This is an optimization exercise on Yosys and OpenROAD, whose aim is small area, a short achievable clock period and few clock cycles per item, not a production implementation.
In this exercise RTL edits were held to simulation tests only and were not proved equivalent to the original.
Not every run is shown, and edits may drop behaviour that the tests do not exercise.

===== flow/design.v =====
module ALU (input logic [31:0] A, B,
				input logic	[1:0] ALUK,
			   output logic [31:0] out);
always_comb begin
	case (ALUK)
		2'b00: out = A+B;
		2'b01: out = A & B;
		2'b10: out = ~A;
		2'b11: out = A-B;
	endcase
end
endmodule
module int_mult( input clk,
			 input reset,
			 input execute,
			 input [15:0] val1,
			 input [15:0] val2,
			 output logic [31:0] out,
			 output logic ready); 
logic sign, active, add;
logic [15:0] A, B, S;
logic [4:0] cycle;
assign ready = active;
always_ff @ (posedge clk) begin
	if (reset) begin
		sign <= 0;
		active <= 0;
		add <= 0;
		cycle <= 0;
		out <= 32'b0;
		S <= 16'b0;
	end
	else begin
		if (execute) begin
			cycle <= 5'b0;
			sign <= val1[15] ^ val2[15];
			A <= 16'b0;
			if (val1[15] == 1'b0) B[15:0] <= val1;
			else B[15:0] <= ~val1+16'b1;
			if (val2[15] == 1'b0) S <= val2;
			else S <= ~val2+1'b1;
			active <= 1'b1;
			add <= 1'b0;
		end	
		else if (active) begin
			if (add == 1'b0) begin
				if (B[0] == 1'b1) A <= A+S;
				add <= 1'b1;
			end
			else begin
				B <= {A[0], B[15:1]};
				A <= {1'b0, A[15:1]};
				if (cycle == 5'b11111) active <= 0;
				add <= 1'b0;
			end
			cycle <= cycle+5'b00001;
		end
		else begin
			if (sign == 1'b0) out <= {A, B};
			else out <= ~{A, B}+32'b1;
		end
	end	
end
endmodule
module int_div (
    input clk,
    input reset,
    input execute,
    input [31:0] dividend,
    input [31:0] divisor,
    output logic [31:0] quotient,
    output logic [31:0] remainder,
    output logic ready
    );
    logic sign, sign_rem, active, rem_add;
    logic [4:0] cycle;
    logic [31:0] divisor_temp;
    logic [63:0] result;
    logic setup;
    logic status;  
    assign ready = active;
    always_ff @ (posedge clk) begin
        if (reset) begin
            active <= 1'b0;
            sign <= 1'b0;
            cycle <= 5'b0;
            divisor_temp <= 32'b0;
            result <= 64'b0;
            status <= 1'b0;
            setup <= 1'b0;
        end
        else begin
            if (execute) begin
                sign <= dividend[31] ^ divisor[31];
					 sign_rem <= dividend[31];
                if (dividend[31] == 1'b0) 
                    result <= {32'b0, dividend[30:0]};
                else
                    result <= {32'b0, ~dividend[30:0]} + 64'b1;
                if (divisor[31] == 1'b0) divisor_temp <= divisor;
                else divisor_temp <= ~divisor + 32'b1;
                setup <= 1'b1;
            end
            else if (setup) begin
                result <= {result[62:0], 1'b0};
                cycle <= 5'b11111;
                setup <= 1'b0;
                status <= 1'b0;
                rem_add <= 1'b0;
					 active <= 1'b1;
            end
            else if (active) begin
                if (status == 1'b0) begin
                    if (rem_add == 1'b0) begin
                        result[63:32] <= result[63:32] - divisor_temp;
							end
                    else begin
                        result[63:32] <= result[63:32] + divisor_temp;
							end
                    status <= 1'b1;
                end
                else if (status == 1'b1) begin
                    if (result[63] == 1'b1) begin
                        result <= {result[62:0], 1'b0};
                        rem_add <= 1'b1;
                    end
                    else begin
                        result <= {result[62:0], 1'b1};
                        rem_add <= 1'b0;
                    end
                    if (cycle == 5'b0) active <= 1'b0;
                    status <= 1'b0;
                    cycle <= cycle - 1'b1;
                end               
            end
            else begin
                if (sign) quotient <= ~result[31:0] + 32'b1;
                else quotient <= result[31:0];
                if (sign_rem) begin
					     if (result[63] == 1'b0) begin
							   if (result[63:33] == 31'b0) remainder <= 32'b0;
								else remainder <= {1'b0, result[63:33]} - divisor_temp;
						  end
					     else remainder <= {1'b1, result[63:33]};
					 end
                else begin
					     if (result[63] == 1'b1) remainder <= {1'b1, result[63:33]} + divisor_temp;
                    else remainder <= {1'b0, result[63:33]};
				    end
            end
        end         
    end
endmodule
module denormalize_24 (input [24:0] A,  input [7:0] shift, output logic [24:0] out); 
  assign out = A >> shift;
endmodule
module float_add_sub( input clk,
			 input reset,
			 input select,
			 input execute,
			 input [31:0] A,
			 input [31:0] B,
			 output logic [31:0] out,
			 output logic ready); 
	 logic [24:0] shift_out_A, shift_out_B;
	 logic A_sign, B_sign, out_sign, greater, active;  
	 logic [24:0] A_frac, B_frac, result;  
	 logic [22:0] frac_diff;
	 logic [7:0] A_exp, B_exp, exp_diff, out_exp;
	 logic [3:0] status;
	 logic debug;
    denormalize_24 shift_A (.A(A_frac), .shift(exp_diff), .out(shift_out_A));
    denormalize_24 shift_B (.A(B_frac), .shift(exp_diff), .out(shift_out_B));
	 assign ready = active;
	 always_ff @ (posedge clk) begin
	     if (reset) begin
			   A_sign <= 1'b0;
				B_sign <= 1'b0;
				out_sign <= 1'b0;
				A_frac <= 25'b0;
				B_frac <= 25'b0;
				A_exp <= 8'b0;
				B_exp <= 8'b0;
				greater <= 1'b0;
				exp_diff <= 8'b0;
		      status <= 3'b000;
				result <= 25'b0;
				out_exp <= 8'b0;
				frac_diff <= 23'b0;
				active <= 1'b0;
		  end
		  else begin
			  if (execute) begin
					A_sign <= A[31];
					if (select == 1'b0) B_sign <= B[31];
					else B_sign <= ~B[31];
					A_frac <= {1'b0, 1'b1, A[22:0]};
					B_frac <= {1'b0, 1'b1, B[22:0]};
					A_exp <= A[30:23] - 8'b01111111;
					B_exp <= B[30:23] - 8'b01111111;
					greater <= 1'b0;
					exp_diff <= 8'b0;
					status <= 3'b000;
					result <= 24'b0;
					out_exp <= 8'b0;
					frac_diff <= 23'b0;
					active <= 1'b1;
					debug <= 1'b0;
			  end
			  else if (active) begin
				  if (status == 3'b000) begin
						exp_diff <= A_exp - B_exp;
						status <= 3'b001;
				  end
				  else if (status == 3'b001) begin
						if (exp_diff[7] == 1'b1) begin  
							 exp_diff <= ~exp_diff + 8'b1;
							 greater <= 1'b1;
						end
						else greater <= 1'b0;
						status <= 3'b010;
				  end
				  else if (status == 3'b010) begin  
						if (greater == 1'b0) out_exp <= A_exp;
						else out_exp <= B_exp; 
						status <= 3'b011;
				  end
				  else if (status == 3'b011) begin  
				  		if (greater == 1'b0) begin  
						    frac_diff <= A_frac[22:0] - shift_out_B[22:0];
							 B_frac <= shift_out_B;
						end
						else begin
						    frac_diff <= shift_out_A[22:0] - B_frac[22:0];
							 A_frac <= shift_out_A;
						end
						status <= 3'b100;
				  end
				  else if (status == 3'b100) begin  
						if (A_sign == 1'b0 && B_sign == 1'b0) begin
							 result <= A_frac + B_frac;
							 out_sign <= 1'b0;
						end
						else if (A_sign == 1'b0 && B_sign == 1'b1) begin
							 if (frac_diff[22] == 1'b1) begin
								  result <= B_frac - A_frac;
								  out_sign <= 1'b1;
							 end
							 else begin
								  result <= A_frac - B_frac;
								  out_sign <= 1'b0;
							 end
						end
						else if (A_sign == 1'b1 && B_sign == 1'b0) begin
							 if (frac_diff[22] == 1'b1) begin
								  result <= B_frac - A_frac;
								  out_sign <= 1'b0;
							 end
							 else begin
								  result <= A_frac - B_frac;
								  out_sign <= 1'b1;
							 end
						end
						else begin
							 out_sign <= 1'b1;
							 result <= A_frac + B_frac;
						end
						status <= 3'b101;
				  end
				  else if (status == 3'b101) begin  
				      if (result == 25'b0 && exp_diff == 8'b0) begin  
						    out_sign <= 1'b0;
							 out_exp <= 8'b0;
							 result <= 25'b0;
						end
						else if (result[24] == 1'b1) begin
							 out_exp <= out_exp + 8'b1 + 8'b01111111;
							 result <= {1'b0, result[24:1]};
						end
						else begin
							 result <= result;
							 out_exp <= out_exp + 8'b01111111;
						end
						active <= 1'b0;
				  end
			  end
			  else begin  
				   debug <= 1'b1;
					out <= {out_sign, out_exp, result[22:0]};
			  end
		  end
    end
endmodule
module denormalize_23 (input [22:0] A,  input [7:0] shift, output logic [22:0] out); 
  assign out = A >> shift;
endmodule
module float_cmp( input clk,
			 input reset,
			 input execute,
			 input [31:0] A,
			 input [31:0] B,
			 output logic [1:0] out,
			 output logic ready); 
	 logic [22:0] shift_out_A, shift_out_B;
	 logic A_sign, B_sign, greater, active;  
	 logic [22:0] A_frac, B_frac, frac_diff;
	 logic [7:0] A_exp, B_exp, exp_diff;
	 logic [3:0] status;
    denormalize_23 shift_A (.A(A_frac), .shift(exp_diff), .out(shift_out_A));
    denormalize_23 shift_B (.A(B_frac), .shift(exp_diff), .out(shift_out_B));
	 assign ready = active;
	 always_ff @ (posedge clk) begin
	     if (reset) begin
			   A_sign <= 1'b0;
				B_sign <= 1'b0;
				A_frac <= 23'b0;
				B_frac <= 23'b0;
				A_exp <= 8'b0;
				B_exp <= 8'b0;
				greater <= 1'b0;
				exp_diff <= 8'b0;
		      status <= 3'b000;
				frac_diff <= 23'b0;
				active <= 1'b0;
		  end
		  else begin
			  if (execute) begin
					A_sign <= A[31];
					B_sign <= B[31];
					A_frac <= A[22:0];
					B_frac <= B[22:0];
					A_exp <= A[30:23] - 8'b01111111;
					B_exp <= B[30:23] - 8'b01111111;
					greater <= 1'b0;
					exp_diff <= 8'b0;
					status <= 3'b000;
					frac_diff <= 23'b0;
					active <= 1'b1;
			  end
			  else if (active) begin
			     if (status == 3'b000) begin
						exp_diff <= A_exp - B_exp;
						status <= 3'b001;
				  end
				  else if (status == 3'b001) begin
						if (exp_diff[7] == 1'b1) begin  
							 exp_diff <= ~exp_diff + 8'b1;
							 greater <= 1'b1;
						end
						else greater <= 1'b0;
						status <= 3'b010;
				  end
				  else if (status == 3'b010) begin  
						status <= 3'b011;
				  end
				  else if (status == 3'b011) begin  
				      if (greater == 1'b1)
						    frac_diff <= A_frac - shift_out_B;
						else
						    frac_diff <= shift_out_A - B_frac;
						active <= 1'b0;
				  end
			end
         else begin  
				 if (A_sign == 1'b0 && B_sign == 1'b0) begin  
                 if (frac_diff == 23'b0) out <= 2'b00;
					  else if (frac_diff[22] == 1'b1) out <= 2'b11;
					  else out <= 2'b01;
				 end
				 else if (A_sign == 1'b0 && B_sign == 1'b1) out <= 2'b01;  
				 else if (A_sign == 1'b1 && B_sign == 1'b0) out <= 2'b11;  
				 else begin  
                 if (frac_diff == 23'b0) out <= 2'b00;
					  else if (frac_diff[22] == 1'b1) out <= 2'b01;
					  else out <= 2'b11;
			    end
		   end
      end
    end
endmodule
module left_shift (input [54:0] A,  input [7:0] shift, output logic [54:0] out); 
  assign out = A << shift;
endmodule
module float_round( input clk,
			 input reset,
			 input execute,
			 input [31:0] in,
			 output logic [31:0] out,
			 output logic ready);
    logic [54:0] result, shift_out;
	 logic [7:0] exp_diff;
	 logic sign, active, exception;
	 assign ready = active;
	 left_shift shift_55(.A(result), .shift(exp_diff), .out(shift_out));
    always_ff @ (posedge clk) begin
	     if (reset) begin
			   sign <= 1'b0;
				exp_diff <= 8'b0;
				active <= 1'b0;
				exception <= 1'b0;
				result <= 54'b0;
		  end
		  else begin
		      if (execute) begin
				    sign <= in[31];
					 exp_diff <= in[30:23] - 8'b01111111;
					 result <= {31'b0, 1'b1, in[22:0]};
				    active <= 1'b1;
					 exception <= 1'b0;
				end
				else if (active) begin
					 if (exp_diff[7] == 1'b0 && exp_diff > 8'b00011110) begin  
						  if (sign ==1'b0) out <= 32'b01111111111111111111111111111111;
						  else out <= 32'b10000000000000000000000000000000;
						  exception <= 1'b1;
					 end
					 else if (exp_diff == 8'b11111111) begin  
						  if (sign == 1'b0) out <= 32'b00000000000000000000000000000001;
						  else out <= 32'b11111111111111111111111111111111;
						  exception <= 1'b1;
					 end
					 else if (exp_diff[7] == 1'b1) begin  
						  out <= 32'b00000000000000000000000000000000;
						  exception <= 1'b1;
					 end
					 else begin
					     exception <= 1'b0;
					 end
					 active <= 1'b0;
				end
				else begin
				    if (exception == 1'b1) out <= out;
					 else begin
					     if (result[22] == 1'b0) begin  
						      if (sign == 1'b0) out <= shift_out[54:23];
								else out <= ~shift_out[54:23] + 32'b1;
						  end
						  else begin
						      if (sign == 1'b0) out <= shift_out[54:23] + 32'b1;
								else out <= ~shift_out[54:23];
						  end
					 end
				end
		  end
    end
endmodule
module mips_arith (input  logic        clk,
                   input  logic        reset,
                   input  logic        start,
                   input  logic [3:0]  op,
                   input  logic [31:0] a,
                   input  logic [31:0] b,
                   output logic        ready,
                   output logic        done,
                   output logic [31:0] result,
                   output logic [31:0] result2);
localparam logic [1:0] S_IDLE = 2'd0, S_WAIT = 2'd1, S_FIN = 2'd2;
logic [1:0]  state;
logic [3:0]  op_q;
logic        seen_busy;
logic [31:0] alu_out, alu_q;
logic [31:0] mult_out, quo_out, rem_out, fadd_out, fround_out;
logic [1:0]  fcmp_out;
logic        mult_busy, div_busy, fadd_busy, fcmp_busy, fround_busy;
logic        accept, is_alu, busy;
assign ready  = (state != S_WAIT);
assign done   = (state == S_FIN);
assign accept = start & ready;
assign is_alu = (op < 4'd4) | (op > 4'd9);
ALU ALU(.A(a), .B(b), .ALUK(op[1:0]), .out(alu_out));
int_mult multiply(.clk(clk), .reset(reset), .execute(accept & (op == 4'd4)),
                  .val1(a[15:0]), .val2(b[15:0]), .out(mult_out), .ready(mult_busy));
int_div division(.clk(clk), .reset(reset), .execute(accept & (op == 4'd5)),
                 .dividend(a), .divisor(b), .quotient(quo_out), .remainder(rem_out),
                 .ready(div_busy));
float_add_sub fadd(.clk(clk), .reset(reset), .select(op == 4'd7),
                   .execute(accept & ((op == 4'd6) | (op == 4'd7))),
                   .A(a), .B(b), .out(fadd_out), .ready(fadd_busy));
float_cmp fcmp(.clk(clk), .reset(reset), .execute(accept & (op == 4'd8)),
               .A(a), .B(b), .out(fcmp_out), .ready(fcmp_busy));
float_round fround(.clk(clk), .reset(reset), .execute(accept & (op == 4'd9)),
                   .in(a), .out(fround_out), .ready(fround_busy));
always_comb begin
	case (op_q)
		4'd4:       busy = mult_busy;
		4'd5:       busy = div_busy;
		4'd6, 4'd7: busy = fadd_busy;
		4'd8:       busy = fcmp_busy;
		4'd9:       busy = fround_busy;
		default:    busy = 1'b0;
	endcase
end
always_comb begin
	result2 = 32'b0;
	case (op_q)
		4'd4:       result = mult_out;
		4'd5: begin
			result  = quo_out;
			result2 = rem_out;
		end
		4'd6, 4'd7: result = fadd_out;
		4'd8:       result = {30'b0, fcmp_out};
		4'd9:       result = fround_out;
		default:    result = alu_q;
	endcase
end
always_ff @ (posedge clk) begin
	if (reset) begin
		state     <= S_IDLE;
		op_q      <= 4'd0;
		seen_busy <= 1'b0;
		alu_q     <= 32'b0;
	end
	else begin
		case (state)
			S_WAIT: begin
				if (busy) seen_busy <= 1'b1;
				else if (seen_busy) state <= S_FIN;
			end
			default: begin
				if (start) begin
					op_q      <= op;
					seen_busy <= 1'b0;
					alu_q     <= alu_out;
					state     <= is_alu ? S_FIN : S_WAIT;
				end
				else state <= S_IDLE;
			end
		endcase
	end
end
endmodule

===== flow/config.mk =====
export PLATFORM = sky130hd
export DESIGN_NAME = mips_arith
export DESIGN_NICKNAME = mips_arith
export VERILOG_FILES = /design/flow/design.v
export SDC_FILE = /design/flow/constraint.sdc
export NUM_CORES = 4
export LEC_CHECK = 0
export CAP_MARGIN = 20
export CORE_MARGIN = 2
export CORE_UTILIZATION = 40
export SLEW_MARGIN = 20

===== flow/run.sh =====
#!/bin/bash
# synth_recipe.tcl (not shown) runs the flow's synth.tcl, then flattens the netlist and writes it again
# the make line also repeats each setting of config.mk as NAME=value (left out here)
make -C /OpenROAD-flow-scripts/flow DESIGN_CONFIG=/design/flow/config.mk WORK_HOME=/design/flow/orfs CLKGATE_MAP_FILE= SYNTH_SCRIPT=/design/flow/synth_recipe.tcl finish

===== flow/constraint.sdc =====
create_clock -name core_clock -period 10.0 [get_ports {clk}]
set_input_delay 2.0000 -clock core_clock [delete_from_list [all_inputs] [get_ports {clk}]]
set_output_delay 2.0000 -clock core_clock [all_outputs]
set_load 0.01 [all_outputs]

==> results.sh, run 1 <==
export IMPL_hold_path_class="flip-flop to flip-flop"
export IMPL_cts_tree="yes"
export IMPL_initial_core_util_pct=40.40
export IMPL_finalCritPeriodShare_pct=73.58
export IMPL_grt_max_degree=88
export IMPL_cp_max_fo=8
export IMPL_grt_pass1_vias=47748
export IMPL_rr_startpoint="fcmp.exp_diff[0]"
export IMPL_gp_congestion=0.9674
export IMPL_die_area_um2=133900
export IMPL_synth_edf_count=164
export IMPL_grt_first_pass_wirelength_mm=312.4
export IMPL_drt_iter0_markers=6030
export IMPL_vias=52101
export IMPL_min_from="fadd.out_sign"
export IMPL_async_reset_ff_share_pct=0
export IMPL_startpoint="b[3]"
export IMPL_die_w_um=365.9
export IMPL_die_y_um=365.9
export IMPL_synth_top_area_cell="dfxtp_1"
export IMPL_dr_wl_met2_mm=92.57
export IMPL_cts_sinks=614
export IMPL_post_cts_resized=0
export IMPL_post_drt_wl_per_cell_um=24.96
export IMPL_cts_buffers=76
export IMPL_drcViolationCount=0
export IMPL_place_hpwl_mm=156.9
export IMPL_synth_most_common_cell="nor2_1"
export IMPL_drive_gt1_share_pct=6.447
export IMPL_grt_overflow_total=0
export IMPL_status="no timing/DRC/antenna violations"
export IMPL_top_layer_used="met5"
export IMPL_final_hold_viol_count=0
export IMPL_synth_main_ff_cell="dfxtp_1"
export IMPL_clockBufferDepth=3
export IMPL_syn_to_final_growth_pct=9.907
export IMPL_clk_latency_ns=0.71
export IMPL_dr_wl_met3_mm=18.15
export IMPL_postCtsHoldBufs=0
export IMPL_synth_cells=6828
export IMPL_rsz0062_at_grt="false"
export IMPL_fin_area_um2=57560
export IMPL_via_per_inst=6.156
export IMPL_grtUsageTotal_pct=30.24
export IMPL_synth_avg_cell_area_um2=7.671
export IMPL_max_freq_mhz=135.9
export IMPL_worstPathRequired_ns=10.61
export IMPL_top_usage_layer="met2"
export IMPL_synth_area_leaders="dfxtp_1 17%, edfxtp_1 9.4%, ha_1 8.3%"
export IMPL_netlist_area_leader_share_pct=17.20
export IMPL_met2_usage_pct=46.83
export IMPL_min_to="fadd.out[31]"
export IMPL_synth_cell_types=107
export IMPL_yosys_warnings=7
export IMPL_coreArea_um2=129600
export IMPL_critPathKind="input pin to flip-flop"
Testbench counts for the RTL of run 1, summed over its fixed seeds: cycles 103,886, ops 8,000.
## run 1: critical path: stages
cell and delay, ns:
clkdlybuf4s50_1 0.84, nor2_1 0.30, nand2_1 0.14, or4_1 0.54, or4_1 0.50, or3_1 0.38, or3_1 0.38, nor2b_1 0.16
xnor2_1 0.16, ha_1 0.40, a21o_1 0.14, a21o_1 0.11, a21oi_1 0.09, o21a_1 0.21, o21ai_0 0.21, nand3_1 0.10
o211ai_1 0.19, nand3_1 0.17, o41ai_1 0.53, xnor2_1 0.12, a311oi_1 0.29
## run 1: flip-flops by register name, indices dropped and copies added, names as in the netlist, 16 cells and up
signal and count:
alu_q 32, division.divisor_temp 32, division.quotient 32, division.remainder 32
division.result 64, fadd.A_frac 25, fadd.B_frac 25, fadd.out 32
fadd.result 25, fcmp.A_frac 23, fcmp.B_frac 23, fcmp.frac_diff 23
fround.out 32, fround.result 24, multiply.A 16, multiply.B 16
multiply.S 16, multiply.out 32
## run 1: area by class of cell
cell class                      instances  area, um^2
Antenna cell                            6       15.01
Clock inverter                         40       446.7
Clock buffer                           98        2090
Sequential cell                       614       13940
Inverter                              263       987.2
Timing Repair Buffer                  267        2341
Multi-Input combinational cell       5434       35560
Tap cell                             1742        2180
Fill cell                           13150       72090
## run 1: logic make-up after synthesis
group | count (synthesis) | synth area share, %
buffers and inverters | 780 | 5.721
AOI/OAI and AO/OA | 2131 | 26.36
muxes | 191 | 4.785
adders and majority gates | 359 | 8.748
and+or+nand+nor | 2322 | 20.57
DFF | 614 | 26.60
xor gates and xnor gates | 431 | 7.207
## run 1: cell usage in the layout, fill, tap and decap left out, types with 69 or more instances in the layout
cell	netlist	final
inv_1	256	256
a22oi_1	89	89
a31oi_1	104	102
dfxtp_1	450	443
a21o_1	91	91
buf_4	1	130
nor2b_1	75	75
edfxtp_1	164	164
o21ai_0	491	490
clkbuf_16	0	77
nor2_1	720	713
a211oi_1	191	191
nand3_1	164	164
nand2b_1	87	87
o22ai_1	77	77
xor2_1	127	126
mux2i_1	110	110
nor3_1	170	169
clkdlybuf4s50_1	0	134
ha_1	347	347
a311oi_1	69	69
nand2_1	714	712
a21oi_1	491	490
o211ai_1	94	94
xnor2_1	304	304
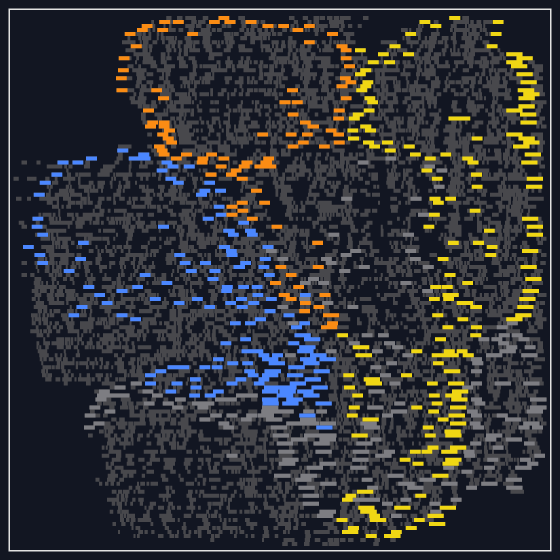
Figure 1: run 1, flops by top-level scope.
colour	scope	flops
yellow	division	171
orange	fcmp	101
blue	fadd	148
not coloured	194

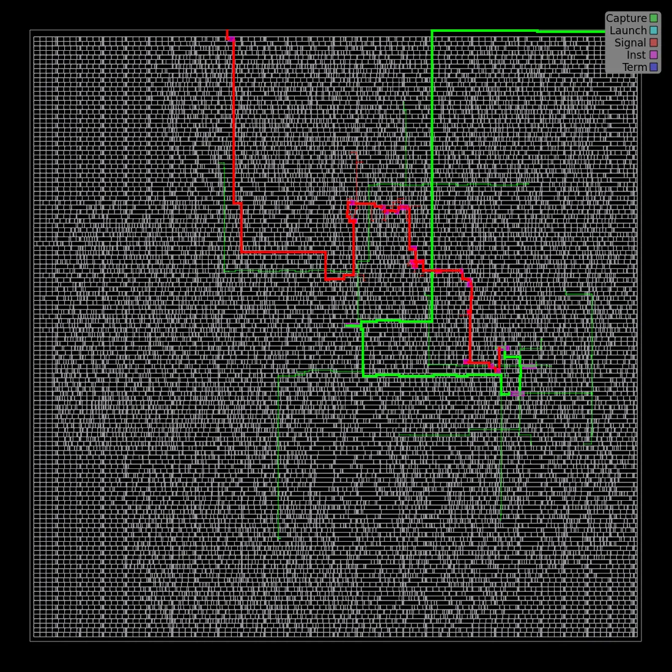
Figure 2: run 1, critical path on the layout.
TNS Setup: 0 ns
final design utilization: 44.40%
minimum clock period: 7.358 ns
Post-Layout Cell Count: 8464

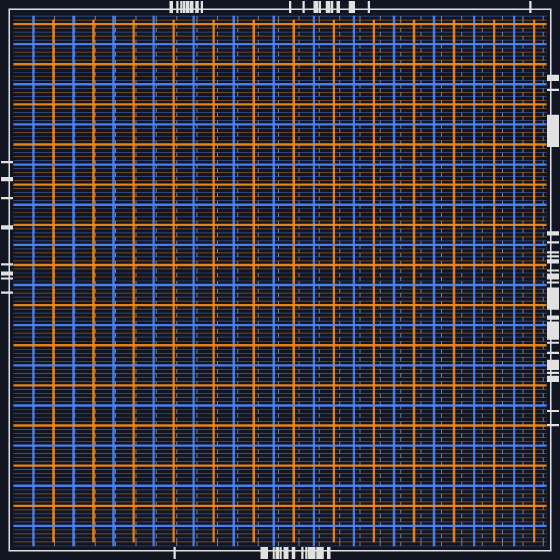
Figure 3: run 1, supply network.
Pins as bars on the die edge. Tap cells in grey.
colour	net
blue	VSS
orange	VDD
met1 rails	133
rows	132

--- run 2 (changed files replaced; the others as in run 1) ---
==> flow/design.v <==
module int_mult (input  logic [15:0] a,
                 input  logic [15:0] b,
                 output logic [31:0] s,
                 output logic [31:0] c);
wire [16:0] ax = {a[15], a};
wire [16:0] a2 = {a, 1'b0};
wire [16:0] bx = {b, 1'b0};
wire neg0 = bx[2];
wire one0 = bx[1] ^ bx[0];
wire two0 = (bx[2] & ~bx[1] & ~bx[0]) | (~bx[2] & bx[1] & bx[0]);
wire [16:0] w0 = (({17{one0}} & ax) | ({17{two0}} & a2)) ^ {17{neg0}};
wire neg1 = bx[4];
wire one1 = bx[3] ^ bx[2];
wire two1 = (bx[4] & ~bx[3] & ~bx[2]) | (~bx[4] & bx[3] & bx[2]);
wire [16:0] w1 = (({17{one1}} & ax) | ({17{two1}} & a2)) ^ {17{neg1}};
wire neg2 = bx[6];
wire one2 = bx[5] ^ bx[4];
wire two2 = (bx[6] & ~bx[5] & ~bx[4]) | (~bx[6] & bx[5] & bx[4]);
wire [16:0] w2 = (({17{one2}} & ax) | ({17{two2}} & a2)) ^ {17{neg2}};
wire neg3 = bx[8];
wire one3 = bx[7] ^ bx[6];
wire two3 = (bx[8] & ~bx[7] & ~bx[6]) | (~bx[8] & bx[7] & bx[6]);
wire [16:0] w3 = (({17{one3}} & ax) | ({17{two3}} & a2)) ^ {17{neg3}};
wire neg4 = bx[10];
wire one4 = bx[9] ^ bx[8];
wire two4 = (bx[10] & ~bx[9] & ~bx[8]) | (~bx[10] & bx[9] & bx[8]);
wire [16:0] w4 = (({17{one4}} & ax) | ({17{two4}} & a2)) ^ {17{neg4}};
wire neg5 = bx[12];
wire one5 = bx[11] ^ bx[10];
wire two5 = (bx[12] & ~bx[11] & ~bx[10]) | (~bx[12] & bx[11] & bx[10]);
wire [16:0] w5 = (({17{one5}} & ax) | ({17{two5}} & a2)) ^ {17{neg5}};
wire neg6 = bx[14];
wire one6 = bx[13] ^ bx[12];
wire two6 = (bx[14] & ~bx[13] & ~bx[12]) | (~bx[14] & bx[13] & bx[12]);
wire [16:0] w6 = (({17{one6}} & ax) | ({17{two6}} & a2)) ^ {17{neg6}};
wire neg7 = bx[16];
wire one7 = bx[15] ^ bx[14];
wire two7 = (bx[16] & ~bx[15] & ~bx[14]) | (~bx[16] & bx[15] & bx[14]);
wire [16:0] w7 = (({17{one7}} & ax) | ({17{two7}} & a2)) ^ {17{neg7}};
wire s1 = w0[10] ^ w1[8];
wire k2 = w0[10] & w1[8];
wire s3 = w0[11] ^ w1[9];
wire k4 = w0[11] & w1[9];
wire s5 = w0[12] ^ w1[10] ^ w2[8];
wire k6 = (w0[12] & w1[10]) | (w0[12] & w2[8]) | (w1[10] & w2[8]);
wire s7 = w3[6] ^ w4[4];
wire k8 = w3[6] & w4[4];
wire s9 = w0[13] ^ w1[11] ^ w2[9];
wire k10 = (w0[13] & w1[11]) | (w0[13] & w2[9]) | (w1[11] & w2[9]);
wire s11 = w3[7] ^ w4[5];
wire k12 = w3[7] & w4[5];
wire s13 = w0[14] ^ w1[12] ^ w2[10];
wire k14 = (w0[14] & w1[12]) | (w0[14] & w2[10]) | (w1[12] & w2[10]);
wire s15 = w3[8] ^ w4[6] ^ w5[4];
wire k16 = (w3[8] & w4[6]) | (w3[8] & w5[4]) | (w4[6] & w5[4]);
wire s17 = w6[2] ^ w7[0];
wire k18 = w6[2] & w7[0];
wire s19 = w0[15] ^ w1[13] ^ w2[11];
wire k20 = (w0[15] & w1[13]) | (w0[15] & w2[11]) | (w1[13] & w2[11]);
wire s21 = w3[9] ^ w4[7] ^ w5[5];
wire k22 = (w3[9] & w4[7]) | (w3[9] & w5[5]) | (w4[7] & w5[5]);
wire s23 = w6[3] ^ w7[1];
wire k24 = w6[3] & w7[1];
wire s25 = ~w0[16] ^ w1[14] ^ w2[12];
wire k26 = (~w0[16] & w1[14]) | (~w0[16] & w2[12]) | (w1[14] & w2[12]);
wire s27 = w3[10] ^ w4[8] ^ w5[6];
wire k28 = (w3[10] & w4[8]) | (w3[10] & w5[6]) | (w4[8] & w5[6]);
wire s29 = w6[4] ^ w7[2] ^ 1'b1;
wire k30 = (w6[4] & w7[2]) | (w6[4] & 1'b1) | (w7[2] & 1'b1);
wire s31 = w1[15] ^ w2[13] ^ w3[11];
wire k32 = (w1[15] & w2[13]) | (w1[15] & w3[11]) | (w2[13] & w3[11]);
wire s33 = w4[9] ^ w5[7] ^ w6[5];
wire k34 = (w4[9] & w5[7]) | (w4[9] & w6[5]) | (w5[7] & w6[5]);
wire s35 = w7[3] ^ 1'b1;
wire k36 = w7[3] & 1'b1;
wire s37 = ~w1[16] ^ w2[14] ^ w3[12];
wire k38 = (~w1[16] & w2[14]) | (~w1[16] & w3[12]) | (w2[14] & w3[12]);
wire s39 = w4[10] ^ w5[8] ^ w6[6];
wire k40 = (w4[10] & w5[8]) | (w4[10] & w6[6]) | (w5[8] & w6[6]);
wire s41 = w2[15] ^ w3[13] ^ w4[11];
wire k42 = (w2[15] & w3[13]) | (w2[15] & w4[11]) | (w3[13] & w4[11]);
wire s43 = w5[9] ^ w6[7];
wire k44 = w5[9] & w6[7];
wire s45 = ~w2[16] ^ w3[14] ^ w4[12];
wire k46 = (~w2[16] & w3[14]) | (~w2[16] & w4[12]) | (w3[14] & w4[12]);
wire s47 = w3[15] ^ w4[13];
wire k48 = w3[15] & w4[13];
wire s49 = w0[6] ^ w1[4];
wire k50 = w0[6] & w1[4];
wire s51 = w0[7] ^ w1[5];
wire k52 = w0[7] & w1[5];
wire s53 = w0[8] ^ w1[6] ^ w2[4];
wire k54 = (w0[8] & w1[6]) | (w0[8] & w2[4]) | (w1[6] & w2[4]);
wire s55 = w3[2] ^ w4[0];
wire k56 = w3[2] & w4[0];
wire s57 = w0[9] ^ w1[7] ^ w2[5];
wire k58 = (w0[9] & w1[7]) | (w0[9] & w2[5]) | (w1[7] & w2[5]);
wire s59 = w3[3] ^ w4[1];
wire k60 = w3[3] & w4[1];
wire s61 = s1 ^ w2[6] ^ w3[4];
wire k62 = (s1 & w2[6]) | (s1 & w3[4]) | (w2[6] & w3[4]);
wire s63 = w4[2] ^ w5[0] ^ neg5;
wire k64 = (w4[2] & w5[0]) | (w4[2] & neg5) | (w5[0] & neg5);
wire s65 = k2 ^ s3 ^ w2[7];
wire k66 = (k2 & s3) | (k2 & w2[7]) | (s3 & w2[7]);
wire s67 = w3[5] ^ w4[3] ^ w5[1];
wire k68 = (w3[5] & w4[3]) | (w3[5] & w5[1]) | (w4[3] & w5[1]);
wire s69 = k4 ^ s5 ^ s7;
wire k70 = (k4 & s5) | (k4 & s7) | (s5 & s7);
wire s71 = w5[2] ^ w6[0] ^ neg6;
wire k72 = (w5[2] & w6[0]) | (w5[2] & neg6) | (w6[0] & neg6);
wire s73 = k6 ^ k8 ^ s9;
wire k74 = (k6 & k8) | (k6 & s9) | (k8 & s9);
wire s75 = s11 ^ w5[3] ^ w6[1];
wire k76 = (s11 & w5[3]) | (s11 & w6[1]) | (w5[3] & w6[1]);
wire s77 = k10 ^ k12 ^ s13;
wire k78 = (k10 & k12) | (k10 & s13) | (k12 & s13);
wire s79 = s15 ^ s17 ^ neg7;
wire k80 = (s15 & s17) | (s15 & neg7) | (s17 & neg7);
wire s81 = k14 ^ k16 ^ k18;
wire k82 = (k14 & k16) | (k14 & k18) | (k16 & k18);
wire s83 = s19 ^ s21 ^ s23;
wire k84 = (s19 & s21) | (s19 & s23) | (s21 & s23);
wire s85 = k20 ^ k22 ^ k24;
wire k86 = (k20 & k22) | (k20 & k24) | (k22 & k24);
wire s87 = s25 ^ s27 ^ s29;
wire k88 = (s25 & s27) | (s25 & s29) | (s27 & s29);
wire s89 = k26 ^ k28 ^ k30;
wire k90 = (k26 & k28) | (k26 & k30) | (k28 & k30);
wire s91 = s31 ^ s33 ^ s35;
wire k92 = (s31 & s33) | (s31 & s35) | (s33 & s35);
wire s93 = k32 ^ k34 ^ k36;
wire k94 = (k32 & k34) | (k32 & k36) | (k34 & k36);
wire s95 = s37 ^ s39 ^ w7[4];
wire k96 = (s37 & s39) | (s37 & w7[4]) | (s39 & w7[4]);
wire s97 = k38 ^ k40 ^ s41;
wire k98 = (k38 & k40) | (k38 & s41) | (k40 & s41);
wire s99 = s43 ^ w7[5] ^ 1'b1;
wire k100 = (s43 & w7[5]) | (s43 & 1'b1) | (w7[5] & 1'b1);
wire s101 = k42 ^ k44 ^ s45;
wire k102 = (k42 & k44) | (k42 & s45) | (k44 & s45);
wire s103 = w5[10] ^ w6[8] ^ w7[6];
wire k104 = (w5[10] & w6[8]) | (w5[10] & w7[6]) | (w6[8] & w7[6]);
wire s105 = k46 ^ s47 ^ w5[11];
wire k106 = (k46 & s47) | (k46 & w5[11]) | (s47 & w5[11]);
wire s107 = w6[9] ^ w7[7] ^ 1'b1;
wire k108 = (w6[9] & w7[7]) | (w6[9] & 1'b1) | (w7[7] & 1'b1);
wire s109 = k48 ^ ~w3[16] ^ w4[14];
wire k110 = (k48 & ~w3[16]) | (k48 & w4[14]) | (~w3[16] & w4[14]);
wire s111 = w5[12] ^ w6[10] ^ w7[8];
wire k112 = (w5[12] & w6[10]) | (w5[12] & w7[8]) | (w6[10] & w7[8]);
wire s113 = w4[15] ^ w5[13] ^ w6[11];
wire k114 = (w4[15] & w5[13]) | (w4[15] & w6[11]) | (w5[13] & w6[11]);
wire s115 = w7[9] ^ 1'b1;
wire k116 = w7[9] & 1'b1;
wire s117 = ~w4[16] ^ w5[14] ^ w6[12];
wire k118 = (~w4[16] & w5[14]) | (~w4[16] & w6[12]) | (w5[14] & w6[12]);
wire s119 = w5[15] ^ w6[13];
wire k120 = w5[15] & w6[13];
wire s121 = w0[4] ^ w1[2];
wire k122 = w0[4] & w1[2];
wire s123 = w0[5] ^ w1[3];
wire k124 = w0[5] & w1[3];
wire s125 = s49 ^ w2[2] ^ w3[0];
wire k126 = (s49 & w2[2]) | (s49 & w3[0]) | (w2[2] & w3[0]);
wire s127 = k50 ^ s51 ^ w2[3];
wire k128 = (k50 & s51) | (k50 & w2[3]) | (s51 & w2[3]);
wire s129 = k52 ^ s53 ^ s55;
wire k130 = (k52 & s53) | (k52 & s55) | (s53 & s55);
wire s131 = k54 ^ k56 ^ s57;
wire k132 = (k54 & k56) | (k54 & s57) | (k56 & s57);
wire s133 = k58 ^ k60 ^ s61;
wire k134 = (k58 & k60) | (k58 & s61) | (k60 & s61);
wire s135 = k62 ^ k64 ^ s65;
wire k136 = (k62 & k64) | (k62 & s65) | (k64 & s65);
wire s137 = k66 ^ k68 ^ s69;
wire k138 = (k66 & k68) | (k66 & s69) | (k68 & s69);
wire s139 = k70 ^ k72 ^ s73;
wire k140 = (k70 & k72) | (k70 & s73) | (k72 & s73);
wire s141 = k74 ^ k76 ^ s77;
wire k142 = (k74 & k76) | (k74 & s77) | (k76 & s77);
wire s143 = k78 ^ k80 ^ s81;
wire k144 = (k78 & k80) | (k78 & s81) | (k80 & s81);
wire s145 = k82 ^ k84 ^ s85;
wire k146 = (k82 & k84) | (k82 & s85) | (k84 & s85);
wire s147 = k86 ^ k88 ^ s89;
wire k148 = (k86 & k88) | (k86 & s89) | (k88 & s89);
wire s149 = k90 ^ k92 ^ s93;
wire k150 = (k90 & k92) | (k90 & s93) | (k92 & s93);
wire s151 = k94 ^ k96 ^ s97;
wire k152 = (k94 & k96) | (k94 & s97) | (k96 & s97);
wire s153 = k98 ^ k100 ^ s101;
wire k154 = (k98 & k100) | (k98 & s101) | (k100 & s101);
wire s155 = k102 ^ k104 ^ s105;
wire k156 = (k102 & k104) | (k102 & s105) | (k104 & s105);
wire s157 = k106 ^ k108 ^ s109;
wire k158 = (k106 & k108) | (k106 & s109) | (k108 & s109);
wire s159 = k110 ^ k112 ^ s113;
wire k160 = (k110 & k112) | (k110 & s113) | (k112 & s113);
wire s161 = k114 ^ k116 ^ s117;
wire k162 = (k114 & k116) | (k114 & s117) | (k116 & s117);
wire s163 = k118 ^ s119 ^ w7[11];
wire k164 = (k118 & s119) | (k118 & w7[11]) | (s119 & w7[11]);
wire s165 = k120 ^ ~w5[16] ^ w6[14];
wire k166 = (k120 & ~w5[16]) | (k120 & w6[14]) | (~w5[16] & w6[14]);
wire s167 = w6[15] ^ w7[13];
wire k168 = w6[15] & w7[13];
wire s169 = w0[2] ^ w1[0];
wire k170 = w0[2] & w1[0];
wire s171 = w0[3] ^ w1[1];
wire k172 = w0[3] & w1[1];
wire s173 = s121 ^ w2[0] ^ neg2;
wire k174 = (s121 & w2[0]) | (s121 & neg2) | (w2[0] & neg2);
wire s175 = k122 ^ s123 ^ w2[1];
wire k176 = (k122 & s123) | (k122 & w2[1]) | (s123 & w2[1]);
wire s177 = k124 ^ s125 ^ neg3;
wire k178 = (k124 & s125) | (k124 & neg3) | (s125 & neg3);
wire s179 = k126 ^ s127 ^ w3[1];
wire k180 = (k126 & s127) | (k126 & w3[1]) | (s127 & w3[1]);
wire s181 = k128 ^ s129 ^ neg4;
wire k182 = (k128 & s129) | (k128 & neg4) | (s129 & neg4);
wire s183 = k130 ^ s131 ^ s59;
wire k184 = (k130 & s131) | (k130 & s59) | (s131 & s59);
wire s185 = k132 ^ s133 ^ s63;
wire k186 = (k132 & s133) | (k132 & s63) | (s133 & s63);
wire s187 = k134 ^ s135 ^ s67;
wire k188 = (k134 & s135) | (k134 & s67) | (s135 & s67);
wire s189 = k136 ^ s137 ^ s71;
wire k190 = (k136 & s137) | (k136 & s71) | (s137 & s71);
wire s191 = k138 ^ s139 ^ s75;
wire k192 = (k138 & s139) | (k138 & s75) | (s139 & s75);
wire s193 = k140 ^ s141 ^ s79;
wire k194 = (k140 & s141) | (k140 & s79) | (s141 & s79);
wire s195 = k142 ^ s143 ^ s83;
wire k196 = (k142 & s143) | (k142 & s83) | (s143 & s83);
wire s197 = k144 ^ s145 ^ s87;
wire k198 = (k144 & s145) | (k144 & s87) | (s145 & s87);
wire s199 = k146 ^ s147 ^ s91;
wire k200 = (k146 & s147) | (k146 & s91) | (s147 & s91);
wire s201 = k148 ^ s149 ^ s95;
wire k202 = (k148 & s149) | (k148 & s95) | (s149 & s95);
wire s203 = k150 ^ s151 ^ s99;
wire k204 = (k150 & s151) | (k150 & s99) | (s151 & s99);
wire s205 = k152 ^ s153 ^ s103;
wire k206 = (k152 & s153) | (k152 & s103) | (s153 & s103);
wire s207 = k154 ^ s155 ^ s107;
wire k208 = (k154 & s155) | (k154 & s107) | (s155 & s107);
wire s209 = k156 ^ s157 ^ s111;
wire k210 = (k156 & s157) | (k156 & s111) | (s157 & s111);
wire s211 = k158 ^ s159 ^ s115;
wire k212 = (k158 & s159) | (k158 & s115) | (s159 & s115);
wire s213 = k160 ^ s161 ^ w7[10];
wire k214 = (k160 & s161) | (k160 & w7[10]) | (s161 & w7[10]);
wire s215 = k162 ^ s163 ^ 1'b1;
wire k216 = (k162 & s163) | (k162 & 1'b1) | (s163 & 1'b1);
wire s217 = k164 ^ s165 ^ w7[12];
wire k218 = (k164 & s165) | (k164 & w7[12]) | (s165 & w7[12]);
wire s219 = k166 ^ s167 ^ 1'b1;
wire k220 = (k166 & s167) | (k166 & 1'b1) | (s167 & 1'b1);
wire s221 = k168 ^ ~w6[16] ^ w7[14];
wire k222 = (k168 & ~w6[16]) | (k168 & w7[14]) | (~w6[16] & w7[14]);
wire s223 = w7[15] ^ 1'b1;
wire k224 = w7[15] & 1'b1;
assign s = {1'b1, k224, k222, k220, k218, k216, k214, k212, k210, k208, k206, k204, k202, k200, k198, k196, k194, k192, k190, k188, k186, k184, k182, k180, k178, k176, k174, k172, k170, s169, w0[1], w0[0]};
assign c = {1'b0, ~w7[16], s223, s221, s219, s217, s215, s213, s211, s209, s207, s205, s203, s201, s199, s197, s195, s193, s191, s189, s187, s185, s183, s181, s179, s177, s175, s173, s171, neg1, 1'b0, neg0};
endmodule
module mips_arith (input  logic        clk,
                   input  logic        reset,
                   input  logic        start,
                   input  logic [3:0]  op,
                   input  logic [31:0] a,
                   input  logic [31:0] b,
                   output logic        ready,
                   output logic        done,
                   output logic [31:0] result,
                   output logic [31:0] result2);
localparam logic [2:0] K_INC = 3'd0, K_MUL = 3'd1, K_FADD = 3'd2, K_FCMP = 3'd3, K_DIV = 3'd4;
localparam logic [1:0] D_NONE = 2'd0, D_LOAD = 2'd1, D_STEP = 2'd2, D_FIN = 2'd3;
logic        rdy, v1;
logic [3:0]  op1;
logic [31:0] a1, b1;
assign ready = rdy;
logic        v2;
logic [2:0]  k2;
logic [1:0]  dph;
logic [31:0] m_a, m_b;
logic [7:0]  m_c;
logic        f0, f1, f2;
logic        is_div1;
logic [2:0]  k1;
assign is_div1 = (op1 == 4'd5);
always_comb begin
	case (op1)
		4'd4:       k1 = K_MUL;
		4'd5:       k1 = K_DIV;
		4'd6, 4'd7: k1 = K_FADD;
		4'd8:       k1 = K_FCMP;
		default:    k1 = K_INC;    
	endcase
end
logic [31:0] alu;
always_comb begin
	case (op1[1:0])
		2'b00: alu = a1 + b1;
		2'b01: alu = a1 & b1;
		2'b10: alu = ~a1;
		2'b11: alu = a1 - b1;
	endcase
end
logic [7:0]  re;
logic [54:0] rwide;
logic [31:0] rint, rj;
logic        rcin, r_norm, r_sat, r_m1;
assign re     = a1[30:23];
assign rwide  = {31'b0, 1'b1, a1[22:0]} << (re[4:0] + 5'd1);
assign rint   = rwide[54:23];
assign r_norm = (re >= 8'd127) && (re <= 8'd157);
assign r_sat  = (re >= 8'd158) && (re <= 8'd254);
assign r_m1   = (re == 8'd126);
always_comb begin
	if (r_norm)     rj = rint ^ {32{a1[31]}};
	else if (r_sat) rj = a1[31] ? 32'h80000000 : 32'h7fffffff;
	else if (r_m1)  rj = a1[31] ? 32'hffffffff : 32'h00000001;
	else            rj = 32'h0;
end
assign rcin = r_norm & (a1[22] ^ a1[31]);
logic [7:0]  ea, eb, dab, dba, ad;
logic        greater, isadd, sh_a;
logic [23:0] sh_in, sh_out, unsh, fx, fy;
assign ea      = a1[30:23];
assign eb      = b1[30:23];
assign dab     = ea - eb;
assign dba     = eb - ea;
assign greater = dab[7];
assign ad      = greater ? dba : dab;
assign isadd   = (op1[3:1] == 3'b011);
assign sh_a    = isadd ? greater : ~greater;
assign sh_in   = {isadd, sh_a ? a1[22:0] : b1[22:0]};
assign unsh    = {isadd, sh_a ? b1[22:0] : a1[22:0]};
assign sh_out  = sh_in >> ad;
assign fx      = sh_a ? sh_out : unsh;
assign fy      = sh_a ? unsh : sh_out;
logic [31:0] ms, mc;
int_mult multiply(.a(a1[15:0]), .b(b1[15:0]), .s(ms), .c(mc));
logic [31:0] dn, dd;
logic [5:0]  lzn, lzd;
logic [6:0]  sdiff;
logic [4:0]  dsh;
logic        dz;
assign dn = a1[31] ? -a1 : a1;
assign dd = b1[31] ? -b1 : b1;
always_comb begin
	lzn = 6'd32;
	for (int i = 0; i < 32; i++) if (dn[i]) lzn = 6'(31 - i);
	lzd = 6'd32;
	for (int i = 0; i < 32; i++) if (dd[i]) lzd = 6'(31 - i);
end
assign dz    = (dd == 32'b0);
assign sdiff = {1'b0, lzd} - {1'b0, lzn};
assign dsh   = (dz | sdiff[6]) ? 5'd0 : sdiff[4:0];
logic [32:0] dt;
logic        dq, dlast;
assign dt    = {1'b0, m_a} - {1'b0, m_b};
assign dq    = ~dt[32];
assign dlast = (m_c[4:0] == 5'd0);
logic [31:0] qf, quo, ds, dsd, rem;
assign qf  = f2 ? {31'h7fffffff, ~m_a[31]} : result;
assign quo = f0 ? -qf : qf;
assign ds  = {m_a[30], m_a[30:0]};
assign dsd = f1 ? ds - m_b : ds + m_b;
always_comb begin
	if (f1) rem = m_a[30] ? ds : ((m_a[30:0] == 31'b0) ? 32'b0 : dsd);
	else    rem = m_a[30] ? dsd : ds;
end
logic [24:0] fxx, fyy, fsum, fdxy, fdyx, fres;
logic        fd22, feff, fsign, fzero, fxy_eq;
logic [31:0] fadd_out;
logic [1:0]  fcmp_out;
assign fxx    = {1'b0, m_a[23:0]};
assign fyy    = {1'b0, m_b[23:0]};
assign fsum   = fxx + fyy;
assign fdxy   = fxx - fyy;
assign fdyx   = fyy - fxx;
assign fd22   = fdxy[22];
assign fxy_eq = (m_a[23:0] == m_b[23:0]);
assign feff   = f0 ^ f1;
assign fres   = feff ? (fd22 ? fdyx : fdxy) : fsum;
assign fsign  = feff ? (f0 ^ fd22) : f0;
assign fzero  = feff ? fxy_eq : ((m_a[23:0] == 24'b0) && (m_b[23:0] == 24'b0));
always_comb begin
	if (fzero && f2)  fadd_out = 32'b0;
	else if (fres[24]) fadd_out = {fsign, m_c + 8'd1, fres[23:1]};
	else               fadd_out = {fsign, m_c, fres[22:0]};
end
always_comb begin
	case ({f0, f1})
		2'b00:   fcmp_out = fxy_eq ? 2'b00 : (fd22 ? 2'b11 : 2'b01);
		2'b01:   fcmp_out = 2'b01;
		2'b10:   fcmp_out = 2'b11;
		default: fcmp_out = fxy_eq ? 2'b00 : (fd22 ? 2'b01 : 2'b11);
	endcase
end
logic [31:0] res_n;
always_comb begin
	case (k2)
		K_MUL:   res_n = m_a + m_b;
		K_FADD:  res_n = fadd_out;
		K_FCMP:  res_n = {30'b0, fcmp_out};
		K_DIV: begin
			case (dph)
				D_LOAD:  res_n = 32'b0;
				D_STEP:  res_n = {result[30:0], dq};
				default: res_n = quo;
			endcase
		end
		default: res_n = m_a + {31'b0, f0};
	endcase
end
logic mid_free;
assign mid_free = (dph == D_NONE) || (dph == D_FIN);
always_ff @(posedge clk) begin
	op1 <= op;
	a1  <= a;
	b1  <= b;
	result  <= res_n;
	result2 <= rem;
	if (reset) begin
		rdy  <= 1'b1;
		v1   <= 1'b0;
		v2   <= 1'b0;
		dph  <= D_NONE;
		done <= 1'b0;
	end
	else begin
		v1   <= start & rdy;
		done <= v2 & ((k2 != K_DIV) | (dph == D_FIN));
		rdy  <= ~(start & rdy & (op == 4'd5)) & ~(v1 & is_div1) &
		        ~((dph == D_LOAD) & (m_c[4:0] != 5'd0)) &
		        ~((dph == D_STEP) & (m_c[4:0] > 5'd1));
		if (mid_free) begin
			v2  <= v1;
			dph <= (v1 & is_div1) ? D_LOAD : D_NONE;
		end
		else if (dph == D_LOAD) dph <= D_STEP;
		else if (dlast)         dph <= D_FIN;
	end
	if (mid_free) begin
		k2 <= k1;
		case (k1)
			K_MUL: begin
				m_a <= ms;
				m_b <= mc;
			end
			K_FADD, K_FCMP: begin
				m_a <= {8'b0, fx};
				m_b <= {8'b0, fy};
				m_c <= greater ? eb : ea;
				f0  <= a1[31];
				f1  <= b1[31] ^ (isadd & op1[0]);
				f2  <= (ea == eb);
			end
			K_DIV: begin
				m_a <= dn;
				m_b <= dd;
				m_c <= {3'b0, dsh};
				f0  <= a1[31] ^ b1[31];
				f1  <= a1[31];
				f2  <= dz;
			end
			default: begin
				m_a <= (op1 == 4'd9) ? rj : alu;
				f0  <= (op1 == 4'd9) & rcin;
			end
		endcase
	end
	else if (dph == D_LOAD) begin
		m_b <= m_b << m_c[4:0];
	end
	else begin
		if (dq | dlast) m_a <= dt[31:0];
		if (!dlast) m_b <= m_b >> 1;
		m_c <= m_c - 8'd1;
	end
end
endmodule
==> results.sh, run 2 <==
export IMPL_die_area_um2=90710
export IMPL_drive_gt1_share_pct=6.868
export IMPL_grt_pass1_vias=36064
export IMPL_synth_cells=4666
export IMPL_cts_tree="yes"
export IMPL_status="no timing/DRC/antenna violations"
export IMPL_finalCritPeriodShare_pct=61.61
export IMPL_rsz0062_at_grt="false"
export IMPL_synth_cell_types=105
export IMPL_synth_area_leaders="ha_1 9.1%, xnor2_1 8.8%, dfxtp_1 7.8%"
export IMPL_critPathMaxStageDelay_ns=0.87
export IMPL_syn_to_final_growth_pct=9.304
export IMPL_clockBufferDepth=3
export IMPL_netlist_area_leader_share_pct=9.138
export IMPL_final_hold_viol_count=0
export IMPL_coreArea_um2=87160
export IMPL_via_per_inst=6.614
export IMPL_post_cts_resized=0
export IMPL_clk_latency_ns=0.63
export IMPL_drt_iter0_markers=4933
export IMPL_place_hpwl_mm=129.0
export IMPL_hold_path_class="flip-flop to flip-flop"
export IMPL_path_cells="buf_4, inv_1, ha_1, and4b_1, and3_1, and2_0, nor2_1, xnor2_1, ha_1, nand2_1, nor3b_1, o31a_1, o31a_1, o21ai_0, a21oi_1, o41ai_1, nand3_1, a221oi_1, o32a_1"
export IMPL_postCtsHoldBufs=0
export IMPL_grtUsageTotal_pct=36.18
export IMPL_worstPathRequired_ns=10.49
export IMPL_async_reset_ff_share_pct=0
export IMPL_grt_first_pass_wirelength_mm=246.0
export IMPL_final_common_cell="nand2_1"
export IMPL_critPathKind="flip-flop to flip-flop"
export IMPL_synth_top_area_cell="ha_1"
export IMPL_final_cell_mix="391 x nand2_1, 385 x nor2_1, 350 x xnor2_1"
export IMPL_synth_edf_count=78
export IMPL_drv_cap=0
export IMPL_vias=38077
export IMPL_cts_sinks=216
export IMPL_yosys_warnings=1
export IMPL_gp_congestion=1.087
export IMPL_die_w_um=301.2
export IMPL_max_freq_mhz=162.3
export IMPL_cp_end_kind="flip-flop"
export IMPL_instances_no_fill=5757
export IMPL_critPathSlowestCell="o41ai_1"
export IMPL_cts_buffers=28
export IMPL_grt_overflow_total=0
export IMPL_initial_core_util_pct=40.53
export IMPL_grt_max_degree=67
export IMPL_n_fill_cell=9016
export IMPL_cp_max_fo=22
export IMPL_synth_avg_cell_area_um2=7.571
Testbench counts for the RTL of run 2, summed over its fixed seeds: cycles 13,808, ops 8,000.
==> run 2: cell count changes after synthesis, sizes merged, moves of 153 or more <==
cell / previous run / this run
clkbuf: 438 / 285
o21ai: 506 / 326
nand2: 714 / 395
dfxtp: 450 / 138
a21oi: 492 / 328
nor2: 721 / 388
==> run 2: final timing paths <==
check | startpoint | endpoint | slack, ns | depth (start not counted)
hold reg to reg | rdy | v1 | 0.46 | 2
setup / recovery | b1[3] | m_a[29] | 3.84 | 19
hold / removal | rdy | v1 | 0.46 | 2
setup reg to reg | b1[3] | m_a[29] | 3.84 | 19
==> run 2: final cells by class <==
| cell class | instances | area (um^2) | share of cell area, % |
|---|---|---|---|
| Multi-Input combinational cell | 3834 | 27960 | 72.41 |
| Sequential cell | 216 | 5109 | 13.23 |
| Timing Repair Buffer | 251 | 2225 | 5.761 |
| Tap cell | 1155 | 1445 | 3.743 |
| Inverter | 249 | 934.6 | 2.421 |
| Clock buffer | 37 | 785.8 | 2.035 |
| Clock inverter | 14 | 150.1 | 0.3888 |
| Antenna cell | 1 | 2.502 | 0.006481 |
==> run 2: layer usage <==
layer	up-vias	GRT usage (%)	wire, um
met5	-	0.3704	64
met4	4	25.91	15410
met3	618	7.197	16370
met2	2402	56.09	72520
met1	18187	44.77	63870
li1	16866	-	-
==> run 2: cell families after synthesis <==
family	after synthesis	share of synthesized area [%]
buf+inv	616	6.722
xor+xnor	449	11.15
compound gates	1508	28.30
mux	182	7.020
simple gates	1345	18.00
flops	216	14.45
fa+ha+maj	350	14.35
==> run 2: through the flow <==
step	area (um^2)	hold slack, ns
after detailed placement	37660	0.4404
after global routing	38610	0.5054
after floorplan	35330	0.4517
after global placement	37650	0.4460
final	38610	0.4564
after CTS	38600	0.4571
==> run 2: worst max-delay path: cells and delay by family (launching register included) <==
family / cells / cell delay (ns)
buffers and inverters: 2 / 0.77
xor gates and xnor gates: 1 / 0.15
AOI/OAI and AO/OA: 7 / 2.39
and+or+nand+nor: 7 / 1.73
DFF: 1 / 0.30
adders and majority gates: 2 / 0.67
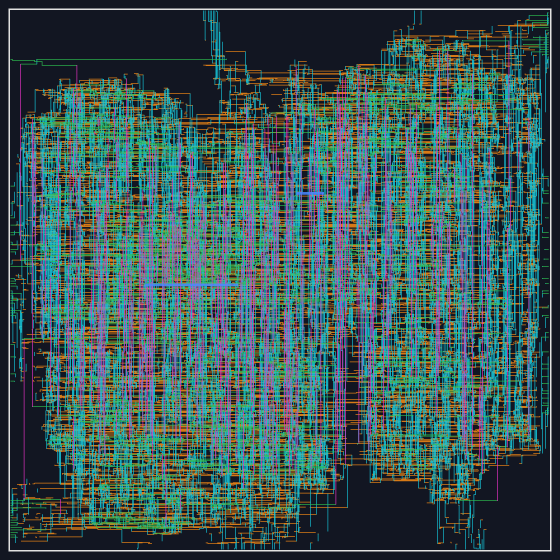
Figure 4: run 2, wiring by layer.
colour	layer	wire length
cyan	metal 2	72.5 mm
blue	metal 5	64.4 um
magenta	metal 4	15400 um
green	metal 3	16400 um
orange	metal 1	63.9 mm

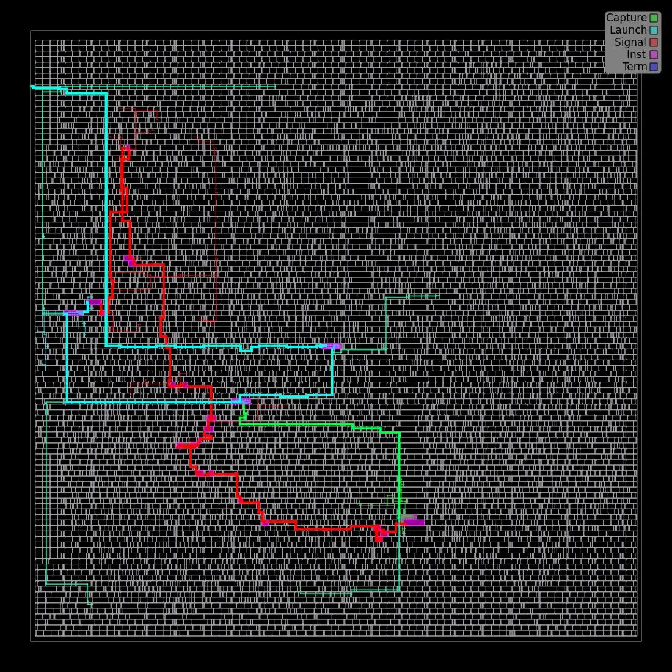
Figure 5: run 2, critical path on the layout.
minimum clock period: 6.161 ns
final design utilization: 44.30%

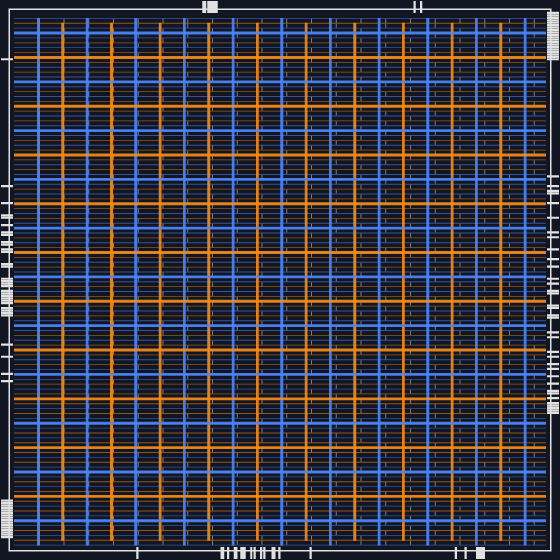
Figure 6: run 2, supply network.
Pins as bars on the die edge. Tap cells in grey.
colour	net
blue	VSS
orange	VDD
signal pins	137
met1 rails	109
tap cells	1155

--- run 3 (diff from run 2) ---
--- a/flow/design.v
+++ b/flow/design.v
@@ -344,23 +344,29 @@
 int_mult multiply(.a(a1[15:0]), .b(b1[15:0]), .s(ms), .c(mc));
 logic [31:0] dn, dd;
-logic [5:0]  lzn, lzd;
-logic [6:0]  sdiff;
-logic [4:0]  dsh;
-logic        dz;
 assign dn = a1[31] ? -a1 : a1;
 assign dd = b1[31] ? -b1 : b1;
+logic [5:0]  lzn, lzd;
+logic [6:0]  sdiff;
+logic        dz, dsingle;
 always_comb begin
 	lzn = 6'd32;
-	for (int i = 0; i < 32; i++) if (dn[i]) lzn = 6'(31 - i);
+	for (int i = 0; i < 32; i++) if (m_a[i]) lzn = 6'(31 - i);
 	lzd = 6'd32;
-	for (int i = 0; i < 32; i++) if (dd[i]) lzd = 6'(31 - i);
+	for (int i = 0; i < 32; i++) if (m_b[i]) lzd = 6'(31 - i);
 end
-assign dz    = (dd == 32'b0);
-assign sdiff = {1'b0, lzd} - {1'b0, lzn};
-assign dsh   = (dz | sdiff[6]) ? 5'd0 : sdiff[4:0];
-logic [32:0] dt;
-logic        dq, dlast;
-assign dt    = {1'b0, m_a} - {1'b0, m_b};
-assign dq    = ~dt[32];
+logic [31:0] dsmear;
+assign dz      = (m_b == 32'b0);
+assign sdiff   = {1'b0, lzd} - {1'b0, lzn};
+assign dsmear  = m_b | (m_b >> 1) | (m_b >> 2) | (m_b >> 3) | (m_b >> 4) | (m_b >> 5) |
+                 (m_b >> 6) | (m_b >> 7) | (m_b >> 8) | (m_b >> 9) | (m_b >> 10) | (m_b >> 11) |
+                 (m_b >> 12) | (m_b >> 13) | (m_b >> 14) | (m_b >> 15) | (m_b >> 16) | (m_b >> 17) |
+                 (m_b >> 18) | (m_b >> 19) | (m_b >> 20) | (m_b >> 21) | (m_b >> 22) | (m_b >> 23) |
+                 (m_b >> 24) | (m_b >> 25) | (m_b >> 26) | (m_b >> 27) | (m_b >> 28) | (m_b >> 29) |
+                 (m_b >> 30) | (m_b >> 31);
+assign dsingle = dz | ((m_a & ~dsmear) == 32'b0);
+logic        dsub, dq, dlast;
+logic [31:0] dsum;
+assign dsub = ~((dph == D_FIN) & ~f1);
+assign {dq, dsum} = {1'b0, m_a} + {1'b0, m_b ^ {32{dsub}}} + {32'b0, dsub};
 assign dlast = (m_c[4:0] == 5'd0);
 logic [31:0] qf, quo, ds, dsd, rem;
@@ -368,5 +374,5 @@
 assign quo = f0 ? -qf : qf;
 assign ds  = {m_a[30], m_a[30:0]};
-assign dsd = f1 ? ds - m_b : ds + m_b;
+assign dsd = {dsum[31] ^ m_a[31] ^ m_a[30], dsum[30:0]};
 always_comb begin
 	if (f1) rem = m_a[30] ? ds : ((m_a[30:0] == 31'b0) ? 32'b0 : dsd);
@@ -379,5 +385,5 @@
 assign fxx    = {1'b0, m_a[23:0]};
 assign fyy    = {1'b0, m_b[23:0]};
-assign fsum   = fxx + fyy;
+assign fsum   = ssum[24:0];
 assign fdxy   = fxx - fyy;
 assign fdyx   = fyy - fxx;
@@ -401,18 +407,20 @@
 	endcase
 end
+logic [31:0] ssum;
+assign ssum = m_a + m_b + {31'b0, (k2 == K_INC) & f0};
 logic [31:0] res_n;
 always_comb begin
 	case (k2)
-		K_MUL:   res_n = m_a + m_b;
+		K_MUL:   res_n = ssum;
 		K_FADD:  res_n = fadd_out;
 		K_FCMP:  res_n = {30'b0, fcmp_out};
 		K_DIV: begin
 			case (dph)
-				D_LOAD:  res_n = 32'b0;
+				D_LOAD:  res_n = {31'b0, dsingle & dq};
 				D_STEP:  res_n = {result[30:0], dq};
 				default: res_n = quo;
 			endcase
 		end
-		default: res_n = m_a + {31'b0, f0};
+		default: res_n = ssum;
 	endcase
 end
@@ -436,5 +444,5 @@
 		done <= v2 & ((k2 != K_DIV) | (dph == D_FIN));
 		rdy  <= ~(start & rdy & (op == 4'd5)) & ~(v1 & is_div1) &
-		        ~((dph == D_LOAD) & (m_c[4:0] != 5'd0)) &
+		        ~((dph == D_LOAD) & ~dsingle) &
 		        ~((dph == D_STEP) & (m_c[4:0] > 5'd1));
 		if (mid_free) begin
@@ -442,5 +450,5 @@
 			dph <= (v1 & is_div1) ? D_LOAD : D_NONE;
 		end
-		else if (dph == D_LOAD) dph <= D_STEP;
+		else if (dph == D_LOAD) dph <= dsingle ? D_FIN : D_STEP;
 		else if (dlast)         dph <= D_FIN;
 	end
@@ -463,11 +471,10 @@
 				m_a <= dn;
 				m_b <= dd;
-				m_c <= {3'b0, dsh};
 				f0  <= a1[31] ^ b1[31];
 				f1  <= a1[31];
-				f2  <= dz;
 			end
 			default: begin
 				m_a <= (op1 == 4'd9) ? rj : alu;
+				m_b <= 32'b0;
 				f0  <= (op1 == 4'd9) & rcin;
 			end
@@ -475,8 +482,13 @@
 	end
 	else if (dph == D_LOAD) begin
-		m_b <= m_b << m_c[4:0];
+		f2 <= dz;
+		if (dsingle) m_a <= dsum;
+		else begin
+			m_b <= m_b << sdiff[4:0];
+			m_c <= {3'b0, sdiff[4:0]};
+		end
 	end
 	else begin
-		if (dq | dlast) m_a <= dt[31:0];
+		if (dq | dlast) m_a <= dsum;
 		if (!dlast) m_b <= m_b >> 1;
 		m_c <= m_c - 8'd1;
--- a/flow/config.mk
+++ b/flow/config.mk
@@ -8,4 +8,4 @@
 export CAP_MARGIN = 20
 export CORE_MARGIN = 2
-export CORE_UTILIZATION = 40
+export CORE_UTILIZATION = 60
 export SLEW_MARGIN = 20
==> results.sh, run 3 <==
export IMPL_clockBufferDepth=3
export IMPL_place_hpwl_mm=103.1
export IMPL_hold_path_class="flip-flop to flip-flop"
export IMPL_yosys_warnings=1
export IMPL_post_route_util_pct=65.38
export IMPL_post_drt_wl_per_cell_um=27.40
export IMPL_via_per_inst=7.098
export IMPL_drt_iter0_markers=5187
export IMPL_status="no timing/DRC/antenna violations"
export IMPL_synth_edf_count=78
export IMPL_final_common_cell="nand2_1"
export IMPL_drive_gt1_share_pct=6.642
export IMPL_initial_core_util_pct=60.68
export IMPL_cp_top_family="compound AO/OA/AOI/OAI gates"
export IMPL_synth_most_common_cell="nand2_1"
export IMPL_setup_tns_ns=0
export IMPL_clk_latency_ns=0.62
export IMPL_grt_first_pass_wirelength_mm=206.5
export IMPL_final_cell_mix="391 x nand2_1, 346 x nor2_1, 330 x xnor2_1"
export IMPL_place_area_um2=34970
export IMPL_post_cts_resized=0
export IMPL_grt_overflow_total=0
export IMPL_cp_depth=18
export IMPL_cts_tree="yes"
export IMPL_cp_max_fo=40
export IMPL_final_hold_viol_count=0
export IMPL_r2r_cells=18
export IMPL_period_needed_ns=6.965
Testbench counts for the RTL of run 3, summed over its fixed seeds: cycles 13,808, ops 8,000.
run 3: worst register-to-register path, cell delays in order, from the launching register on:
cell and delay [ns]:
edfxtp_1 0.33, buf_4 0.36, clkinv_1 0.67, nor4_1 1.09
fa_1 0.36, inv_1 0.06, fa_1 0.43, nor2_1 0.16
o311a_1 0.19, o221ai_1 0.29, o41a_1 0.47, o21ai_1 0.48
a21boi_0 0.22, xnor2_1 0.20, o221ai_2 0.51, buf_4 0.35
nand2b_1 0.26, o2111a_1 0.22, a21bo_2 0.21
run 3: worst min-delay path by stage:
stage / from / to / depth (start not counted)
2_1_floorplan: v2 / v2 / 2
3_3_place_gp: rdy / v1 / 2
3_5_place_dp: rdy / v1 / 2
4_1_cts: rdy / v1 / 2
5_1_grt: rdy / v1 / 2
6_report: rdy / v1 / 2
run 3: final cells by class:
class	instances	area (um^2)	share of cell area [%]
Multi-Input combinational cell	3553	26090	72.58
Inverter	233	874.6	2.433
Tap cell	748	935.9	2.603
Clock buffer	33	750.7	2.088
Clock inverter	17	163.9	0.4560
Timing Repair Buffer	224	2026	5.635
Sequential cell	216	5106	14.20
run 3: metal layers:
metal,vias up,routed length [um]
li1,15675,-
met1,16696,47680
met2,2602,60350
met3,687,16090
met4,2,13520
met5,-,12
run 3: stage by stage:
step                std cells  worst slack (ns)
floorplan                4371             5.026
global route             5024             2.885
global placement         4973             3.643
finish                   5024             3.035
CTS                      5023             3.489
detailed placement       4973             3.540
run 3: cells by family (layout without fill, tap and decap cells):
family	Yosys count	after routing	share of synthesized area, %
simple gates	1214	1214	16.86
fa+ha+maj	315	315	13.88
buf+inv	602	507	7.065
xor+xnor	421	421	11.10
flops	216	216	15.30
compound gates	1412	1412	28.32
mux	191	191	7.481
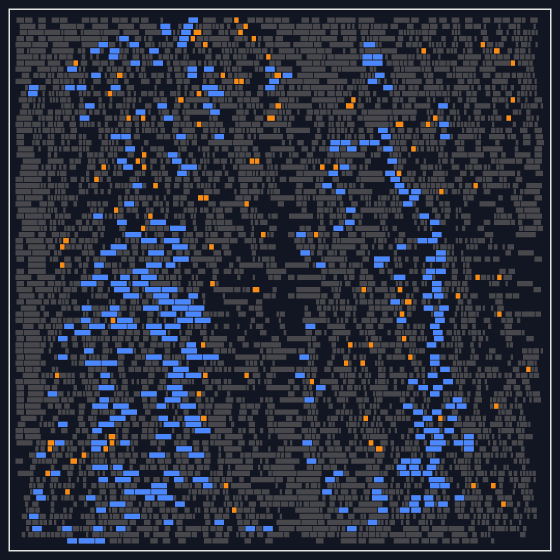
Figure 7: run 3, selected gate families.
colour	family	cells	where
orange	AND and OR gates	103	all over the die
blue	adder and majority cells	315	all over the die

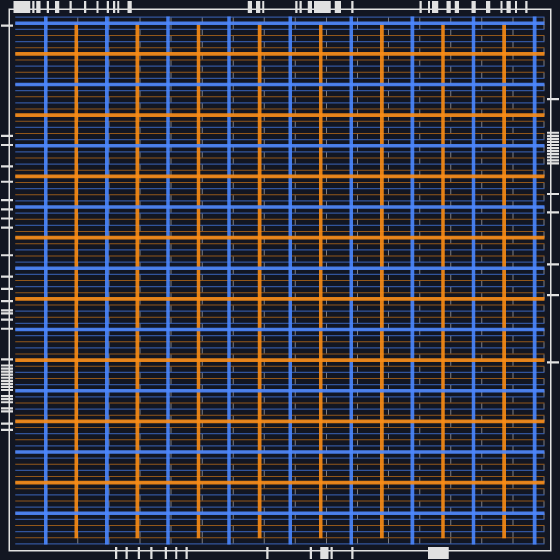
Figure 8: run 3, supply network.
Pins as bars on the die edge. Tap cells in grey.
colour	net
orange	VDD
blue	VSS
tap cells	748
met1 rails	87
signal pins	137
rows	86

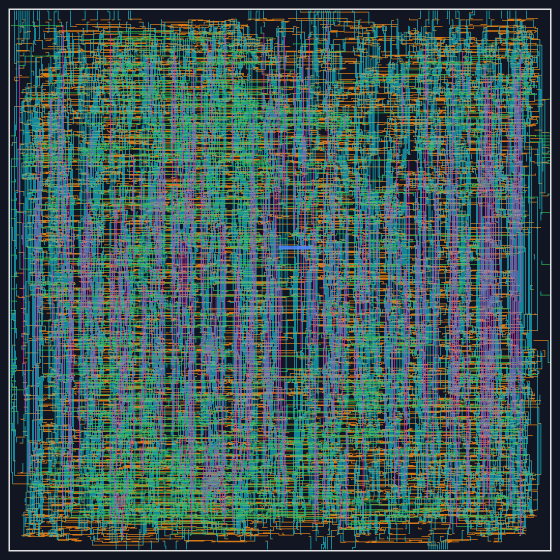
Figure 9: run 3, wiring by layer.
colour	layer	wire length
blue	metal 5	12.9 um
cyan	metal 2	60.3 mm
green	metal 3	16100 um
magenta	metal 4	13500 um
orange	metal 1	47.7 mm

--- run 4 (diff from run 3) ---
--- a/flow/config.mk
+++ b/flow/config.mk
@@ -9,3 +9,4 @@
 export CORE_MARGIN = 2
 export CORE_UTILIZATION = 60
+export SETUP_SLACK_MARGIN = 5
 export SLEW_MARGIN = 20
==> results.sh, run 4 <==
export IMPL_finalCritPeriodShare_pct=50.31
export IMPL_cts_sinks=216
export IMPL_instances_no_fill=5111
export IMPL_r2r_end="m_b[14]"
export IMPL_synth_main_ff_cell="dfxtp_1"
export IMPL_grtUsageTotal_pct=47.65
export IMPL_final_hold_viol_count=0
export IMPL_cts_tree="yes"
export IMPL_crit_buf_inv=3
export IMPL_status="no timing/DRC/antenna violations"
export IMPL_die_area_um2=57510
export IMPL_rr_startpoint="m_b[2]"
export IMPL_synth_cells=4371
export IMPL_critPathKind="flip-flop to flip-flop"
export IMPL_place_area_um2=34970
export IMPL_die_y_um=239.8
export IMPL_drv_cap=0
export IMPL_reg2reg_slack_ns=4.97
export IMPL_synth_top_area_cell="xnor2_1"
export IMPL_path_cells="buf_4, o311ai_1, a211oi_1, o311ai_1, a311oi_1, nor3_1, nor3_1, nor3_1, o31ai_1, a21boi_1, fa_2, buf_12, buf_4, mux4_2, mux2i_1, mux2i_1, a31oi_2, a21oi_1, a21oi_1, o21ai_0"
export IMPL_cp_max_fo=6
export IMPL_hold_path_class="flip-flop to flip-flop"
export IMPL_drt_iter0_markers=5373
export IMPL_period_needed_ns=5.031
export IMPL_netlist_area_leader_share_pct=8.872
export IMPL_coreArea_um2=54990
export IMPL_synth_most_common_cell="nand2_1"
export IMPL_hold_slack_ns=0.4475
export IMPL_rsz0062_at_grt="true"
export IMPL_r2r_cells=20
export IMPL_vias=36416
export IMPL_setup_slack_ns=4.969
export IMPL_grt_max_degree=62
export IMPL_fin_area_um2=37410
export IMPL_grt_pass1_vias=33560
export IMPL_place_hpwl_mm=103.1
export IMPL_worstPathRequired_ns=10.33
export IMPL_max_freq_mhz=198.8
export IMPL_dp_slack_ns=3.540
export IMPL_syn_to_final_growth_pct=12.13
export IMPL_grt_overflow_total=0
export IMPL_synth_edf_count=78
export IMPL_post_place_cells=4973
export IMPL_final_common_cell="nand2_1"
export IMPL_drive_gt1_share_pct=10.87
export IMPL_synth_avg_cell_area_um2=7.633
export IMPL_setup_tns_ns=0
export IMPL_yosys_warnings=1
export IMPL_critPathSlowestCell="fa_2"
export IMPL_gp_congestion=1.086
[run 4: cell counts after synthesis]
No cell type changed its count.
[run 4: cell families after synthesis]
kind of cell,count (synthesis),share of synthesized area [%]
buf+inv,602,7.065
simple gates,1214,16.86
compound gates,1412,28.32
fa+ha+maj,315,13.88
xor+xnor,421,11.10
flops,216,15.30
mux,191,7.481
[run 4: routing by layer]
metal	part of all wire [%]	global-route usage [%]	up-vias
met5	0.063	1.039	-
li1	-	-	15859
met2	44	74.26	2877
met4	10	37.14	6
met3	12	12.79	772
met1	34	55.54	16902
[run 4: worst max-delay path by stage]
| stage | depth (start not counted) | to | slack (ns) |
|---|---|---|---|
| global route | 21 | m_b[24] | 4.78 |
| CTS | 20 | m_b[14] | 4.99 |
| global placement | 18 | result[20] | 3.64 |
| detailed placement | 18 | result[20] | 3.54 |
| finish | 20 | m_b[14] | 4.97 |
| floorplan | 9 | m_b[30] | 5.03 |
[run 4: what timing repair did]
item                                    4_1_cts  5_1_grt
hold buffers                                  0        0
endpoints found under the setup margin      130      119
cloned                                        1        3
gates resized for setup                      80      107
pin swaps                                     8       23
buffers inserted                             31       51
[run 4: worst reg2reg max path, stage by stage (launching register included)]
cell,delay [ns]
edfxtp_1,0.45
buf_4,0.18
o311ai_1,0.30
a211oi_1,0.14
o311ai_1,0.39
a311oi_1,0.19
nor3_1,0.18
nor3_1,0.08
nor3_1,0.24
o31ai_1,0.10
a21boi_1,0.23
fa_2,0.53
buf_12,0.18
buf_4,0.16
mux4_2,0.31
mux2i_1,0.28
mux2i_1,0.18
a31oi_2,0.29
a21oi_1,0.10
a21oi_1,0.16
o21ai_0,0.10
[run 4: area by class of cell]
class	count	area (um^2)
multi-input combinational	3553	26680
fill	4685	17570
sequential	216	5112
timing repair buffer	310	2843
tap	748	935.9
inverter	233	919.6
clock buffer	33	750.7
clock inverter	17	163.9
antenna	1	2.502
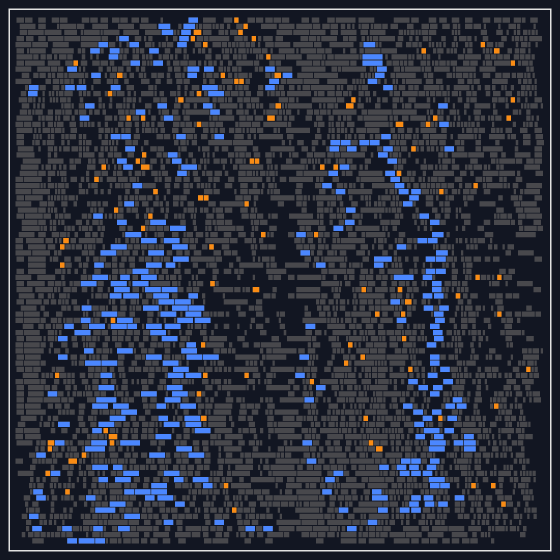
Figure 10: run 4, selected gate families.
colour	family	cells	where
blue	adder and majority cells	315	all over the die
orange	AND and OR gates	103	all over the die

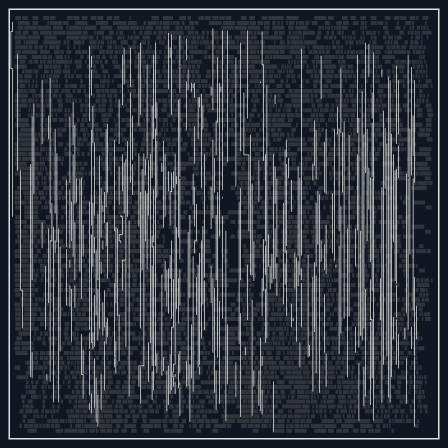
Figure 11: run 4, signal wires on met4.
Cells faint in the background.
wire length on this layer	14200 um
nets with wire on the layer	284
longest straight run	206 um
main direction	vertical
share of all routed wire	10%

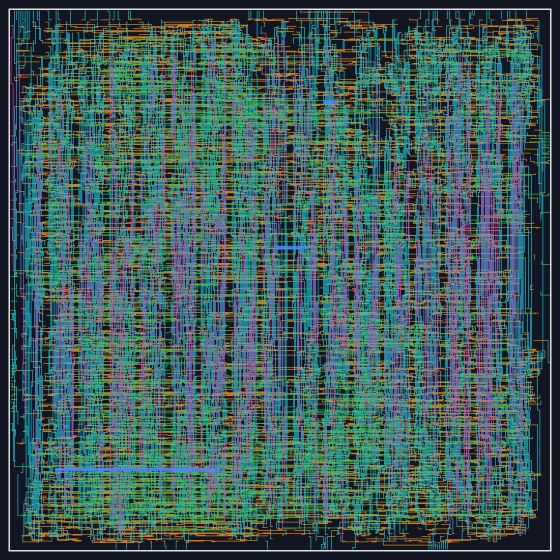
Figure 12: run 4, wiring by layer.
colour	layer	wire length
blue	metal 5	89.2 um
orange	metal 1	47.7 mm
magenta	metal 4	14200 um
cyan	metal 2	61.3 mm
green	metal 3	17000 um

--- run 5 (diff from run 4) ---
--- a/flow/design.v
+++ b/flow/design.v
@@ -286,5 +286,6 @@
 logic [31:0] m_a, m_b;
 logic [7:0]  m_c;
-logic        f0, f1, f2;
+logic        f0, f1, f2, f3, m_ci;
+logic [1:0]  d3h;
 logic        is_div1;
 logic [2:0]  k1;
@@ -299,11 +300,11 @@
 	endcase
 end
-logic [31:0] alu;
+logic [31:0] alu, alu_as;
+assign alu_as = a1 + (b1 ^ {32{op1[1]}}) + {31'b0, op1[1]};
 always_comb begin
 	case (op1[1:0])
-		2'b00: alu = a1 + b1;
-		2'b01: alu = a1 & b1;
-		2'b10: alu = ~a1;
-		2'b11: alu = a1 - b1;
+		2'b01:   alu = a1 & b1;
+		2'b10:   alu = ~a1;
+		default: alu = alu_as;
 	endcase
 end
@@ -341,28 +342,31 @@
 assign fx      = sh_a ? sh_out : unsh;
 assign fy      = sh_a ? unsh : sh_out;
+logic fsub1;
+assign fsub1   = ~isadd | (a1[31] ^ b1[31] ^ op1[0]);
 logic [31:0] ms, mc;
 int_mult multiply(.a(a1[15:0]), .b(b1[15:0]), .s(ms), .c(mc));
-logic [31:0] dn, dd;
-assign dn = a1[31] ? -a1 : a1;
-assign dd = b1[31] ? -b1 : b1;
+logic [31:0] dn, dd, dsmear;
 logic [5:0]  lzn, lzd;
 logic [6:0]  sdiff;
 logic        dz, dsingle;
+assign dn = a1[31] ? -a1 : a1;
+assign dd = b1[31] ? -b1 : b1;
 always_comb begin
 	lzn = 6'd32;
-	for (int i = 0; i < 32; i++) if (m_a[i]) lzn = 6'(31 - i);
+	for (int i = 0; i < 32; i++) if (dn[i]) lzn = 6'(31 - i);
 	lzd = 6'd32;
-	for (int i = 0; i < 32; i++) if (m_b[i]) lzd = 6'(31 - i);
+	for (int i = 0; i < 32; i++) if (dd[i]) lzd = 6'(31 - i);
 end
-logic [31:0] dsmear;
-assign dz      = (m_b == 32'b0);
+assign dz      = (dd == 32'b0);
 assign sdiff   = {1'b0, lzd} - {1'b0, lzn};
-assign dsmear  = m_b | (m_b >> 1) | (m_b >> 2) | (m_b >> 3) | (m_b >> 4) | (m_b >> 5) |
-                 (m_b >> 6) | (m_b >> 7) | (m_b >> 8) | (m_b >> 9) | (m_b >> 10) | (m_b >> 11) |
-                 (m_b >> 12) | (m_b >> 13) | (m_b >> 14) | (m_b >> 15) | (m_b >> 16) | (m_b >> 17) |
-                 (m_b >> 18) | (m_b >> 19) | (m_b >> 20) | (m_b >> 21) | (m_b >> 22) | (m_b >> 23) |
-                 (m_b >> 24) | (m_b >> 25) | (m_b >> 26) | (m_b >> 27) | (m_b >> 28) | (m_b >> 29) |
-                 (m_b >> 30) | (m_b >> 31);
-assign dsingle = dz | ((m_a & ~dsmear) == 32'b0);
+assign dsmear  = dd | (dd >> 1) | (dd >> 2) | (dd >> 3) | (dd >> 4) | (dd >> 5) |
+                 (dd >> 6) | (dd >> 7) | (dd >> 8) | (dd >> 9) | (dd >> 10) | (dd >> 11) |
+                 (dd >> 12) | (dd >> 13) | (dd >> 14) | (dd >> 15) | (dd >> 16) | (dd >> 17) |
+                 (dd >> 18) | (dd >> 19) | (dd >> 20) | (dd >> 21) | (dd >> 22) | (dd >> 23) |
+                 (dd >> 24) | (dd >> 25) | (dd >> 26) | (dd >> 27) | (dd >> 28) | (dd >> 29) |
+                 (dd >> 30) | (dd >> 31);
+assign dsingle = dz | ((dn & ~dsmear) == 32'b0);
+logic [31:0] ssum;
+assign ssum = m_a + m_b + {31'b0, m_ci};
 logic        dsub, dq, dlast;
 logic [31:0] dsum;
@@ -370,4 +374,13 @@
 assign {dq, dsum} = {1'b0, m_a} + {1'b0, m_b ^ {32{dsub}}} + {32'b0, dsub};
 assign dlast = (m_c[4:0] == 5'd0);
+logic [33:0] dtb, dtc, dl3_load;
+logic [31:0] dl_load;
+logic        dq1, dq0;
+assign dtb      = {2'b0, m_a} - {1'b0, m_b, 1'b0};
+assign dtc      = {2'b0, m_a} - {d3h, result2};
+assign dq1      = ~dtb[33];
+assign dq0      = dq1 ? ~dtc[33] : dq;
+assign dl_load  = m_b << {m_c[4:1], 1'b0};
+assign dl3_load = {2'b0, dl_load} + {1'b0, dl_load, 1'b0};
 logic [31:0] qf, quo, ds, dsd, rem;
 assign qf  = f2 ? {31'h7fffffff, ~m_a[31]} : result;
@@ -379,17 +392,13 @@
 	else    rem = m_a[30] ? dsd : ds;
 end
-logic [24:0] fxx, fyy, fsum, fdxy, fdyx, fres;
+logic [24:0] fdyx, fres;
 logic        fd22, feff, fsign, fzero, fxy_eq;
 logic [31:0] fadd_out;
 logic [1:0]  fcmp_out;
-assign fxx    = {1'b0, m_a[23:0]};
-assign fyy    = {1'b0, m_b[23:0]};
-assign fsum   = ssum[24:0];
-assign fdxy   = fxx - fyy;
-assign fdyx   = fyy - fxx;
-assign fd22   = fdxy[22];
-assign fxy_eq = (m_a[23:0] == m_b[23:0]);
+assign fdyx   = ~(m_a[24:0] + m_b[24:0]);
+assign fd22   = ssum[22];
+assign fxy_eq = &(m_a[23:0] ^ m_b[23:0]);
 assign feff   = f0 ^ f1;
-assign fres   = feff ? (fd22 ? fdyx : fdxy) : fsum;
+assign fres   = (feff & fd22) ? fdyx : ssum[24:0];
 assign fsign  = feff ? (f0 ^ fd22) : f0;
 assign fzero  = feff ? fxy_eq : ((m_a[23:0] == 24'b0) && (m_b[23:0] == 24'b0));
@@ -407,6 +416,4 @@
 	endcase
 end
-logic [31:0] ssum;
-assign ssum = m_a + m_b + {31'b0, (k2 == K_INC) & f0};
 logic [31:0] res_n;
 always_comb begin
@@ -417,6 +424,6 @@
 		K_DIV: begin
 			case (dph)
-				D_LOAD:  res_n = {31'b0, dsingle & dq};
-				D_STEP:  res_n = {result[30:0], dq};
+				D_LOAD:  res_n = {31'b0, f3 & dq};
+				D_STEP:  res_n = {result[29:0], dq1, dq0};
 				default: res_n = quo;
 			endcase
@@ -432,5 +439,7 @@
 	b1  <= b;
 	result  <= res_n;
-	result2 <= rem;
+	if ((k2 == K_DIV) & (dph == D_LOAD)) {d3h, result2} <= dl3_load;
+	else if ((k2 == K_DIV) & (dph == D_STEP)) {d3h, result2} <= {2'b0, d3h, result2[31:2]};
+	else result2 <= rem;
 	if (reset) begin
 		rdy  <= 1'b1;
@@ -443,13 +452,13 @@
 		v1   <= start & rdy;
 		done <= v2 & ((k2 != K_DIV) | (dph == D_FIN));
-		rdy  <= ~(start & rdy & (op == 4'd5)) & ~(v1 & is_div1) &
-		        ~((dph == D_LOAD) & ~dsingle) &
-		        ~((dph == D_STEP) & (m_c[4:0] > 5'd1));
+		rdy  <= ~(start & rdy & (op == 4'd5)) & ~(v1 & is_div1 & ~dsingle) &
+		        ~((dph == D_LOAD) & ~f3 & (m_c[4:1] != 4'd0)) &
+		        ~((dph == D_STEP) & (m_c[4:1] != 4'd0));
 		if (mid_free) begin
 			v2  <= v1;
 			dph <= (v1 & is_div1) ? D_LOAD : D_NONE;
 		end
-		else if (dph == D_LOAD) dph <= dsingle ? D_FIN : D_STEP;
-		else if (dlast)         dph <= D_FIN;
+		else if (dph == D_LOAD) dph <= f3 ? D_FIN : D_STEP;
+		else if (dlast) dph <= D_FIN;
 	end
 	if (mid_free) begin
@@ -459,8 +468,10 @@
 				m_a <= ms;
 				m_b <= mc;
+				m_ci <= 1'b0;
 			end
 			K_FADD, K_FCMP: begin
 				m_a <= {8'b0, fx};
-				m_b <= {8'b0, fy};
+				m_b <= {8'b0, fy} ^ {32{fsub1}};
+				m_ci <= fsub1;
 				m_c <= greater ? eb : ea;
 				f0  <= a1[31];
@@ -471,25 +482,29 @@
 				m_a <= dn;
 				m_b <= dd;
+				m_c <= {3'b0, sdiff[4:0]};
 				f0  <= a1[31] ^ b1[31];
 				f1  <= a1[31];
+				f2  <= dz;
+				f3  <= dsingle;
 			end
 			default: begin
 				m_a <= (op1 == 4'd9) ? rj : alu;
 				m_b <= 32'b0;
-				f0  <= (op1 == 4'd9) & rcin;
+				m_ci <= (op1 == 4'd9) & rcin;
 			end
 		endcase
 	end
 	else if (dph == D_LOAD) begin
-		f2 <= dz;
-		if (dsingle) m_a <= dsum;
+		if (f3) m_a <= dsum;
 		else begin
-			m_b <= m_b << sdiff[4:0];
-			m_c <= {3'b0, sdiff[4:0]};
+			m_b <= dl_load;
+			m_c <= {4'b0, m_c[4:1]};
 		end
 	end
+	else if (dlast) m_a <= dq1 ? dtc[31:0] : dsum;
 	else begin
-		if (dq | dlast) m_a <= dsum;
-		if (!dlast) m_b <= m_b >> 1;
+		if (dq1) m_a <= dq0 ? dtc[31:0] : dtb[31:0];
+		else if (dq0) m_a <= dsum;
+		m_b <= m_b >> 2;
 		m_c <= m_c - 8'd1;
 	end
--- a/flow/config.mk
+++ b/flow/config.mk
@@ -6,7 +6,8 @@
 export NUM_CORES = 4
 export LEC_CHECK = 0
+export ABC_AREA = 1
 export CAP_MARGIN = 20
 export CORE_MARGIN = 2
-export CORE_UTILIZATION = 60
+export CORE_UTILIZATION = 50
 export SETUP_SLACK_MARGIN = 5
 export SLEW_MARGIN = 20
==> results.sh, run 5 <==
export IMPL_grt_max_degree=72
export IMPL_async_reset_ff_share_pct=0
export IMPL_drv_cap=0
export IMPL_grt_pass1_vias=41063
export IMPL_die_area_um2=77240
export IMPL_cts_sinks=220
export IMPL_synth_edf_count=82
export IMPL_synth_avg_cell_area_um2=6.262
export IMPL_cp_top_family="adder cells"
export IMPL_postCtsHoldBufs=0
export IMPL_n_fill_cell=7506
export IMPL_cp_max_fo=7
export IMPL_synth_top_area_cell="nand2_1"
export IMPL_path_cells="inv_1, ha_2, clkinvlp_4, buf_4, o22ai_1, xor2_1, fa_1, fa_1, inv_1, fa_1, fa_1, nand2_1, nand3_1, nand2_1, o211ai_1"
export IMPL_drcViolationCount=0
export IMPL_initial_core_util_pct=50.48
export IMPL_synth_most_common_cell="nand2_1"
export IMPL_final_cell_mix="1350 x nand2_1, 664 x inv_1, 509 x o21ai_0"
export IMPL_cts_tree="yes"
export IMPL_post_drt_wl_per_cell_um=27.35
export IMPL_synth_area_leaders="nand2_1 14%, ha_1 8.9%, xor2_1 8.5%"
export IMPL_status="no timing/DRC/antenna violations"
export IMPL_min_to="v2"
export IMPL_min_path_cells=2
export IMPL_worstPathRequired_ns=10.35
export IMPL_final_common_cell="nand2_1"
export IMPL_cp_end_kind="flip-flop"
export IMPL_crit_path_frequent_cell="fa_1"
export IMPL_rsz0062_at_grt="true"
export IMPL_clk_latency_ns=0.64
export IMPL_min_from="v1"
export IMPL_r2r_end="m_a[19]"
export IMPL_critPathSlowestCell="dfxtp_2"
export IMPL_hold_path_class="flip-flop to flip-flop"
export IMPL_die_w_um=277.9
export IMPL_setup_tns_ns=0
export IMPL_synth_main_ff_cell="dfxtp_1"
export IMPL_coreArea_um2=74320
export IMPL_drt_iter0_markers=6798
export IMPL_critPathMaxStageDelay_ns=0.56
export IMPL_via_per_inst=6.496
export IMPL_critPathKind="flip-flop to flip-flop"
export IMPL_cts_buffers=29
export IMPL_vias=45665
export IMPL_clockBufferDepth=3
export IMPL_crit_buf_inv=4
Testbench counts for the RTL of run 5, summed over its fixed seeds: cycles 11,227, ops 8,000.
run 5: worst max-delay path by stage:
stage	from	endpoint	depth (start not counted)
final	b1[6]	m_a[19]	15
after global routing	a1[0]	m_c[4]	33
after CTS	b1[5]	m_c[4]	43
after detailed placement	op1[1]	m_a[1]	13
after global placement	op1[1]	m_a[1]	13
after floorplan	b1[5]	m_b[21]	18
run 5: repair_timing:
action / in CTS / in global routing
buffers inserted: 24 / 56
gates resized for setup: 65 / 131
endpoints found under the hold margin: 0 / 0
gates cloned: 0 / 4
setup endpoints to repair: 135 / 104
pin swaps: 0 / 23
run 5: cells by family (layout without fill, tap and decap cells):
| group | after synthesis | count (layout) | synth area share, % |
|---|---|---|---|
| AND/OR/NAND/NOR | 2347 | 2349 | 26.20 |
| XOR/XNOR | 444 | 444 | 10.49 |
| adder cells (fa/ha/maj) | 361 | 361 | 13.92 |
| buffers and inverters | 1030 | 1094 | 10.60 |
| multiplexers | 22 | 22 | 0.5970 |
| flip-flops | 220 | 220 | 13.93 |
| other | 0 | 4 | 0 |
| AO/OA/AOI/OAI | 1567 | 1567 | 24.27 |
run 5: layout make-up:
class,instances,area (um^2),share of cell area [%]
Clock buffer,37,804.5,1.912
Tap cell,969,1212,2.882
Multi-Input combinational cell,4743,28860,68.60
Antenna cell,4,10.01,0.02379
Clock inverter,16,201.4,0.4788
Sequential cell,220,5248,12.47
Timing Repair Buffer,321,2925,6.953
Inverter,718,2796,6.647
Timing Repair inverter,2,12.51,0.02974
run 5: per-stage QoR:
step | cells | cell area [um^2]
finish | 7030 | 42070
global route | 7026 | 42060
CTS | 6965 | 41110
detailed placement | 6888 | 39660
global placement | 6888 | 39660
floorplan | 5991 | 37520
run 5: layer usage:
metal	vias up	GRT usage, %	share of wire [%]
li1	20375	-	-
met4	8	34.53	9.2
met3	816	11.84	13
met5	-	0	0.020
met1	20995	60.09	37
met2	3471	70.18	41
run 5: worst min-delay path: stages, from the launching register on:
cell and delay, ns:
dfxtp_1 0.32, nand2_1 0.06, a21oi_1 0.06
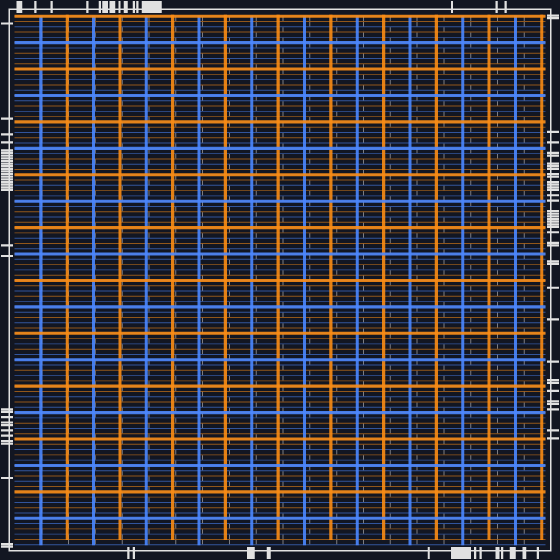
Figure 13: run 5, supply network.
Pins as bars on the die edge. Tap cells in grey.
colour	net
orange	VDD
blue	VSS
met4 straps	20
met1 rails	101
tap cells	969
met5 straps	20
signal pins	137

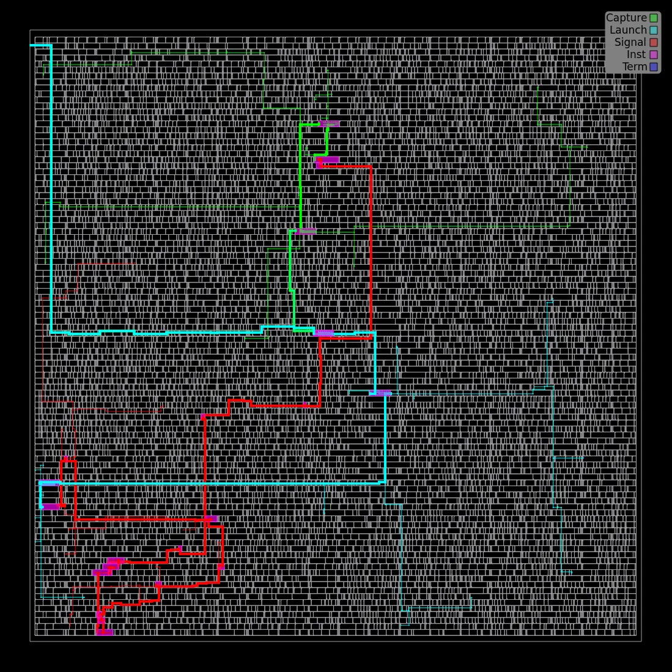
Figure 14: run 5, critical path on the layout.
PnR worst setup slack: 4.968 ns
minimum clock period: 5.032 ns
Post-Layout Cell Count: 7030
final design utilization: 56.61%

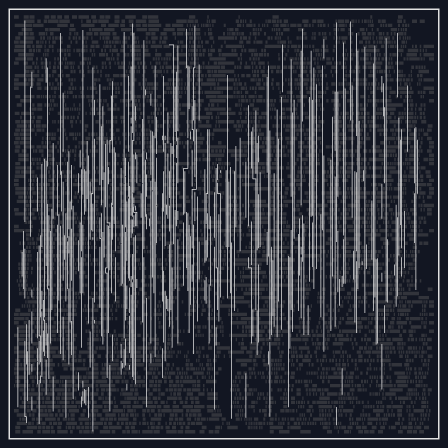
Figure 15: run 5, signal wires on met4.
Cells faint in the background.
longest straight run	173 um
main direction	vertical
nets with wire on the layer	295

--- run 6 (diff from run 5) ---
==> flow/flow/run.sh (new file) <==
#!/bin/bash
set -euo pipefail
bash standard.sh SETUP_SLACK_MARGIN=6 finish > standard.log 2>&1
==> flow/standard.sh (new file) <==
#!/bin/bash
# synth_recipe.tcl (not shown) runs the flow's synth.tcl, then flattens the netlist and writes it again
# the make line also repeats each setting of config.mk as NAME=value (left out here)
make -C /OpenROAD-flow-scripts/flow DESIGN_CONFIG=/design/flow/config.mk WORK_HOME=/design/flow/orfs CLKGATE_MAP_FILE= SYNTH_SCRIPT=/design/flow/synth_recipe.tcl "${@:-finish}"
--- a/flow/config.mk
+++ b/flow/config.mk
@@ -10,4 +10,3 @@
 export CORE_MARGIN = 2
 export CORE_UTILIZATION = 50
-export SETUP_SLACK_MARGIN = 5
 export SLEW_MARGIN = 20
removed: flow/run.sh
==> results.sh, run 6 <==
export IMPL_cts_sinks=220
export IMPL_drv_cap=0
export IMPL_grt_pass1_vias=43478
export IMPL_synth_cell_types=76
export IMPL_use_met1_pct=61.91
export IMPL_dr_wl_met3_mm=31.03
export IMPL_grt_max_degree=66
export IMPL_syn_to_final_growth_pct=29.65
export IMPL_min_from="v1"
export IMPL_final_cell_mix="1272 x nand2_1, 614 x inv_1, 447 x o21ai_0"
export IMPL_final_hold_viol_count=0
export IMPL_period_needed_ns=4.622
export IMPL_critPathMaxStageDelay_ns=0.55
export IMPL_clk_latency_ns=0.64
export IMPL_status="no timing/DRC/antenna violations"
export IMPL_synth_cells=5991
export IMPL_gp_congestion=1.134
export IMPL_met2_usage_pct=74.96
export IMPL_die_w_um=277.9
export IMPL_synth_area_leaders="nand2_1 14%, ha_1 8.9%, xor2_1 8.5%"
export IMPL_crit_buf_inv=6
export IMPL_cts_tree="yes"
export IMPL_initial_core_util_pct=50.48
export IMPL_synth_avg_cell_area_um2=6.262
export IMPL_dp_slack_ns=3.804
export IMPL_setup_tns_ns=0
export IMPL_startpoint="b1[2]"
export IMPL_rr_startpoint="b1[2]"
export IMPL_cp_max_fo=5
export IMPL_dr_wl_met2_mm=84.89
export IMPL_synth_top_area_cell="nand2_1"
export IMPL_path_cells="buf_8, clkinvlp_4, buf_4, buf_4, o21ai_1, nand2_2, buf_4, o22ai_2, xor2_2, fa_2, fa_1, inv_1, fa_2, fa_2, a22oi_1, o21ai_2, nand2_1, o211ai_1"
export IMPL_place_hpwl_mm=149.6
export IMPL_drt_met1_wl_mm=73.52
export IMPL_postCtsHoldBufs=0
export IMPL_synth_edf_count=82
export IMPL_hold_path_class="flip-flop to flip-flop"
export IMPL_drive_gt1_share_pct=19.82
export IMPL_finalCritPeriodShare_pct=46.22
export IMPL_top_usage_layer="met2"
export IMPL_grt_overflow_total=0
-- run 6: changes by cell type in the layout (fill, tap and decap cells not counted), moves of 34 or more --
| cell | previous run | this run |
|---|---|---|
| o21ai_0 | 509 | 447 |
| a21oi_2 | 3 | 39 |
| buf_4 | 165 | 406 |
| inv_1 | 664 | 614 |
| nand2_2 | 25 | 89 |
| buf_6 | 6 | 49 |
| a21oi_1 | 468 | 421 |
| ha_1 | 256 | 222 |
| o21ai_2 | 10 | 64 |
| nor2_1 | 392 | 358 |
| nand2_1 | 1350 | 1272 |
-- run 6: logic make-up (layout without fill, tap and decap cells) --
kind of cell | after synthesis | count (layout) | synth area share (%)
XOR/XNOR | 444 | 444 | 10.49
buffers and inverters | 1030 | 1443 | 10.60
flip-flops | 220 | 220 | 13.93
AND/OR/NAND/NOR | 2347 | 2361 | 26.20
other | 0 | 9 | 0
multiplexers | 22 | 22 | 0.5970
AO/OA/AOI/OAI | 1567 | 1567 | 24.27
adder cells (fa/ha/maj) | 361 | 361 | 13.92
-- run 6: final cells by class --
class / instances / area [um^2]
Tap cell: 969 / 1212
Timing Repair Buffer: 659 / 6452
Antenna cell: 9 / 22.52
Inverter: 718 / 3054
Multi-Input combinational cell: 4755 / 31430
Clock buffer: 37 / 850.8
Fill cell: 6555 / 25680
Sequential cell: 220 / 5331
Timing Repair inverter: 10 / 86.33
Clock inverter: 19 / 201.4
-- run 6: per-stage QoR --
stage,std cells,util (%),hold WS (ns),cell area [um^2]
2_1_floorplan,5991,-,0.4303,37880
3_3_place_gp,6880,53.51,0.4508,39770
3_5_place_dp,6880,53.51,0.4632,39770
4_1_cts,7201,61.31,0.4660,45570
5_1_grt,7387,65.41,0.5091,48620
6_report,7396,65.44,0.4805,48640
-- run 6: repair_timing --
item | CTS | global route
setup endpoints to repair | 173 | 143
setup buffers | 234 | 172
cloned | 31 | 13
resized for setup | 592 | 382
pin swaps | 100 | 175
-- run 6: worst min-delay path: stages (launching register included) --
cell,delay (ns)
dfxtp_1,0.32
nand2_1,0.06
a21oi_1,0.05
-- run 6: final timing paths --
| path | endpoint | slack, ns | cells past startpoint |
|---|---|---|---|
| max | m_b[14] | 5.38 | 18 |
| min | v2 | 0.48 | 2 |
| max reg2reg | m_b[14] | 5.38 | 18 |
| min reg2reg | v2 | 0.48 | 2 |
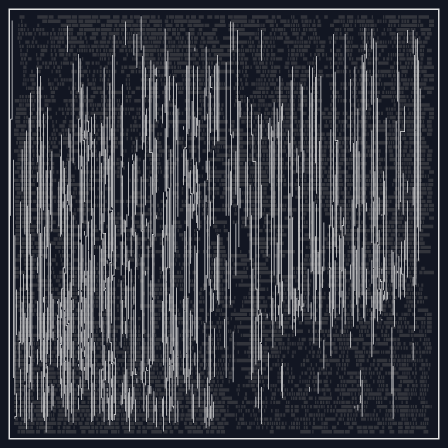
Figure 16: run 6, signal wires on met4.
Cells faint in the background.
share of all routed wire	11%
main direction	vertical
wire length on this layer	24.4 mm

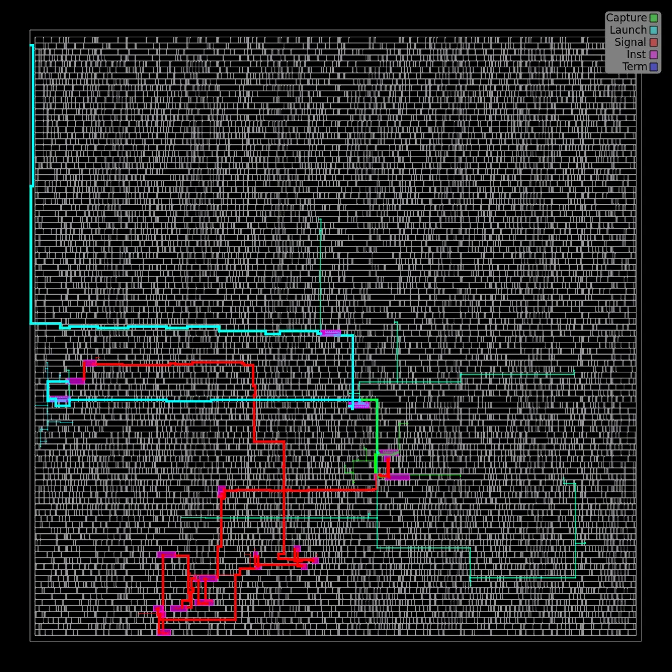
Figure 17: run 6, critical path on the layout.
final design utilization: 65.44%
PnR worst setup slack: 5.378 ns

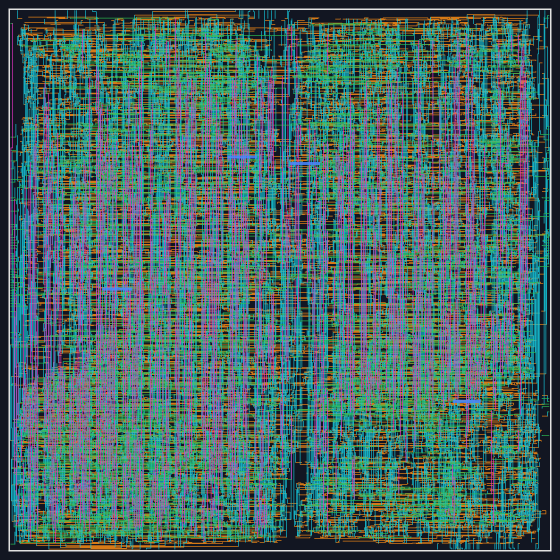
Figure 18: run 6, wiring by layer.
colour	layer	wire length
blue	metal 5	54.3 um
orange	metal 1	73.5 mm
cyan	metal 2	84.9 mm
magenta	metal 4	24.4 mm
green	metal 3	31.0 mm

--- run 7 (diff from run 6) ---
--- a/flow/design.v
+++ b/flow/design.v
@@ -309,11 +309,30 @@
 	endcase
 end
+logic [7:0]  ea, eb, dab, dba, ad, sh_amt;
+logic        greater, isadd, isround, sh_a;
+logic [30:0] sh_in, sh_out;
+logic [23:0] unsh, fx, fy;
+assign ea      = a1[30:23];
+assign eb      = b1[30:23];
+assign dab     = ea - eb;
+assign dba     = eb - ea;
+assign greater = dab[7];
+assign ad      = greater ? dba : dab;
+assign isadd   = (op1[3:1] == 3'b011);
+assign isround = (op1 == 4'd9);
+assign sh_a    = isadd ? greater : ~greater;
+assign sh_in   = {isadd | isround, (sh_a | isround) ? a1[22:0] : b1[22:0], 7'b0};
+assign sh_amt  = isround ? {3'b0, 5'd29 - a1[27:23]} : ad;
+assign sh_out  = sh_in >> sh_amt;
+assign unsh    = {isadd, sh_a ? b1[22:0] : a1[22:0]};
+assign fx      = sh_a ? sh_out[30:7] : unsh;
+assign fy      = sh_a ? unsh : sh_out[30:7];
+logic fsub1;
+assign fsub1   = ~isadd | (a1[31] ^ b1[31] ^ op1[0]);
 logic [7:0]  re;
-logic [54:0] rwide;
 logic [31:0] rint, rj;
 logic        rcin, r_norm, r_sat, r_m1;
 assign re     = a1[30:23];
-assign rwide  = {31'b0, 1'b1, a1[22:0]} << (re[4:0] + 5'd1);
-assign rint   = rwide[54:23];
+assign rint   = {1'b0, sh_out};
 assign r_norm = (re >= 8'd127) && (re <= 8'd157);
 assign r_sat  = (re >= 8'd158) && (re <= 8'd254);
@@ -326,22 +345,4 @@
 end
 assign rcin = r_norm & (a1[22] ^ a1[31]);
-logic [7:0]  ea, eb, dab, dba, ad;
-logic        greater, isadd, sh_a;
-logic [23:0] sh_in, sh_out, unsh, fx, fy;
-assign ea      = a1[30:23];
-assign eb      = b1[30:23];
-assign dab     = ea - eb;
-assign dba     = eb - ea;
-assign greater = dab[7];
-assign ad      = greater ? dba : dab;
-assign isadd   = (op1[3:1] == 3'b011);
-assign sh_a    = isadd ? greater : ~greater;
-assign sh_in   = {isadd, sh_a ? a1[22:0] : b1[22:0]};
-assign unsh    = {isadd, sh_a ? b1[22:0] : a1[22:0]};
-assign sh_out  = sh_in >> ad;
-assign fx      = sh_a ? sh_out : unsh;
-assign fy      = sh_a ? unsh : sh_out;
-logic fsub1;
-assign fsub1   = ~isadd | (a1[31] ^ b1[31] ^ op1[0]);
 logic [31:0] ms, mc;
 int_mult multiply(.a(a1[15:0]), .b(b1[15:0]), .s(ms), .c(mc));
==> flow/run.sh (new file) <==
#!/bin/bash
# synth_recipe.tcl (not shown) runs the flow's synth.tcl, then flattens the netlist and writes it again
# the make line also repeats each setting of config.mk as NAME=value (left out here)
make -C /OpenROAD-flow-scripts/flow DESIGN_CONFIG=/design/flow/config.mk WORK_HOME=/design/flow/orfs CLKGATE_MAP_FILE= SYNTH_SCRIPT=/design/flow/synth_recipe.tcl finish
--- a/flow/config.mk
+++ b/flow/config.mk
@@ -9,4 +9,5 @@
 export CAP_MARGIN = 20
 export CORE_MARGIN = 2
-export CORE_UTILIZATION = 50
+export CORE_UTILIZATION = 40
+export SETUP_SLACK_MARGIN = 5
 export SLEW_MARGIN = 20
removed: flow/flow/run.sh
removed: flow/standard.sh
==> results.sh, run 7 <==
export IMPL_coreArea_um2=90290
export IMPL_die_w_um=306.4
export IMPL_yosys_area_share_simple_pct=27.12
export IMPL_die_area_um2=93860
export IMPL_status="no timing/DRC/antenna violations"
export IMPL_crit_end="m_b[12]"
export IMPL_synth_xor_area_share_pct=10.08
export IMPL_synth_cell_types=71
export IMPL_cts_sinks=220
export IMPL_drt_iter0_markers=6173
export IMPL_post_place_cells=6920
export IMPL_critPathKind="flip-flop to flip-flop"
export IMPL_grt_pass1_vias=40191
export IMPL_setup_tns_ns=0
export IMPL_synth_edf_count=82
export IMPL_die_y_um=306.4
export IMPL_synth_mux_area_share_pct=0.08211
export IMPL_clockBufferDepth=3
export IMPL_synth_avg_cell_area_um2=6.277
export IMPL_grt_first_pass_wirelength_mm=273.1
export IMPL_finalCritPeriodShare_pct=49.62
export IMPL_hold_path_class="flip-flop to flip-flop"
export IMPL_final_common_cell="nand2_1"
export IMPL_min_from="v1"
export IMPL_cts_tree="yes"
export IMPL_initial_core_util_pct=40.51
export IMPL_synth_most_common_cell="nand2_1"
export IMPL_synth_area_leaders="nand2_1 14%, ha_1 9.1%, xor2_1 8.2%"
export IMPL_vias=43434
export IMPL_syn_to_final_growth_pct=13.73
export IMPL_max_freq_mhz=201.5
export IMPL_cp_end_kind="flip-flop"
export IMPL_synth_main_ff_cell="dfxtp_1"
export IMPL_post_drt_wl_per_cell_um=27.02
export IMPL_r2r_end="m_b[12]"
export IMPL_drcViolationCount=0
export IMPL_startpoint="b1[3]"
export IMPL_rsz0062_at_grt="true"
export IMPL_r2r_cells=16
export IMPL_cts_buffers=31
export IMPL_final_hold_viol_count=0
export IMPL_worstPathRequired_ns=10.39
export IMPL_async_reset_ff_share_pct=0
Testbench counts for the RTL of run 7, summed over its fixed seeds: cycles 11,227, ops 8,000.
[run 7: how the worst min path moves through the flow]
stage	endpoint	slack (ns)	cells past startpoint
floorplan	v2	0.43	2
global placement	v2	0.47	2
detailed placement	v2	0.48	2
CTS	v2	0.49	2
global route	v2	0.50	2
finish	v2	0.48	2
[run 7: layout make-up]
type                    instances  area (um^2)
repair buffers                322         3009
multi-input cells            4634        28070
fillers                      9688        48690
diodes                          2        5.005
clock buffers                  36        825.8
inverters                     681         2694
clock inverters                21        182.7
flip-flops and latches        220         5276
repair inverters                9        56.30
well taps                    1176         1471
[run 7: metal layers]
metal / vias up / global-route usage, % / share of wire [%]
met2: 2598 / 60.60 / 43
met3: 535 / 6.539 / 10
met4: 6 / 23.56 / 7.6
li1: 19887 / - / -
met1: 20408 / 50.90 / 39
met5: - / 0 / 0.027
[run 7: stage by stage]
stage	hold WS, ns	instance area (um^2)	setup slack (ns)	util, %
after floorplan	0.4294	36570	5.214	-
after global placement	0.4702	38810	4.203	42.99
after detailed placement	0.4762	38810	4.150	42.99
after CTS	0.4867	40370	5.004	44.71
after global routing	0.4990	41590	4.910	46.06
final	0.4790	41590	5.038	46.07
[run 7: logic make-up (layout without fill, tap and decap cells)]
family | count (synthesis) | after routing
other | 0 | 2
muxes | 3 | 3
DFF | 220 | 220
AOI/OAI and AO/OA | 1502 | 1503
and+or+nand+nor | 2347 | 2349
xor gates and xnor gates | 419 | 419
adders and majority gates | 360 | 360
buffers and inverters | 975 | 1069
[run 7: critical path: stages, from the launching register on]
cell and delay [ns]:
dfxtp_1 0.33, buf_12 0.14, buf_4 0.19, buf_4 0.19, o21ai_0 0.22, nand2_2 0.28
o22ai_1 0.24, xor2_1 0.22, fa_1 0.47, fa_1 0.51, inv_1 0.05, fa_1 0.47
fa_1 0.47, nand2_1 0.12, o21ai_0 0.37, o21ai_1 0.34, nand2_1 0.07
[run 7: what timing repair did]
| action | CTS | global route |
|---|---|---|
| endpoints found under the setup margin | 121 | 126 |
| pin swaps | 4 | 23 |
| buffers inserted | 27 | 80 |
| resized for setup | 87 | 160 |
| gates cloned | 7 | 8 |
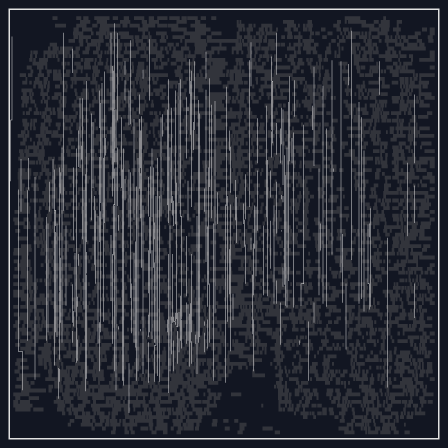
Figure 19: run 7, signal wires on met4.
Cells faint in the background.
share of all routed wire	7.6%
nets with wire on the layer	207

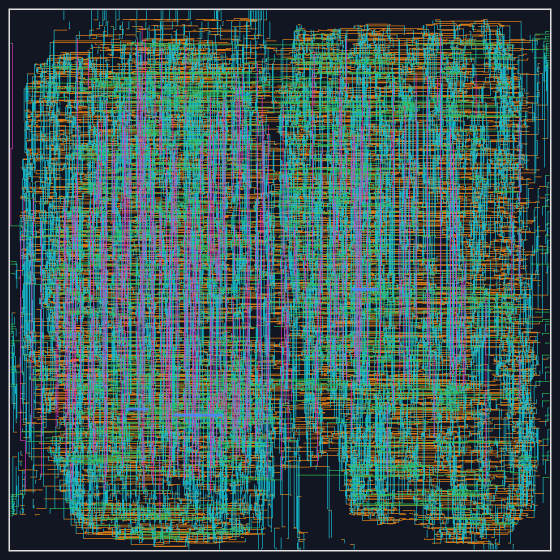
Figure 20: run 7, wiring by layer.
colour	layer	wire length
magenta	metal 4	14600 um
orange	metal 1	75.5 mm
green	metal 3	19700 um
blue	metal 5	51.5 um
cyan	metal 2	82.0 mm

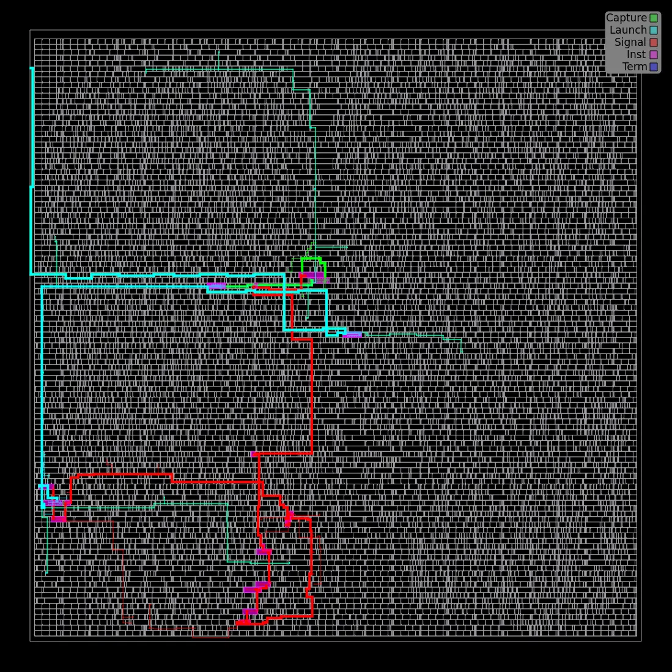
Figure 21: run 7, critical path on the layout.
Post-Layout Cell Count: 7101
PnR worst setup slack: 5.038 ns
final design utilization: 46.07%
minimum clock period: 4.962 ns

--- run 8 (diff from run 7) ---
--- a/flow/design.v
+++ b/flow/design.v
@@ -1,40 +1,53 @@
+module booth_enc (input  logic [15:0] b,
+                  output logic [7:0]  neg,
+                  output logic [7:0]  one,
+                  output logic [7:0]  two);
+wire [16:0] bx = {b, 1'b0};
+genvar j;
+for (j = 0; j < 8; j++) begin : g
+	assign neg[j] = bx[2*j+2];
+	assign one[j] = bx[2*j+1] ^ bx[2*j];
+	assign two[j] = (bx[2*j+2] & ~bx[2*j+1] & ~bx[2*j]) | (~bx[2*j+2] & bx[2*j+1] & bx[2*j]);
+end
+endmodule
 module int_mult (input  logic [15:0] a,
-                 input  logic [15:0] b,
+                 input  logic [7:0]  neg,
+                 input  logic [7:0]  one,
+                 input  logic [7:0]  two,
                  output logic [31:0] s,
                  output logic [31:0] c);
 wire [16:0] ax = {a[15], a};
 wire [16:0] a2 = {a, 1'b0};
-wire [16:0] bx = {b, 1'b0};
-wire neg0 = bx[2];
-wire one0 = bx[1] ^ bx[0];
-wire two0 = (bx[2] & ~bx[1] & ~bx[0]) | (~bx[2] & bx[1] & bx[0]);
+wire neg0 = neg[0];
+wire one0 = one[0];
+wire two0 = two[0];
 wire [16:0] w0 = (({17{one0}} & ax) | ({17{two0}} & a2)) ^ {17{neg0}};
-wire neg1 = bx[4];
-wire one1 = bx[3] ^ bx[2];
-wire two1 = (bx[4] & ~bx[3] & ~bx[2]) | (~bx[4] & bx[3] & bx[2]);
+wire neg1 = neg[1];
+wire one1 = one[1];
+wire two1 = two[1];
 wire [16:0] w1 = (({17{one1}} & ax) | ({17{two1}} & a2)) ^ {17{neg1}};
-wire neg2 = bx[6];
-wire one2 = bx[5] ^ bx[4];
-wire two2 = (bx[6] & ~bx[5] & ~bx[4]) | (~bx[6] & bx[5] & bx[4]);
+wire neg2 = neg[2];
+wire one2 = one[2];
+wire two2 = two[2];
 wire [16:0] w2 = (({17{one2}} & ax) | ({17{two2}} & a2)) ^ {17{neg2}};
-wire neg3 = bx[8];
-wire one3 = bx[7] ^ bx[6];
-wire two3 = (bx[8] & ~bx[7] & ~bx[6]) | (~bx[8] & bx[7] & bx[6]);
+wire neg3 = neg[3];
+wire one3 = one[3];
+wire two3 = two[3];
 wire [16:0] w3 = (({17{one3}} & ax) | ({17{two3}} & a2)) ^ {17{neg3}};
-wire neg4 = bx[10];
-wire one4 = bx[9] ^ bx[8];
-wire two4 = (bx[10] & ~bx[9] & ~bx[8]) | (~bx[10] & bx[9] & bx[8]);
+wire neg4 = neg[4];
+wire one4 = one[4];
+wire two4 = two[4];
 wire [16:0] w4 = (({17{one4}} & ax) | ({17{two4}} & a2)) ^ {17{neg4}};
-wire neg5 = bx[12];
-wire one5 = bx[11] ^ bx[10];
-wire two5 = (bx[12] & ~bx[11] & ~bx[10]) | (~bx[12] & bx[11] & bx[10]);
+wire neg5 = neg[5];
+wire one5 = one[5];
+wire two5 = two[5];
 wire [16:0] w5 = (({17{one5}} & ax) | ({17{two5}} & a2)) ^ {17{neg5}};
-wire neg6 = bx[14];
-wire one6 = bx[13] ^ bx[12];
-wire two6 = (bx[14] & ~bx[13] & ~bx[12]) | (~bx[14] & bx[13] & bx[12]);
+wire neg6 = neg[6];
+wire one6 = one[6];
+wire two6 = two[6];
 wire [16:0] w6 = (({17{one6}} & ax) | ({17{two6}} & a2)) ^ {17{neg6}};
-wire neg7 = bx[16];
-wire one7 = bx[15] ^ bx[14];
-wire two7 = (bx[16] & ~bx[15] & ~bx[14]) | (~bx[16] & bx[15] & bx[14]);
+wire neg7 = neg[7];
+wire one7 = one[7];
+wire two7 = two[7];
 wire [16:0] w7 = (({17{one7}} & ax) | ({17{two7}} & a2)) ^ {17{neg7}};
 wire s1 = w0[10] ^ w1[8];
@@ -281,4 +294,27 @@
 logic [31:0] a1, b1;
 assign ready = rdy;
+logic [7:0]  bone_n, btwo_n, bone1, btwo1;
+booth_enc benc(.b(b[15:0]), .neg(), .one(bone_n), .two(btwo_n));
+logic [7:0]  dab_n, dba_n, ad_n, ad1;
+logic        gt_n, gt1, eq1;
+assign dab_n = a[30:23] - b[30:23];
+assign dba_n = b[30:23] - a[30:23];
+assign gt_n  = dab_n[7];
+assign ad_n  = gt_n ? dba_n : dab_n;
+logic [31:0] na, nb;
+logic [5:0]  lza, lzb;
+logic [5:0]  lza1, lzb1;
+logic        pa, pb, pa1, pb1, dz_n, dz1;
+assign na = a ^ {32{a[31]}};
+assign nb = b ^ {32{b[31]}};
+always_comb begin
+	lza = 6'd32;
+	for (int i = 0; i < 32; i++) if (na[i]) lza = 6'(31 - i);
+	lzb = 6'd32;
+	for (int i = 0; i < 32; i++) if (nb[i]) lzb = 6'(31 - i);
+end
+assign pa        = a[31] & ((na[31:1] & ~na[30:0]) == 31'b0);
+assign pb        = b[31] & ((nb[31:1] & ~nb[30:0]) == 31'b0);
+assign dz_n      = (b == 32'b0);
 logic        v2;
 logic [2:0]  k2;
@@ -309,5 +345,5 @@
 	endcase
 end
-logic [7:0]  ea, eb, dab, dba, ad, sh_amt;
+logic [7:0]  ea, eb, ad, sh_amt;
 logic        greater, isadd, isround, sh_a;
 logic [30:0] sh_in, sh_out;
@@ -315,8 +351,6 @@
 assign ea      = a1[30:23];
 assign eb      = b1[30:23];
-assign dab     = ea - eb;
-assign dba     = eb - ea;
-assign greater = dab[7];
-assign ad      = greater ? dba : dab;
+assign greater = gt1;
+assign ad      = ad1;
 assign isadd   = (op1[3:1] == 3'b011);
 assign isround = (op1 == 4'd9);
@@ -346,26 +380,13 @@
 assign rcin = r_norm & (a1[22] ^ a1[31]);
 logic [31:0] ms, mc;
-int_mult multiply(.a(a1[15:0]), .b(b1[15:0]), .s(ms), .c(mc));
-logic [31:0] dn, dd, dsmear;
-logic [5:0]  lzn, lzd;
+int_mult multiply(.a(a1[15:0]), .neg({b1[15], b1[13], b1[11], b1[9], b1[7], b1[5], b1[3], b1[1]}),
+                  .one(bone1), .two(btwo1), .s(ms), .c(mc));
+logic [31:0] dn, dd;
 logic [6:0]  sdiff;
-logic        dz, dsingle;
+logic        dsingle;
 assign dn = a1[31] ? -a1 : a1;
 assign dd = b1[31] ? -b1 : b1;
-always_comb begin
-	lzn = 6'd32;
-	for (int i = 0; i < 32; i++) if (dn[i]) lzn = 6'(31 - i);
-	lzd = 6'd32;
-	for (int i = 0; i < 32; i++) if (dd[i]) lzd = 6'(31 - i);
-end
-assign dz      = (dd == 32'b0);
-assign sdiff   = {1'b0, lzd} - {1'b0, lzn};
-assign dsmear  = dd | (dd >> 1) | (dd >> 2) | (dd >> 3) | (dd >> 4) | (dd >> 5) |
-                 (dd >> 6) | (dd >> 7) | (dd >> 8) | (dd >> 9) | (dd >> 10) | (dd >> 11) |
-                 (dd >> 12) | (dd >> 13) | (dd >> 14) | (dd >> 15) | (dd >> 16) | (dd >> 17) |
-                 (dd >> 18) | (dd >> 19) | (dd >> 20) | (dd >> 21) | (dd >> 22) | (dd >> 23) |
-                 (dd >> 24) | (dd >> 25) | (dd >> 26) | (dd >> 27) | (dd >> 28) | (dd >> 29) |
-                 (dd >> 30) | (dd >> 31);
-assign dsingle = dz | ((dn & ~dsmear) == 32'b0);
+assign sdiff   = {1'b0, lzb1} - {6'b0, pb1} - {1'b0, lza1} + {6'b0, pa1};
+assign dsingle = dz1 | sdiff[6] | (sdiff == 7'd0);
 logic [31:0] ssum;
 assign ssum = m_a + m_b + {31'b0, m_ci};
@@ -439,4 +460,14 @@
 	a1  <= a;
 	b1  <= b;
+	bone1    <= bone_n;
+	btwo1    <= btwo_n;
+	ad1      <= ad_n;
+	gt1      <= gt_n;
+	eq1      <= (dab_n == 8'd0);
+	lza1     <= lza;
+	lzb1     <= lzb;
+	pa1      <= pa;
+	pb1      <= pb;
+	dz1      <= dz_n;
 	result  <= res_n;
 	if ((k2 == K_DIV) & (dph == D_LOAD)) {d3h, result2} <= dl3_load;
@@ -478,5 +509,5 @@
 				f0  <= a1[31];
 				f1  <= b1[31] ^ (isadd & op1[0]);
-				f2  <= (ea == eb);
+				f2  <= eq1;
 			end
 			K_DIV: begin
@@ -486,5 +517,5 @@
 				f0  <= a1[31] ^ b1[31];
 				f1  <= a1[31];
-				f2  <= dz;
+				f2  <= dz1;
 				f3  <= dsingle;
 			end
==> results.sh, run 8 <==
export IMPL_r2r_end="m_a[19]"
export IMPL_final_hold_viol_count=0
export IMPL_drt_iter0_markers=4777
export IMPL_dp_slack_ns=3.372
export IMPL_grt_pass1_vias=40816
export IMPL_hold_path_class="flip-flop to flip-flop"
export IMPL_netlist_area_leader_share_pct=12.92
export IMPL_setup_tns_ns=0
export IMPL_place_hpwl_mm=153.3
export IMPL_drt_met1_wl_mm=74.85
export IMPL_instances_no_fill=7247
export IMPL_synth_cells=5994
export IMPL_r2r_cells=12
export IMPL_synth_cell_types=80
export IMPL_rr_startpoint="a1[9]"
export IMPL_initial_core_util_pct=40.26
export IMPL_cts_buffers=36
export IMPL_drive_gt1_share_pct=5.200
export IMPL_syn_to_final_growth_pct=10.13
export IMPL_finalCritPeriodShare_pct=49.59
export IMPL_dr_wl_met3_mm=16.56
export IMPL_cp_end_kind="flip-flop"
export IMPL_gp_congestion=1.074
export IMPL_reg2reg_slack_ns=5.04
export IMPL_synth_main_ff_cell="dfxtp_1"
export IMPL_dr_wl_met2_mm=87.66
export IMPL_critPathKind="flip-flop to flip-flop"
export IMPL_synth_most_common_cell="nand2_1"
export IMPL_critPathMaxStageDelay_ns=0.72
export IMPL_min_to="v2"
export IMPL_drcViolationCount=0
export IMPL_post_drt_wl_per_cell_um=26.93
export IMPL_path_cells="clkinvlp_4, o22ai_1, xor2_1, fa_1, fa_1, inv_1, fa_1, fa_1, a2111oi_2, nor2_1, nand2_1, o21ai_1"
export IMPL_status="no timing/DRC/antenna violations"
export IMPL_crit_path_frequent_cell="fa_1"
export IMPL_synth_top_area_cell="nand2_1"
export IMPL_synth_avg_cell_area_um2=6.373
export IMPL_grt_first_pass_wirelength_mm=279.3
export IMPL_drv_cap=0
export IMPL_fin_area_um2=42070
export IMPL_grt_overflow_total=0
export IMPL_top_layer_used="met5"
export IMPL_final_common_cell="nand2_1"
export IMPL_cp_max_fo=11
export IMPL_clk_latency_ns=0.62
export IMPL_post_route_util_pct=44.34
Testbench counts for the RTL of run 8, summed over its fixed seeds: cycles 11,227, ops 8,000.
[run 8: cell count changes in the layout (fill, tap and decap cells not counted), sizes merged, moves of 28 or more]
cell / change
clkinvlp: -28
o211ai: +55
xnor2: +53
o21ai: +80
buf: -96
nor3: +44
nand3: -146
dfxtp: +40
nor2: +89
[run 8: what timing repair did]
item	CTS	global route
buffers inserted	2	12
cloned	2	2
endpoints found under the hold margin	0	0
pin swaps	1	5
resized for setup	32	52
endpoints found under the setup margin	91	88
[run 8: final cells by class]
class                      count  area, um^2
antenna                        1       2.502
clock buffer                  53        1049
clock inverter                10       96.34
fill                       10279       52800
inverter                     691        2648
multi-input combinational   4745       28640
sequential                   260        6028
tap                         1265        1583
timing repair buffer         220        2007
timing repair inverter         2       12.51
[run 8: how the worst max path moves through the flow]
stage           start  endpoint  slack, ns  cells after the start
2_1_floorplan  dph[0]   m_a[10]       5.18                     17
3_3_place_gp   op1[1]   m_a[21]       3.48                     17
3_5_place_dp   op1[1]   m_a[21]       3.37                     17
4_1_cts        op1[1]   m_a[25]       5.01                     19
5_1_grt        m_c[1]    d3h[1]       4.97                     26
6_report        a1[9]   m_a[19]       5.04                     12
[run 8: worst reg2reg max path: cells and delay by family, from the launching register on]
family                     cells  cell delay (ns)
AOI/OAI and AO/OA              3             0.90
xor gates and xnor gates       1             0.13
adders and majority gates      4             2.03
buffers and inverters          2             0.56
DFF                            1             0.72
and+or+nand+nor                2             0.37
[run 8: cell families (layout without fill, tap and decap cells)]
kind of cell / after synthesis / in the layout / share of synthesized area (%)
simple gates: 2311 / 2313 / 25.46
compound gates: 1620 / 1620 / 24.65
buf+inv: 991 / 976 / 10.05
xor+xnor: 445 / 445 / 10.22
fa+ha+maj: 355 / 355 / 13.51
flops: 260 / 260 / 15.77
mux: 12 / 12 / 0.3243
other cells: 0 / 1 / 0
[run 8: per-layer routing]
layer  vias up  track usage (%)
met1     20529            46.49
met4         8            26.97
li1      20205                -
met2      2229            61.80
met3       617            7.265
met5         -                0
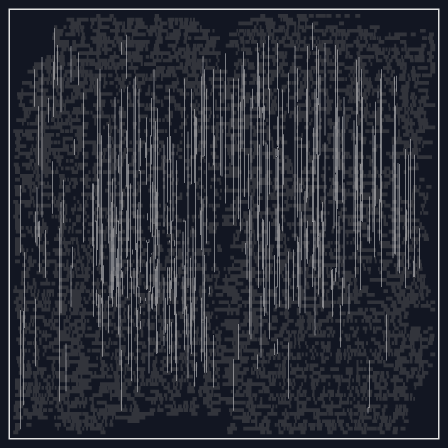
Figure 22: run 8, signal wires on met4.
Cells faint in the background.
main direction	vertical
share of all routed wire	8.2%
nets with wire on the layer	231

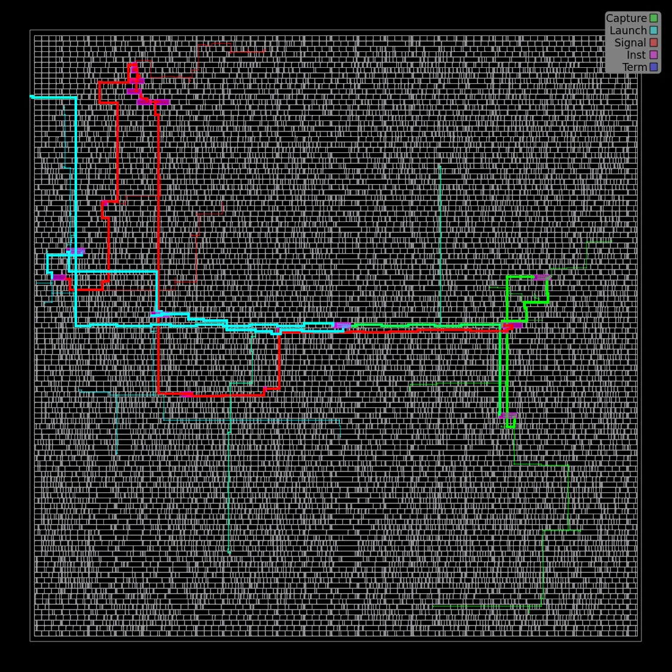
Figure 23: run 8, critical path on the layout.
minimum clock period: 4.959 ns
PnR worst setup slack: 5.041 ns

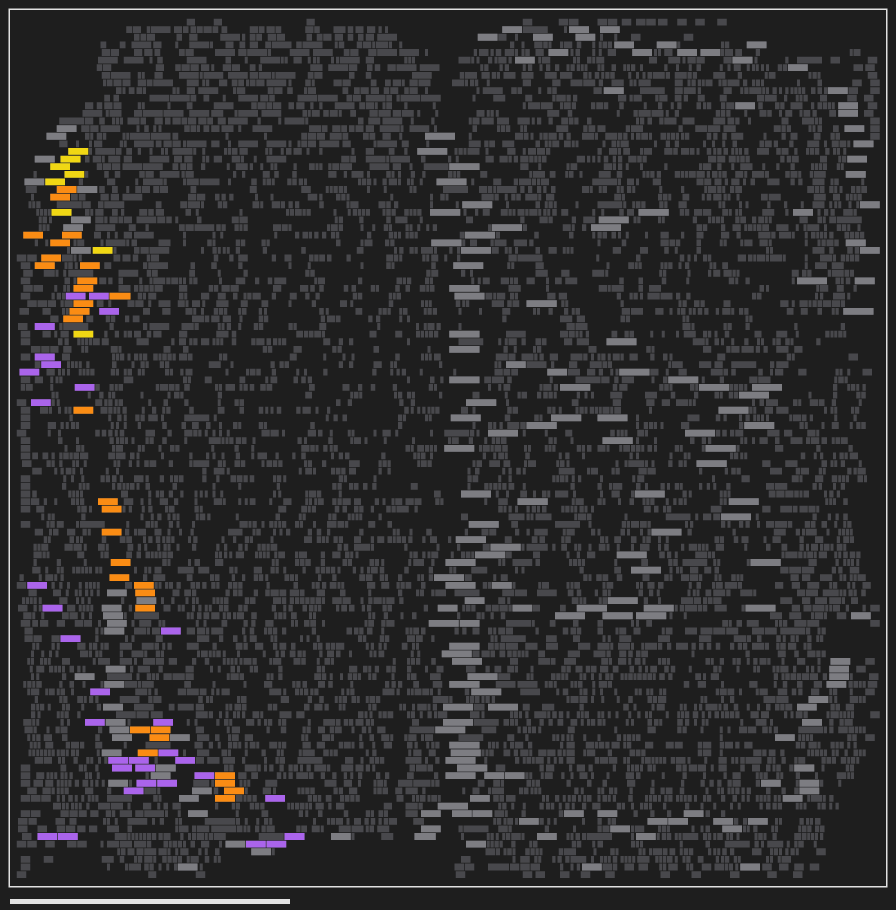
Figure 24: run 8, register map, names as in the netlist.
The bar under the picture is 100 um long.
colour	signal	flops
yellow	bone1	8
purple	a1	32
orange	b1	31

[static timing again, ports no longer ideal]
Ports are ideal in the flow. The routed layouts listed here were re-timed in OpenROAD.
Step 1 assumes that a clkbuf_16 drives the clock port and a buf_2 every other input.
Step 2 adds t to the input delays and takes it off the output delays; t is the mean of the earliest and latest rising clock arrival at the registers after step 1. Input paths then give back, and output paths get back, about the clock's delay inside the block.
Slacks: ideal ports / drivers / drivers and shift; pairs: ideal ports / drivers.
run | shift t [ns] | setup slack, ns | hold slack, ns | worst setup path after step 2
run 1 | 0.756 | 2.642 / 2.692 / 1.936 | 0.447 / 0.447 / 0.447 | input to register
run 2 | 0.700 | 3.839 / 3.839 / 3.839 | 0.456 / 0.456 / 0.456 | register to register
run 3 | 0.673 | 3.035 / 3.035 / 3.035 | 0.445 / 0.445 / 0.445 | register to register
run 4 | 0.664 | 4.969 / 4.969 / 4.969 | 0.447 / 0.447 / 0.447 | register to register
run 5 | 0.701 | 4.968 / 4.968 / 4.968 | 0.480 / 0.480 / 0.480 | register to register
run 6 | 0.700 | 5.378 / 5.378 / 5.378 | 0.480 / 0.480 / 0.480 | register to register
run 7 | 0.718 | 5.038 / 5.038 / 5.038 | 0.479 / 0.479 / 0.479 | register to register
run 8 | 0.680 | 5.041 / 5.041 / 5.041 | 0.503 / 0.503 / 0.503 | register to register
After both steps every run listed still meets setup and hold. For run 1, which loses most, drivers alone change the setup slack by +0.050 ns; drivers and shift together by -0.706 ns.
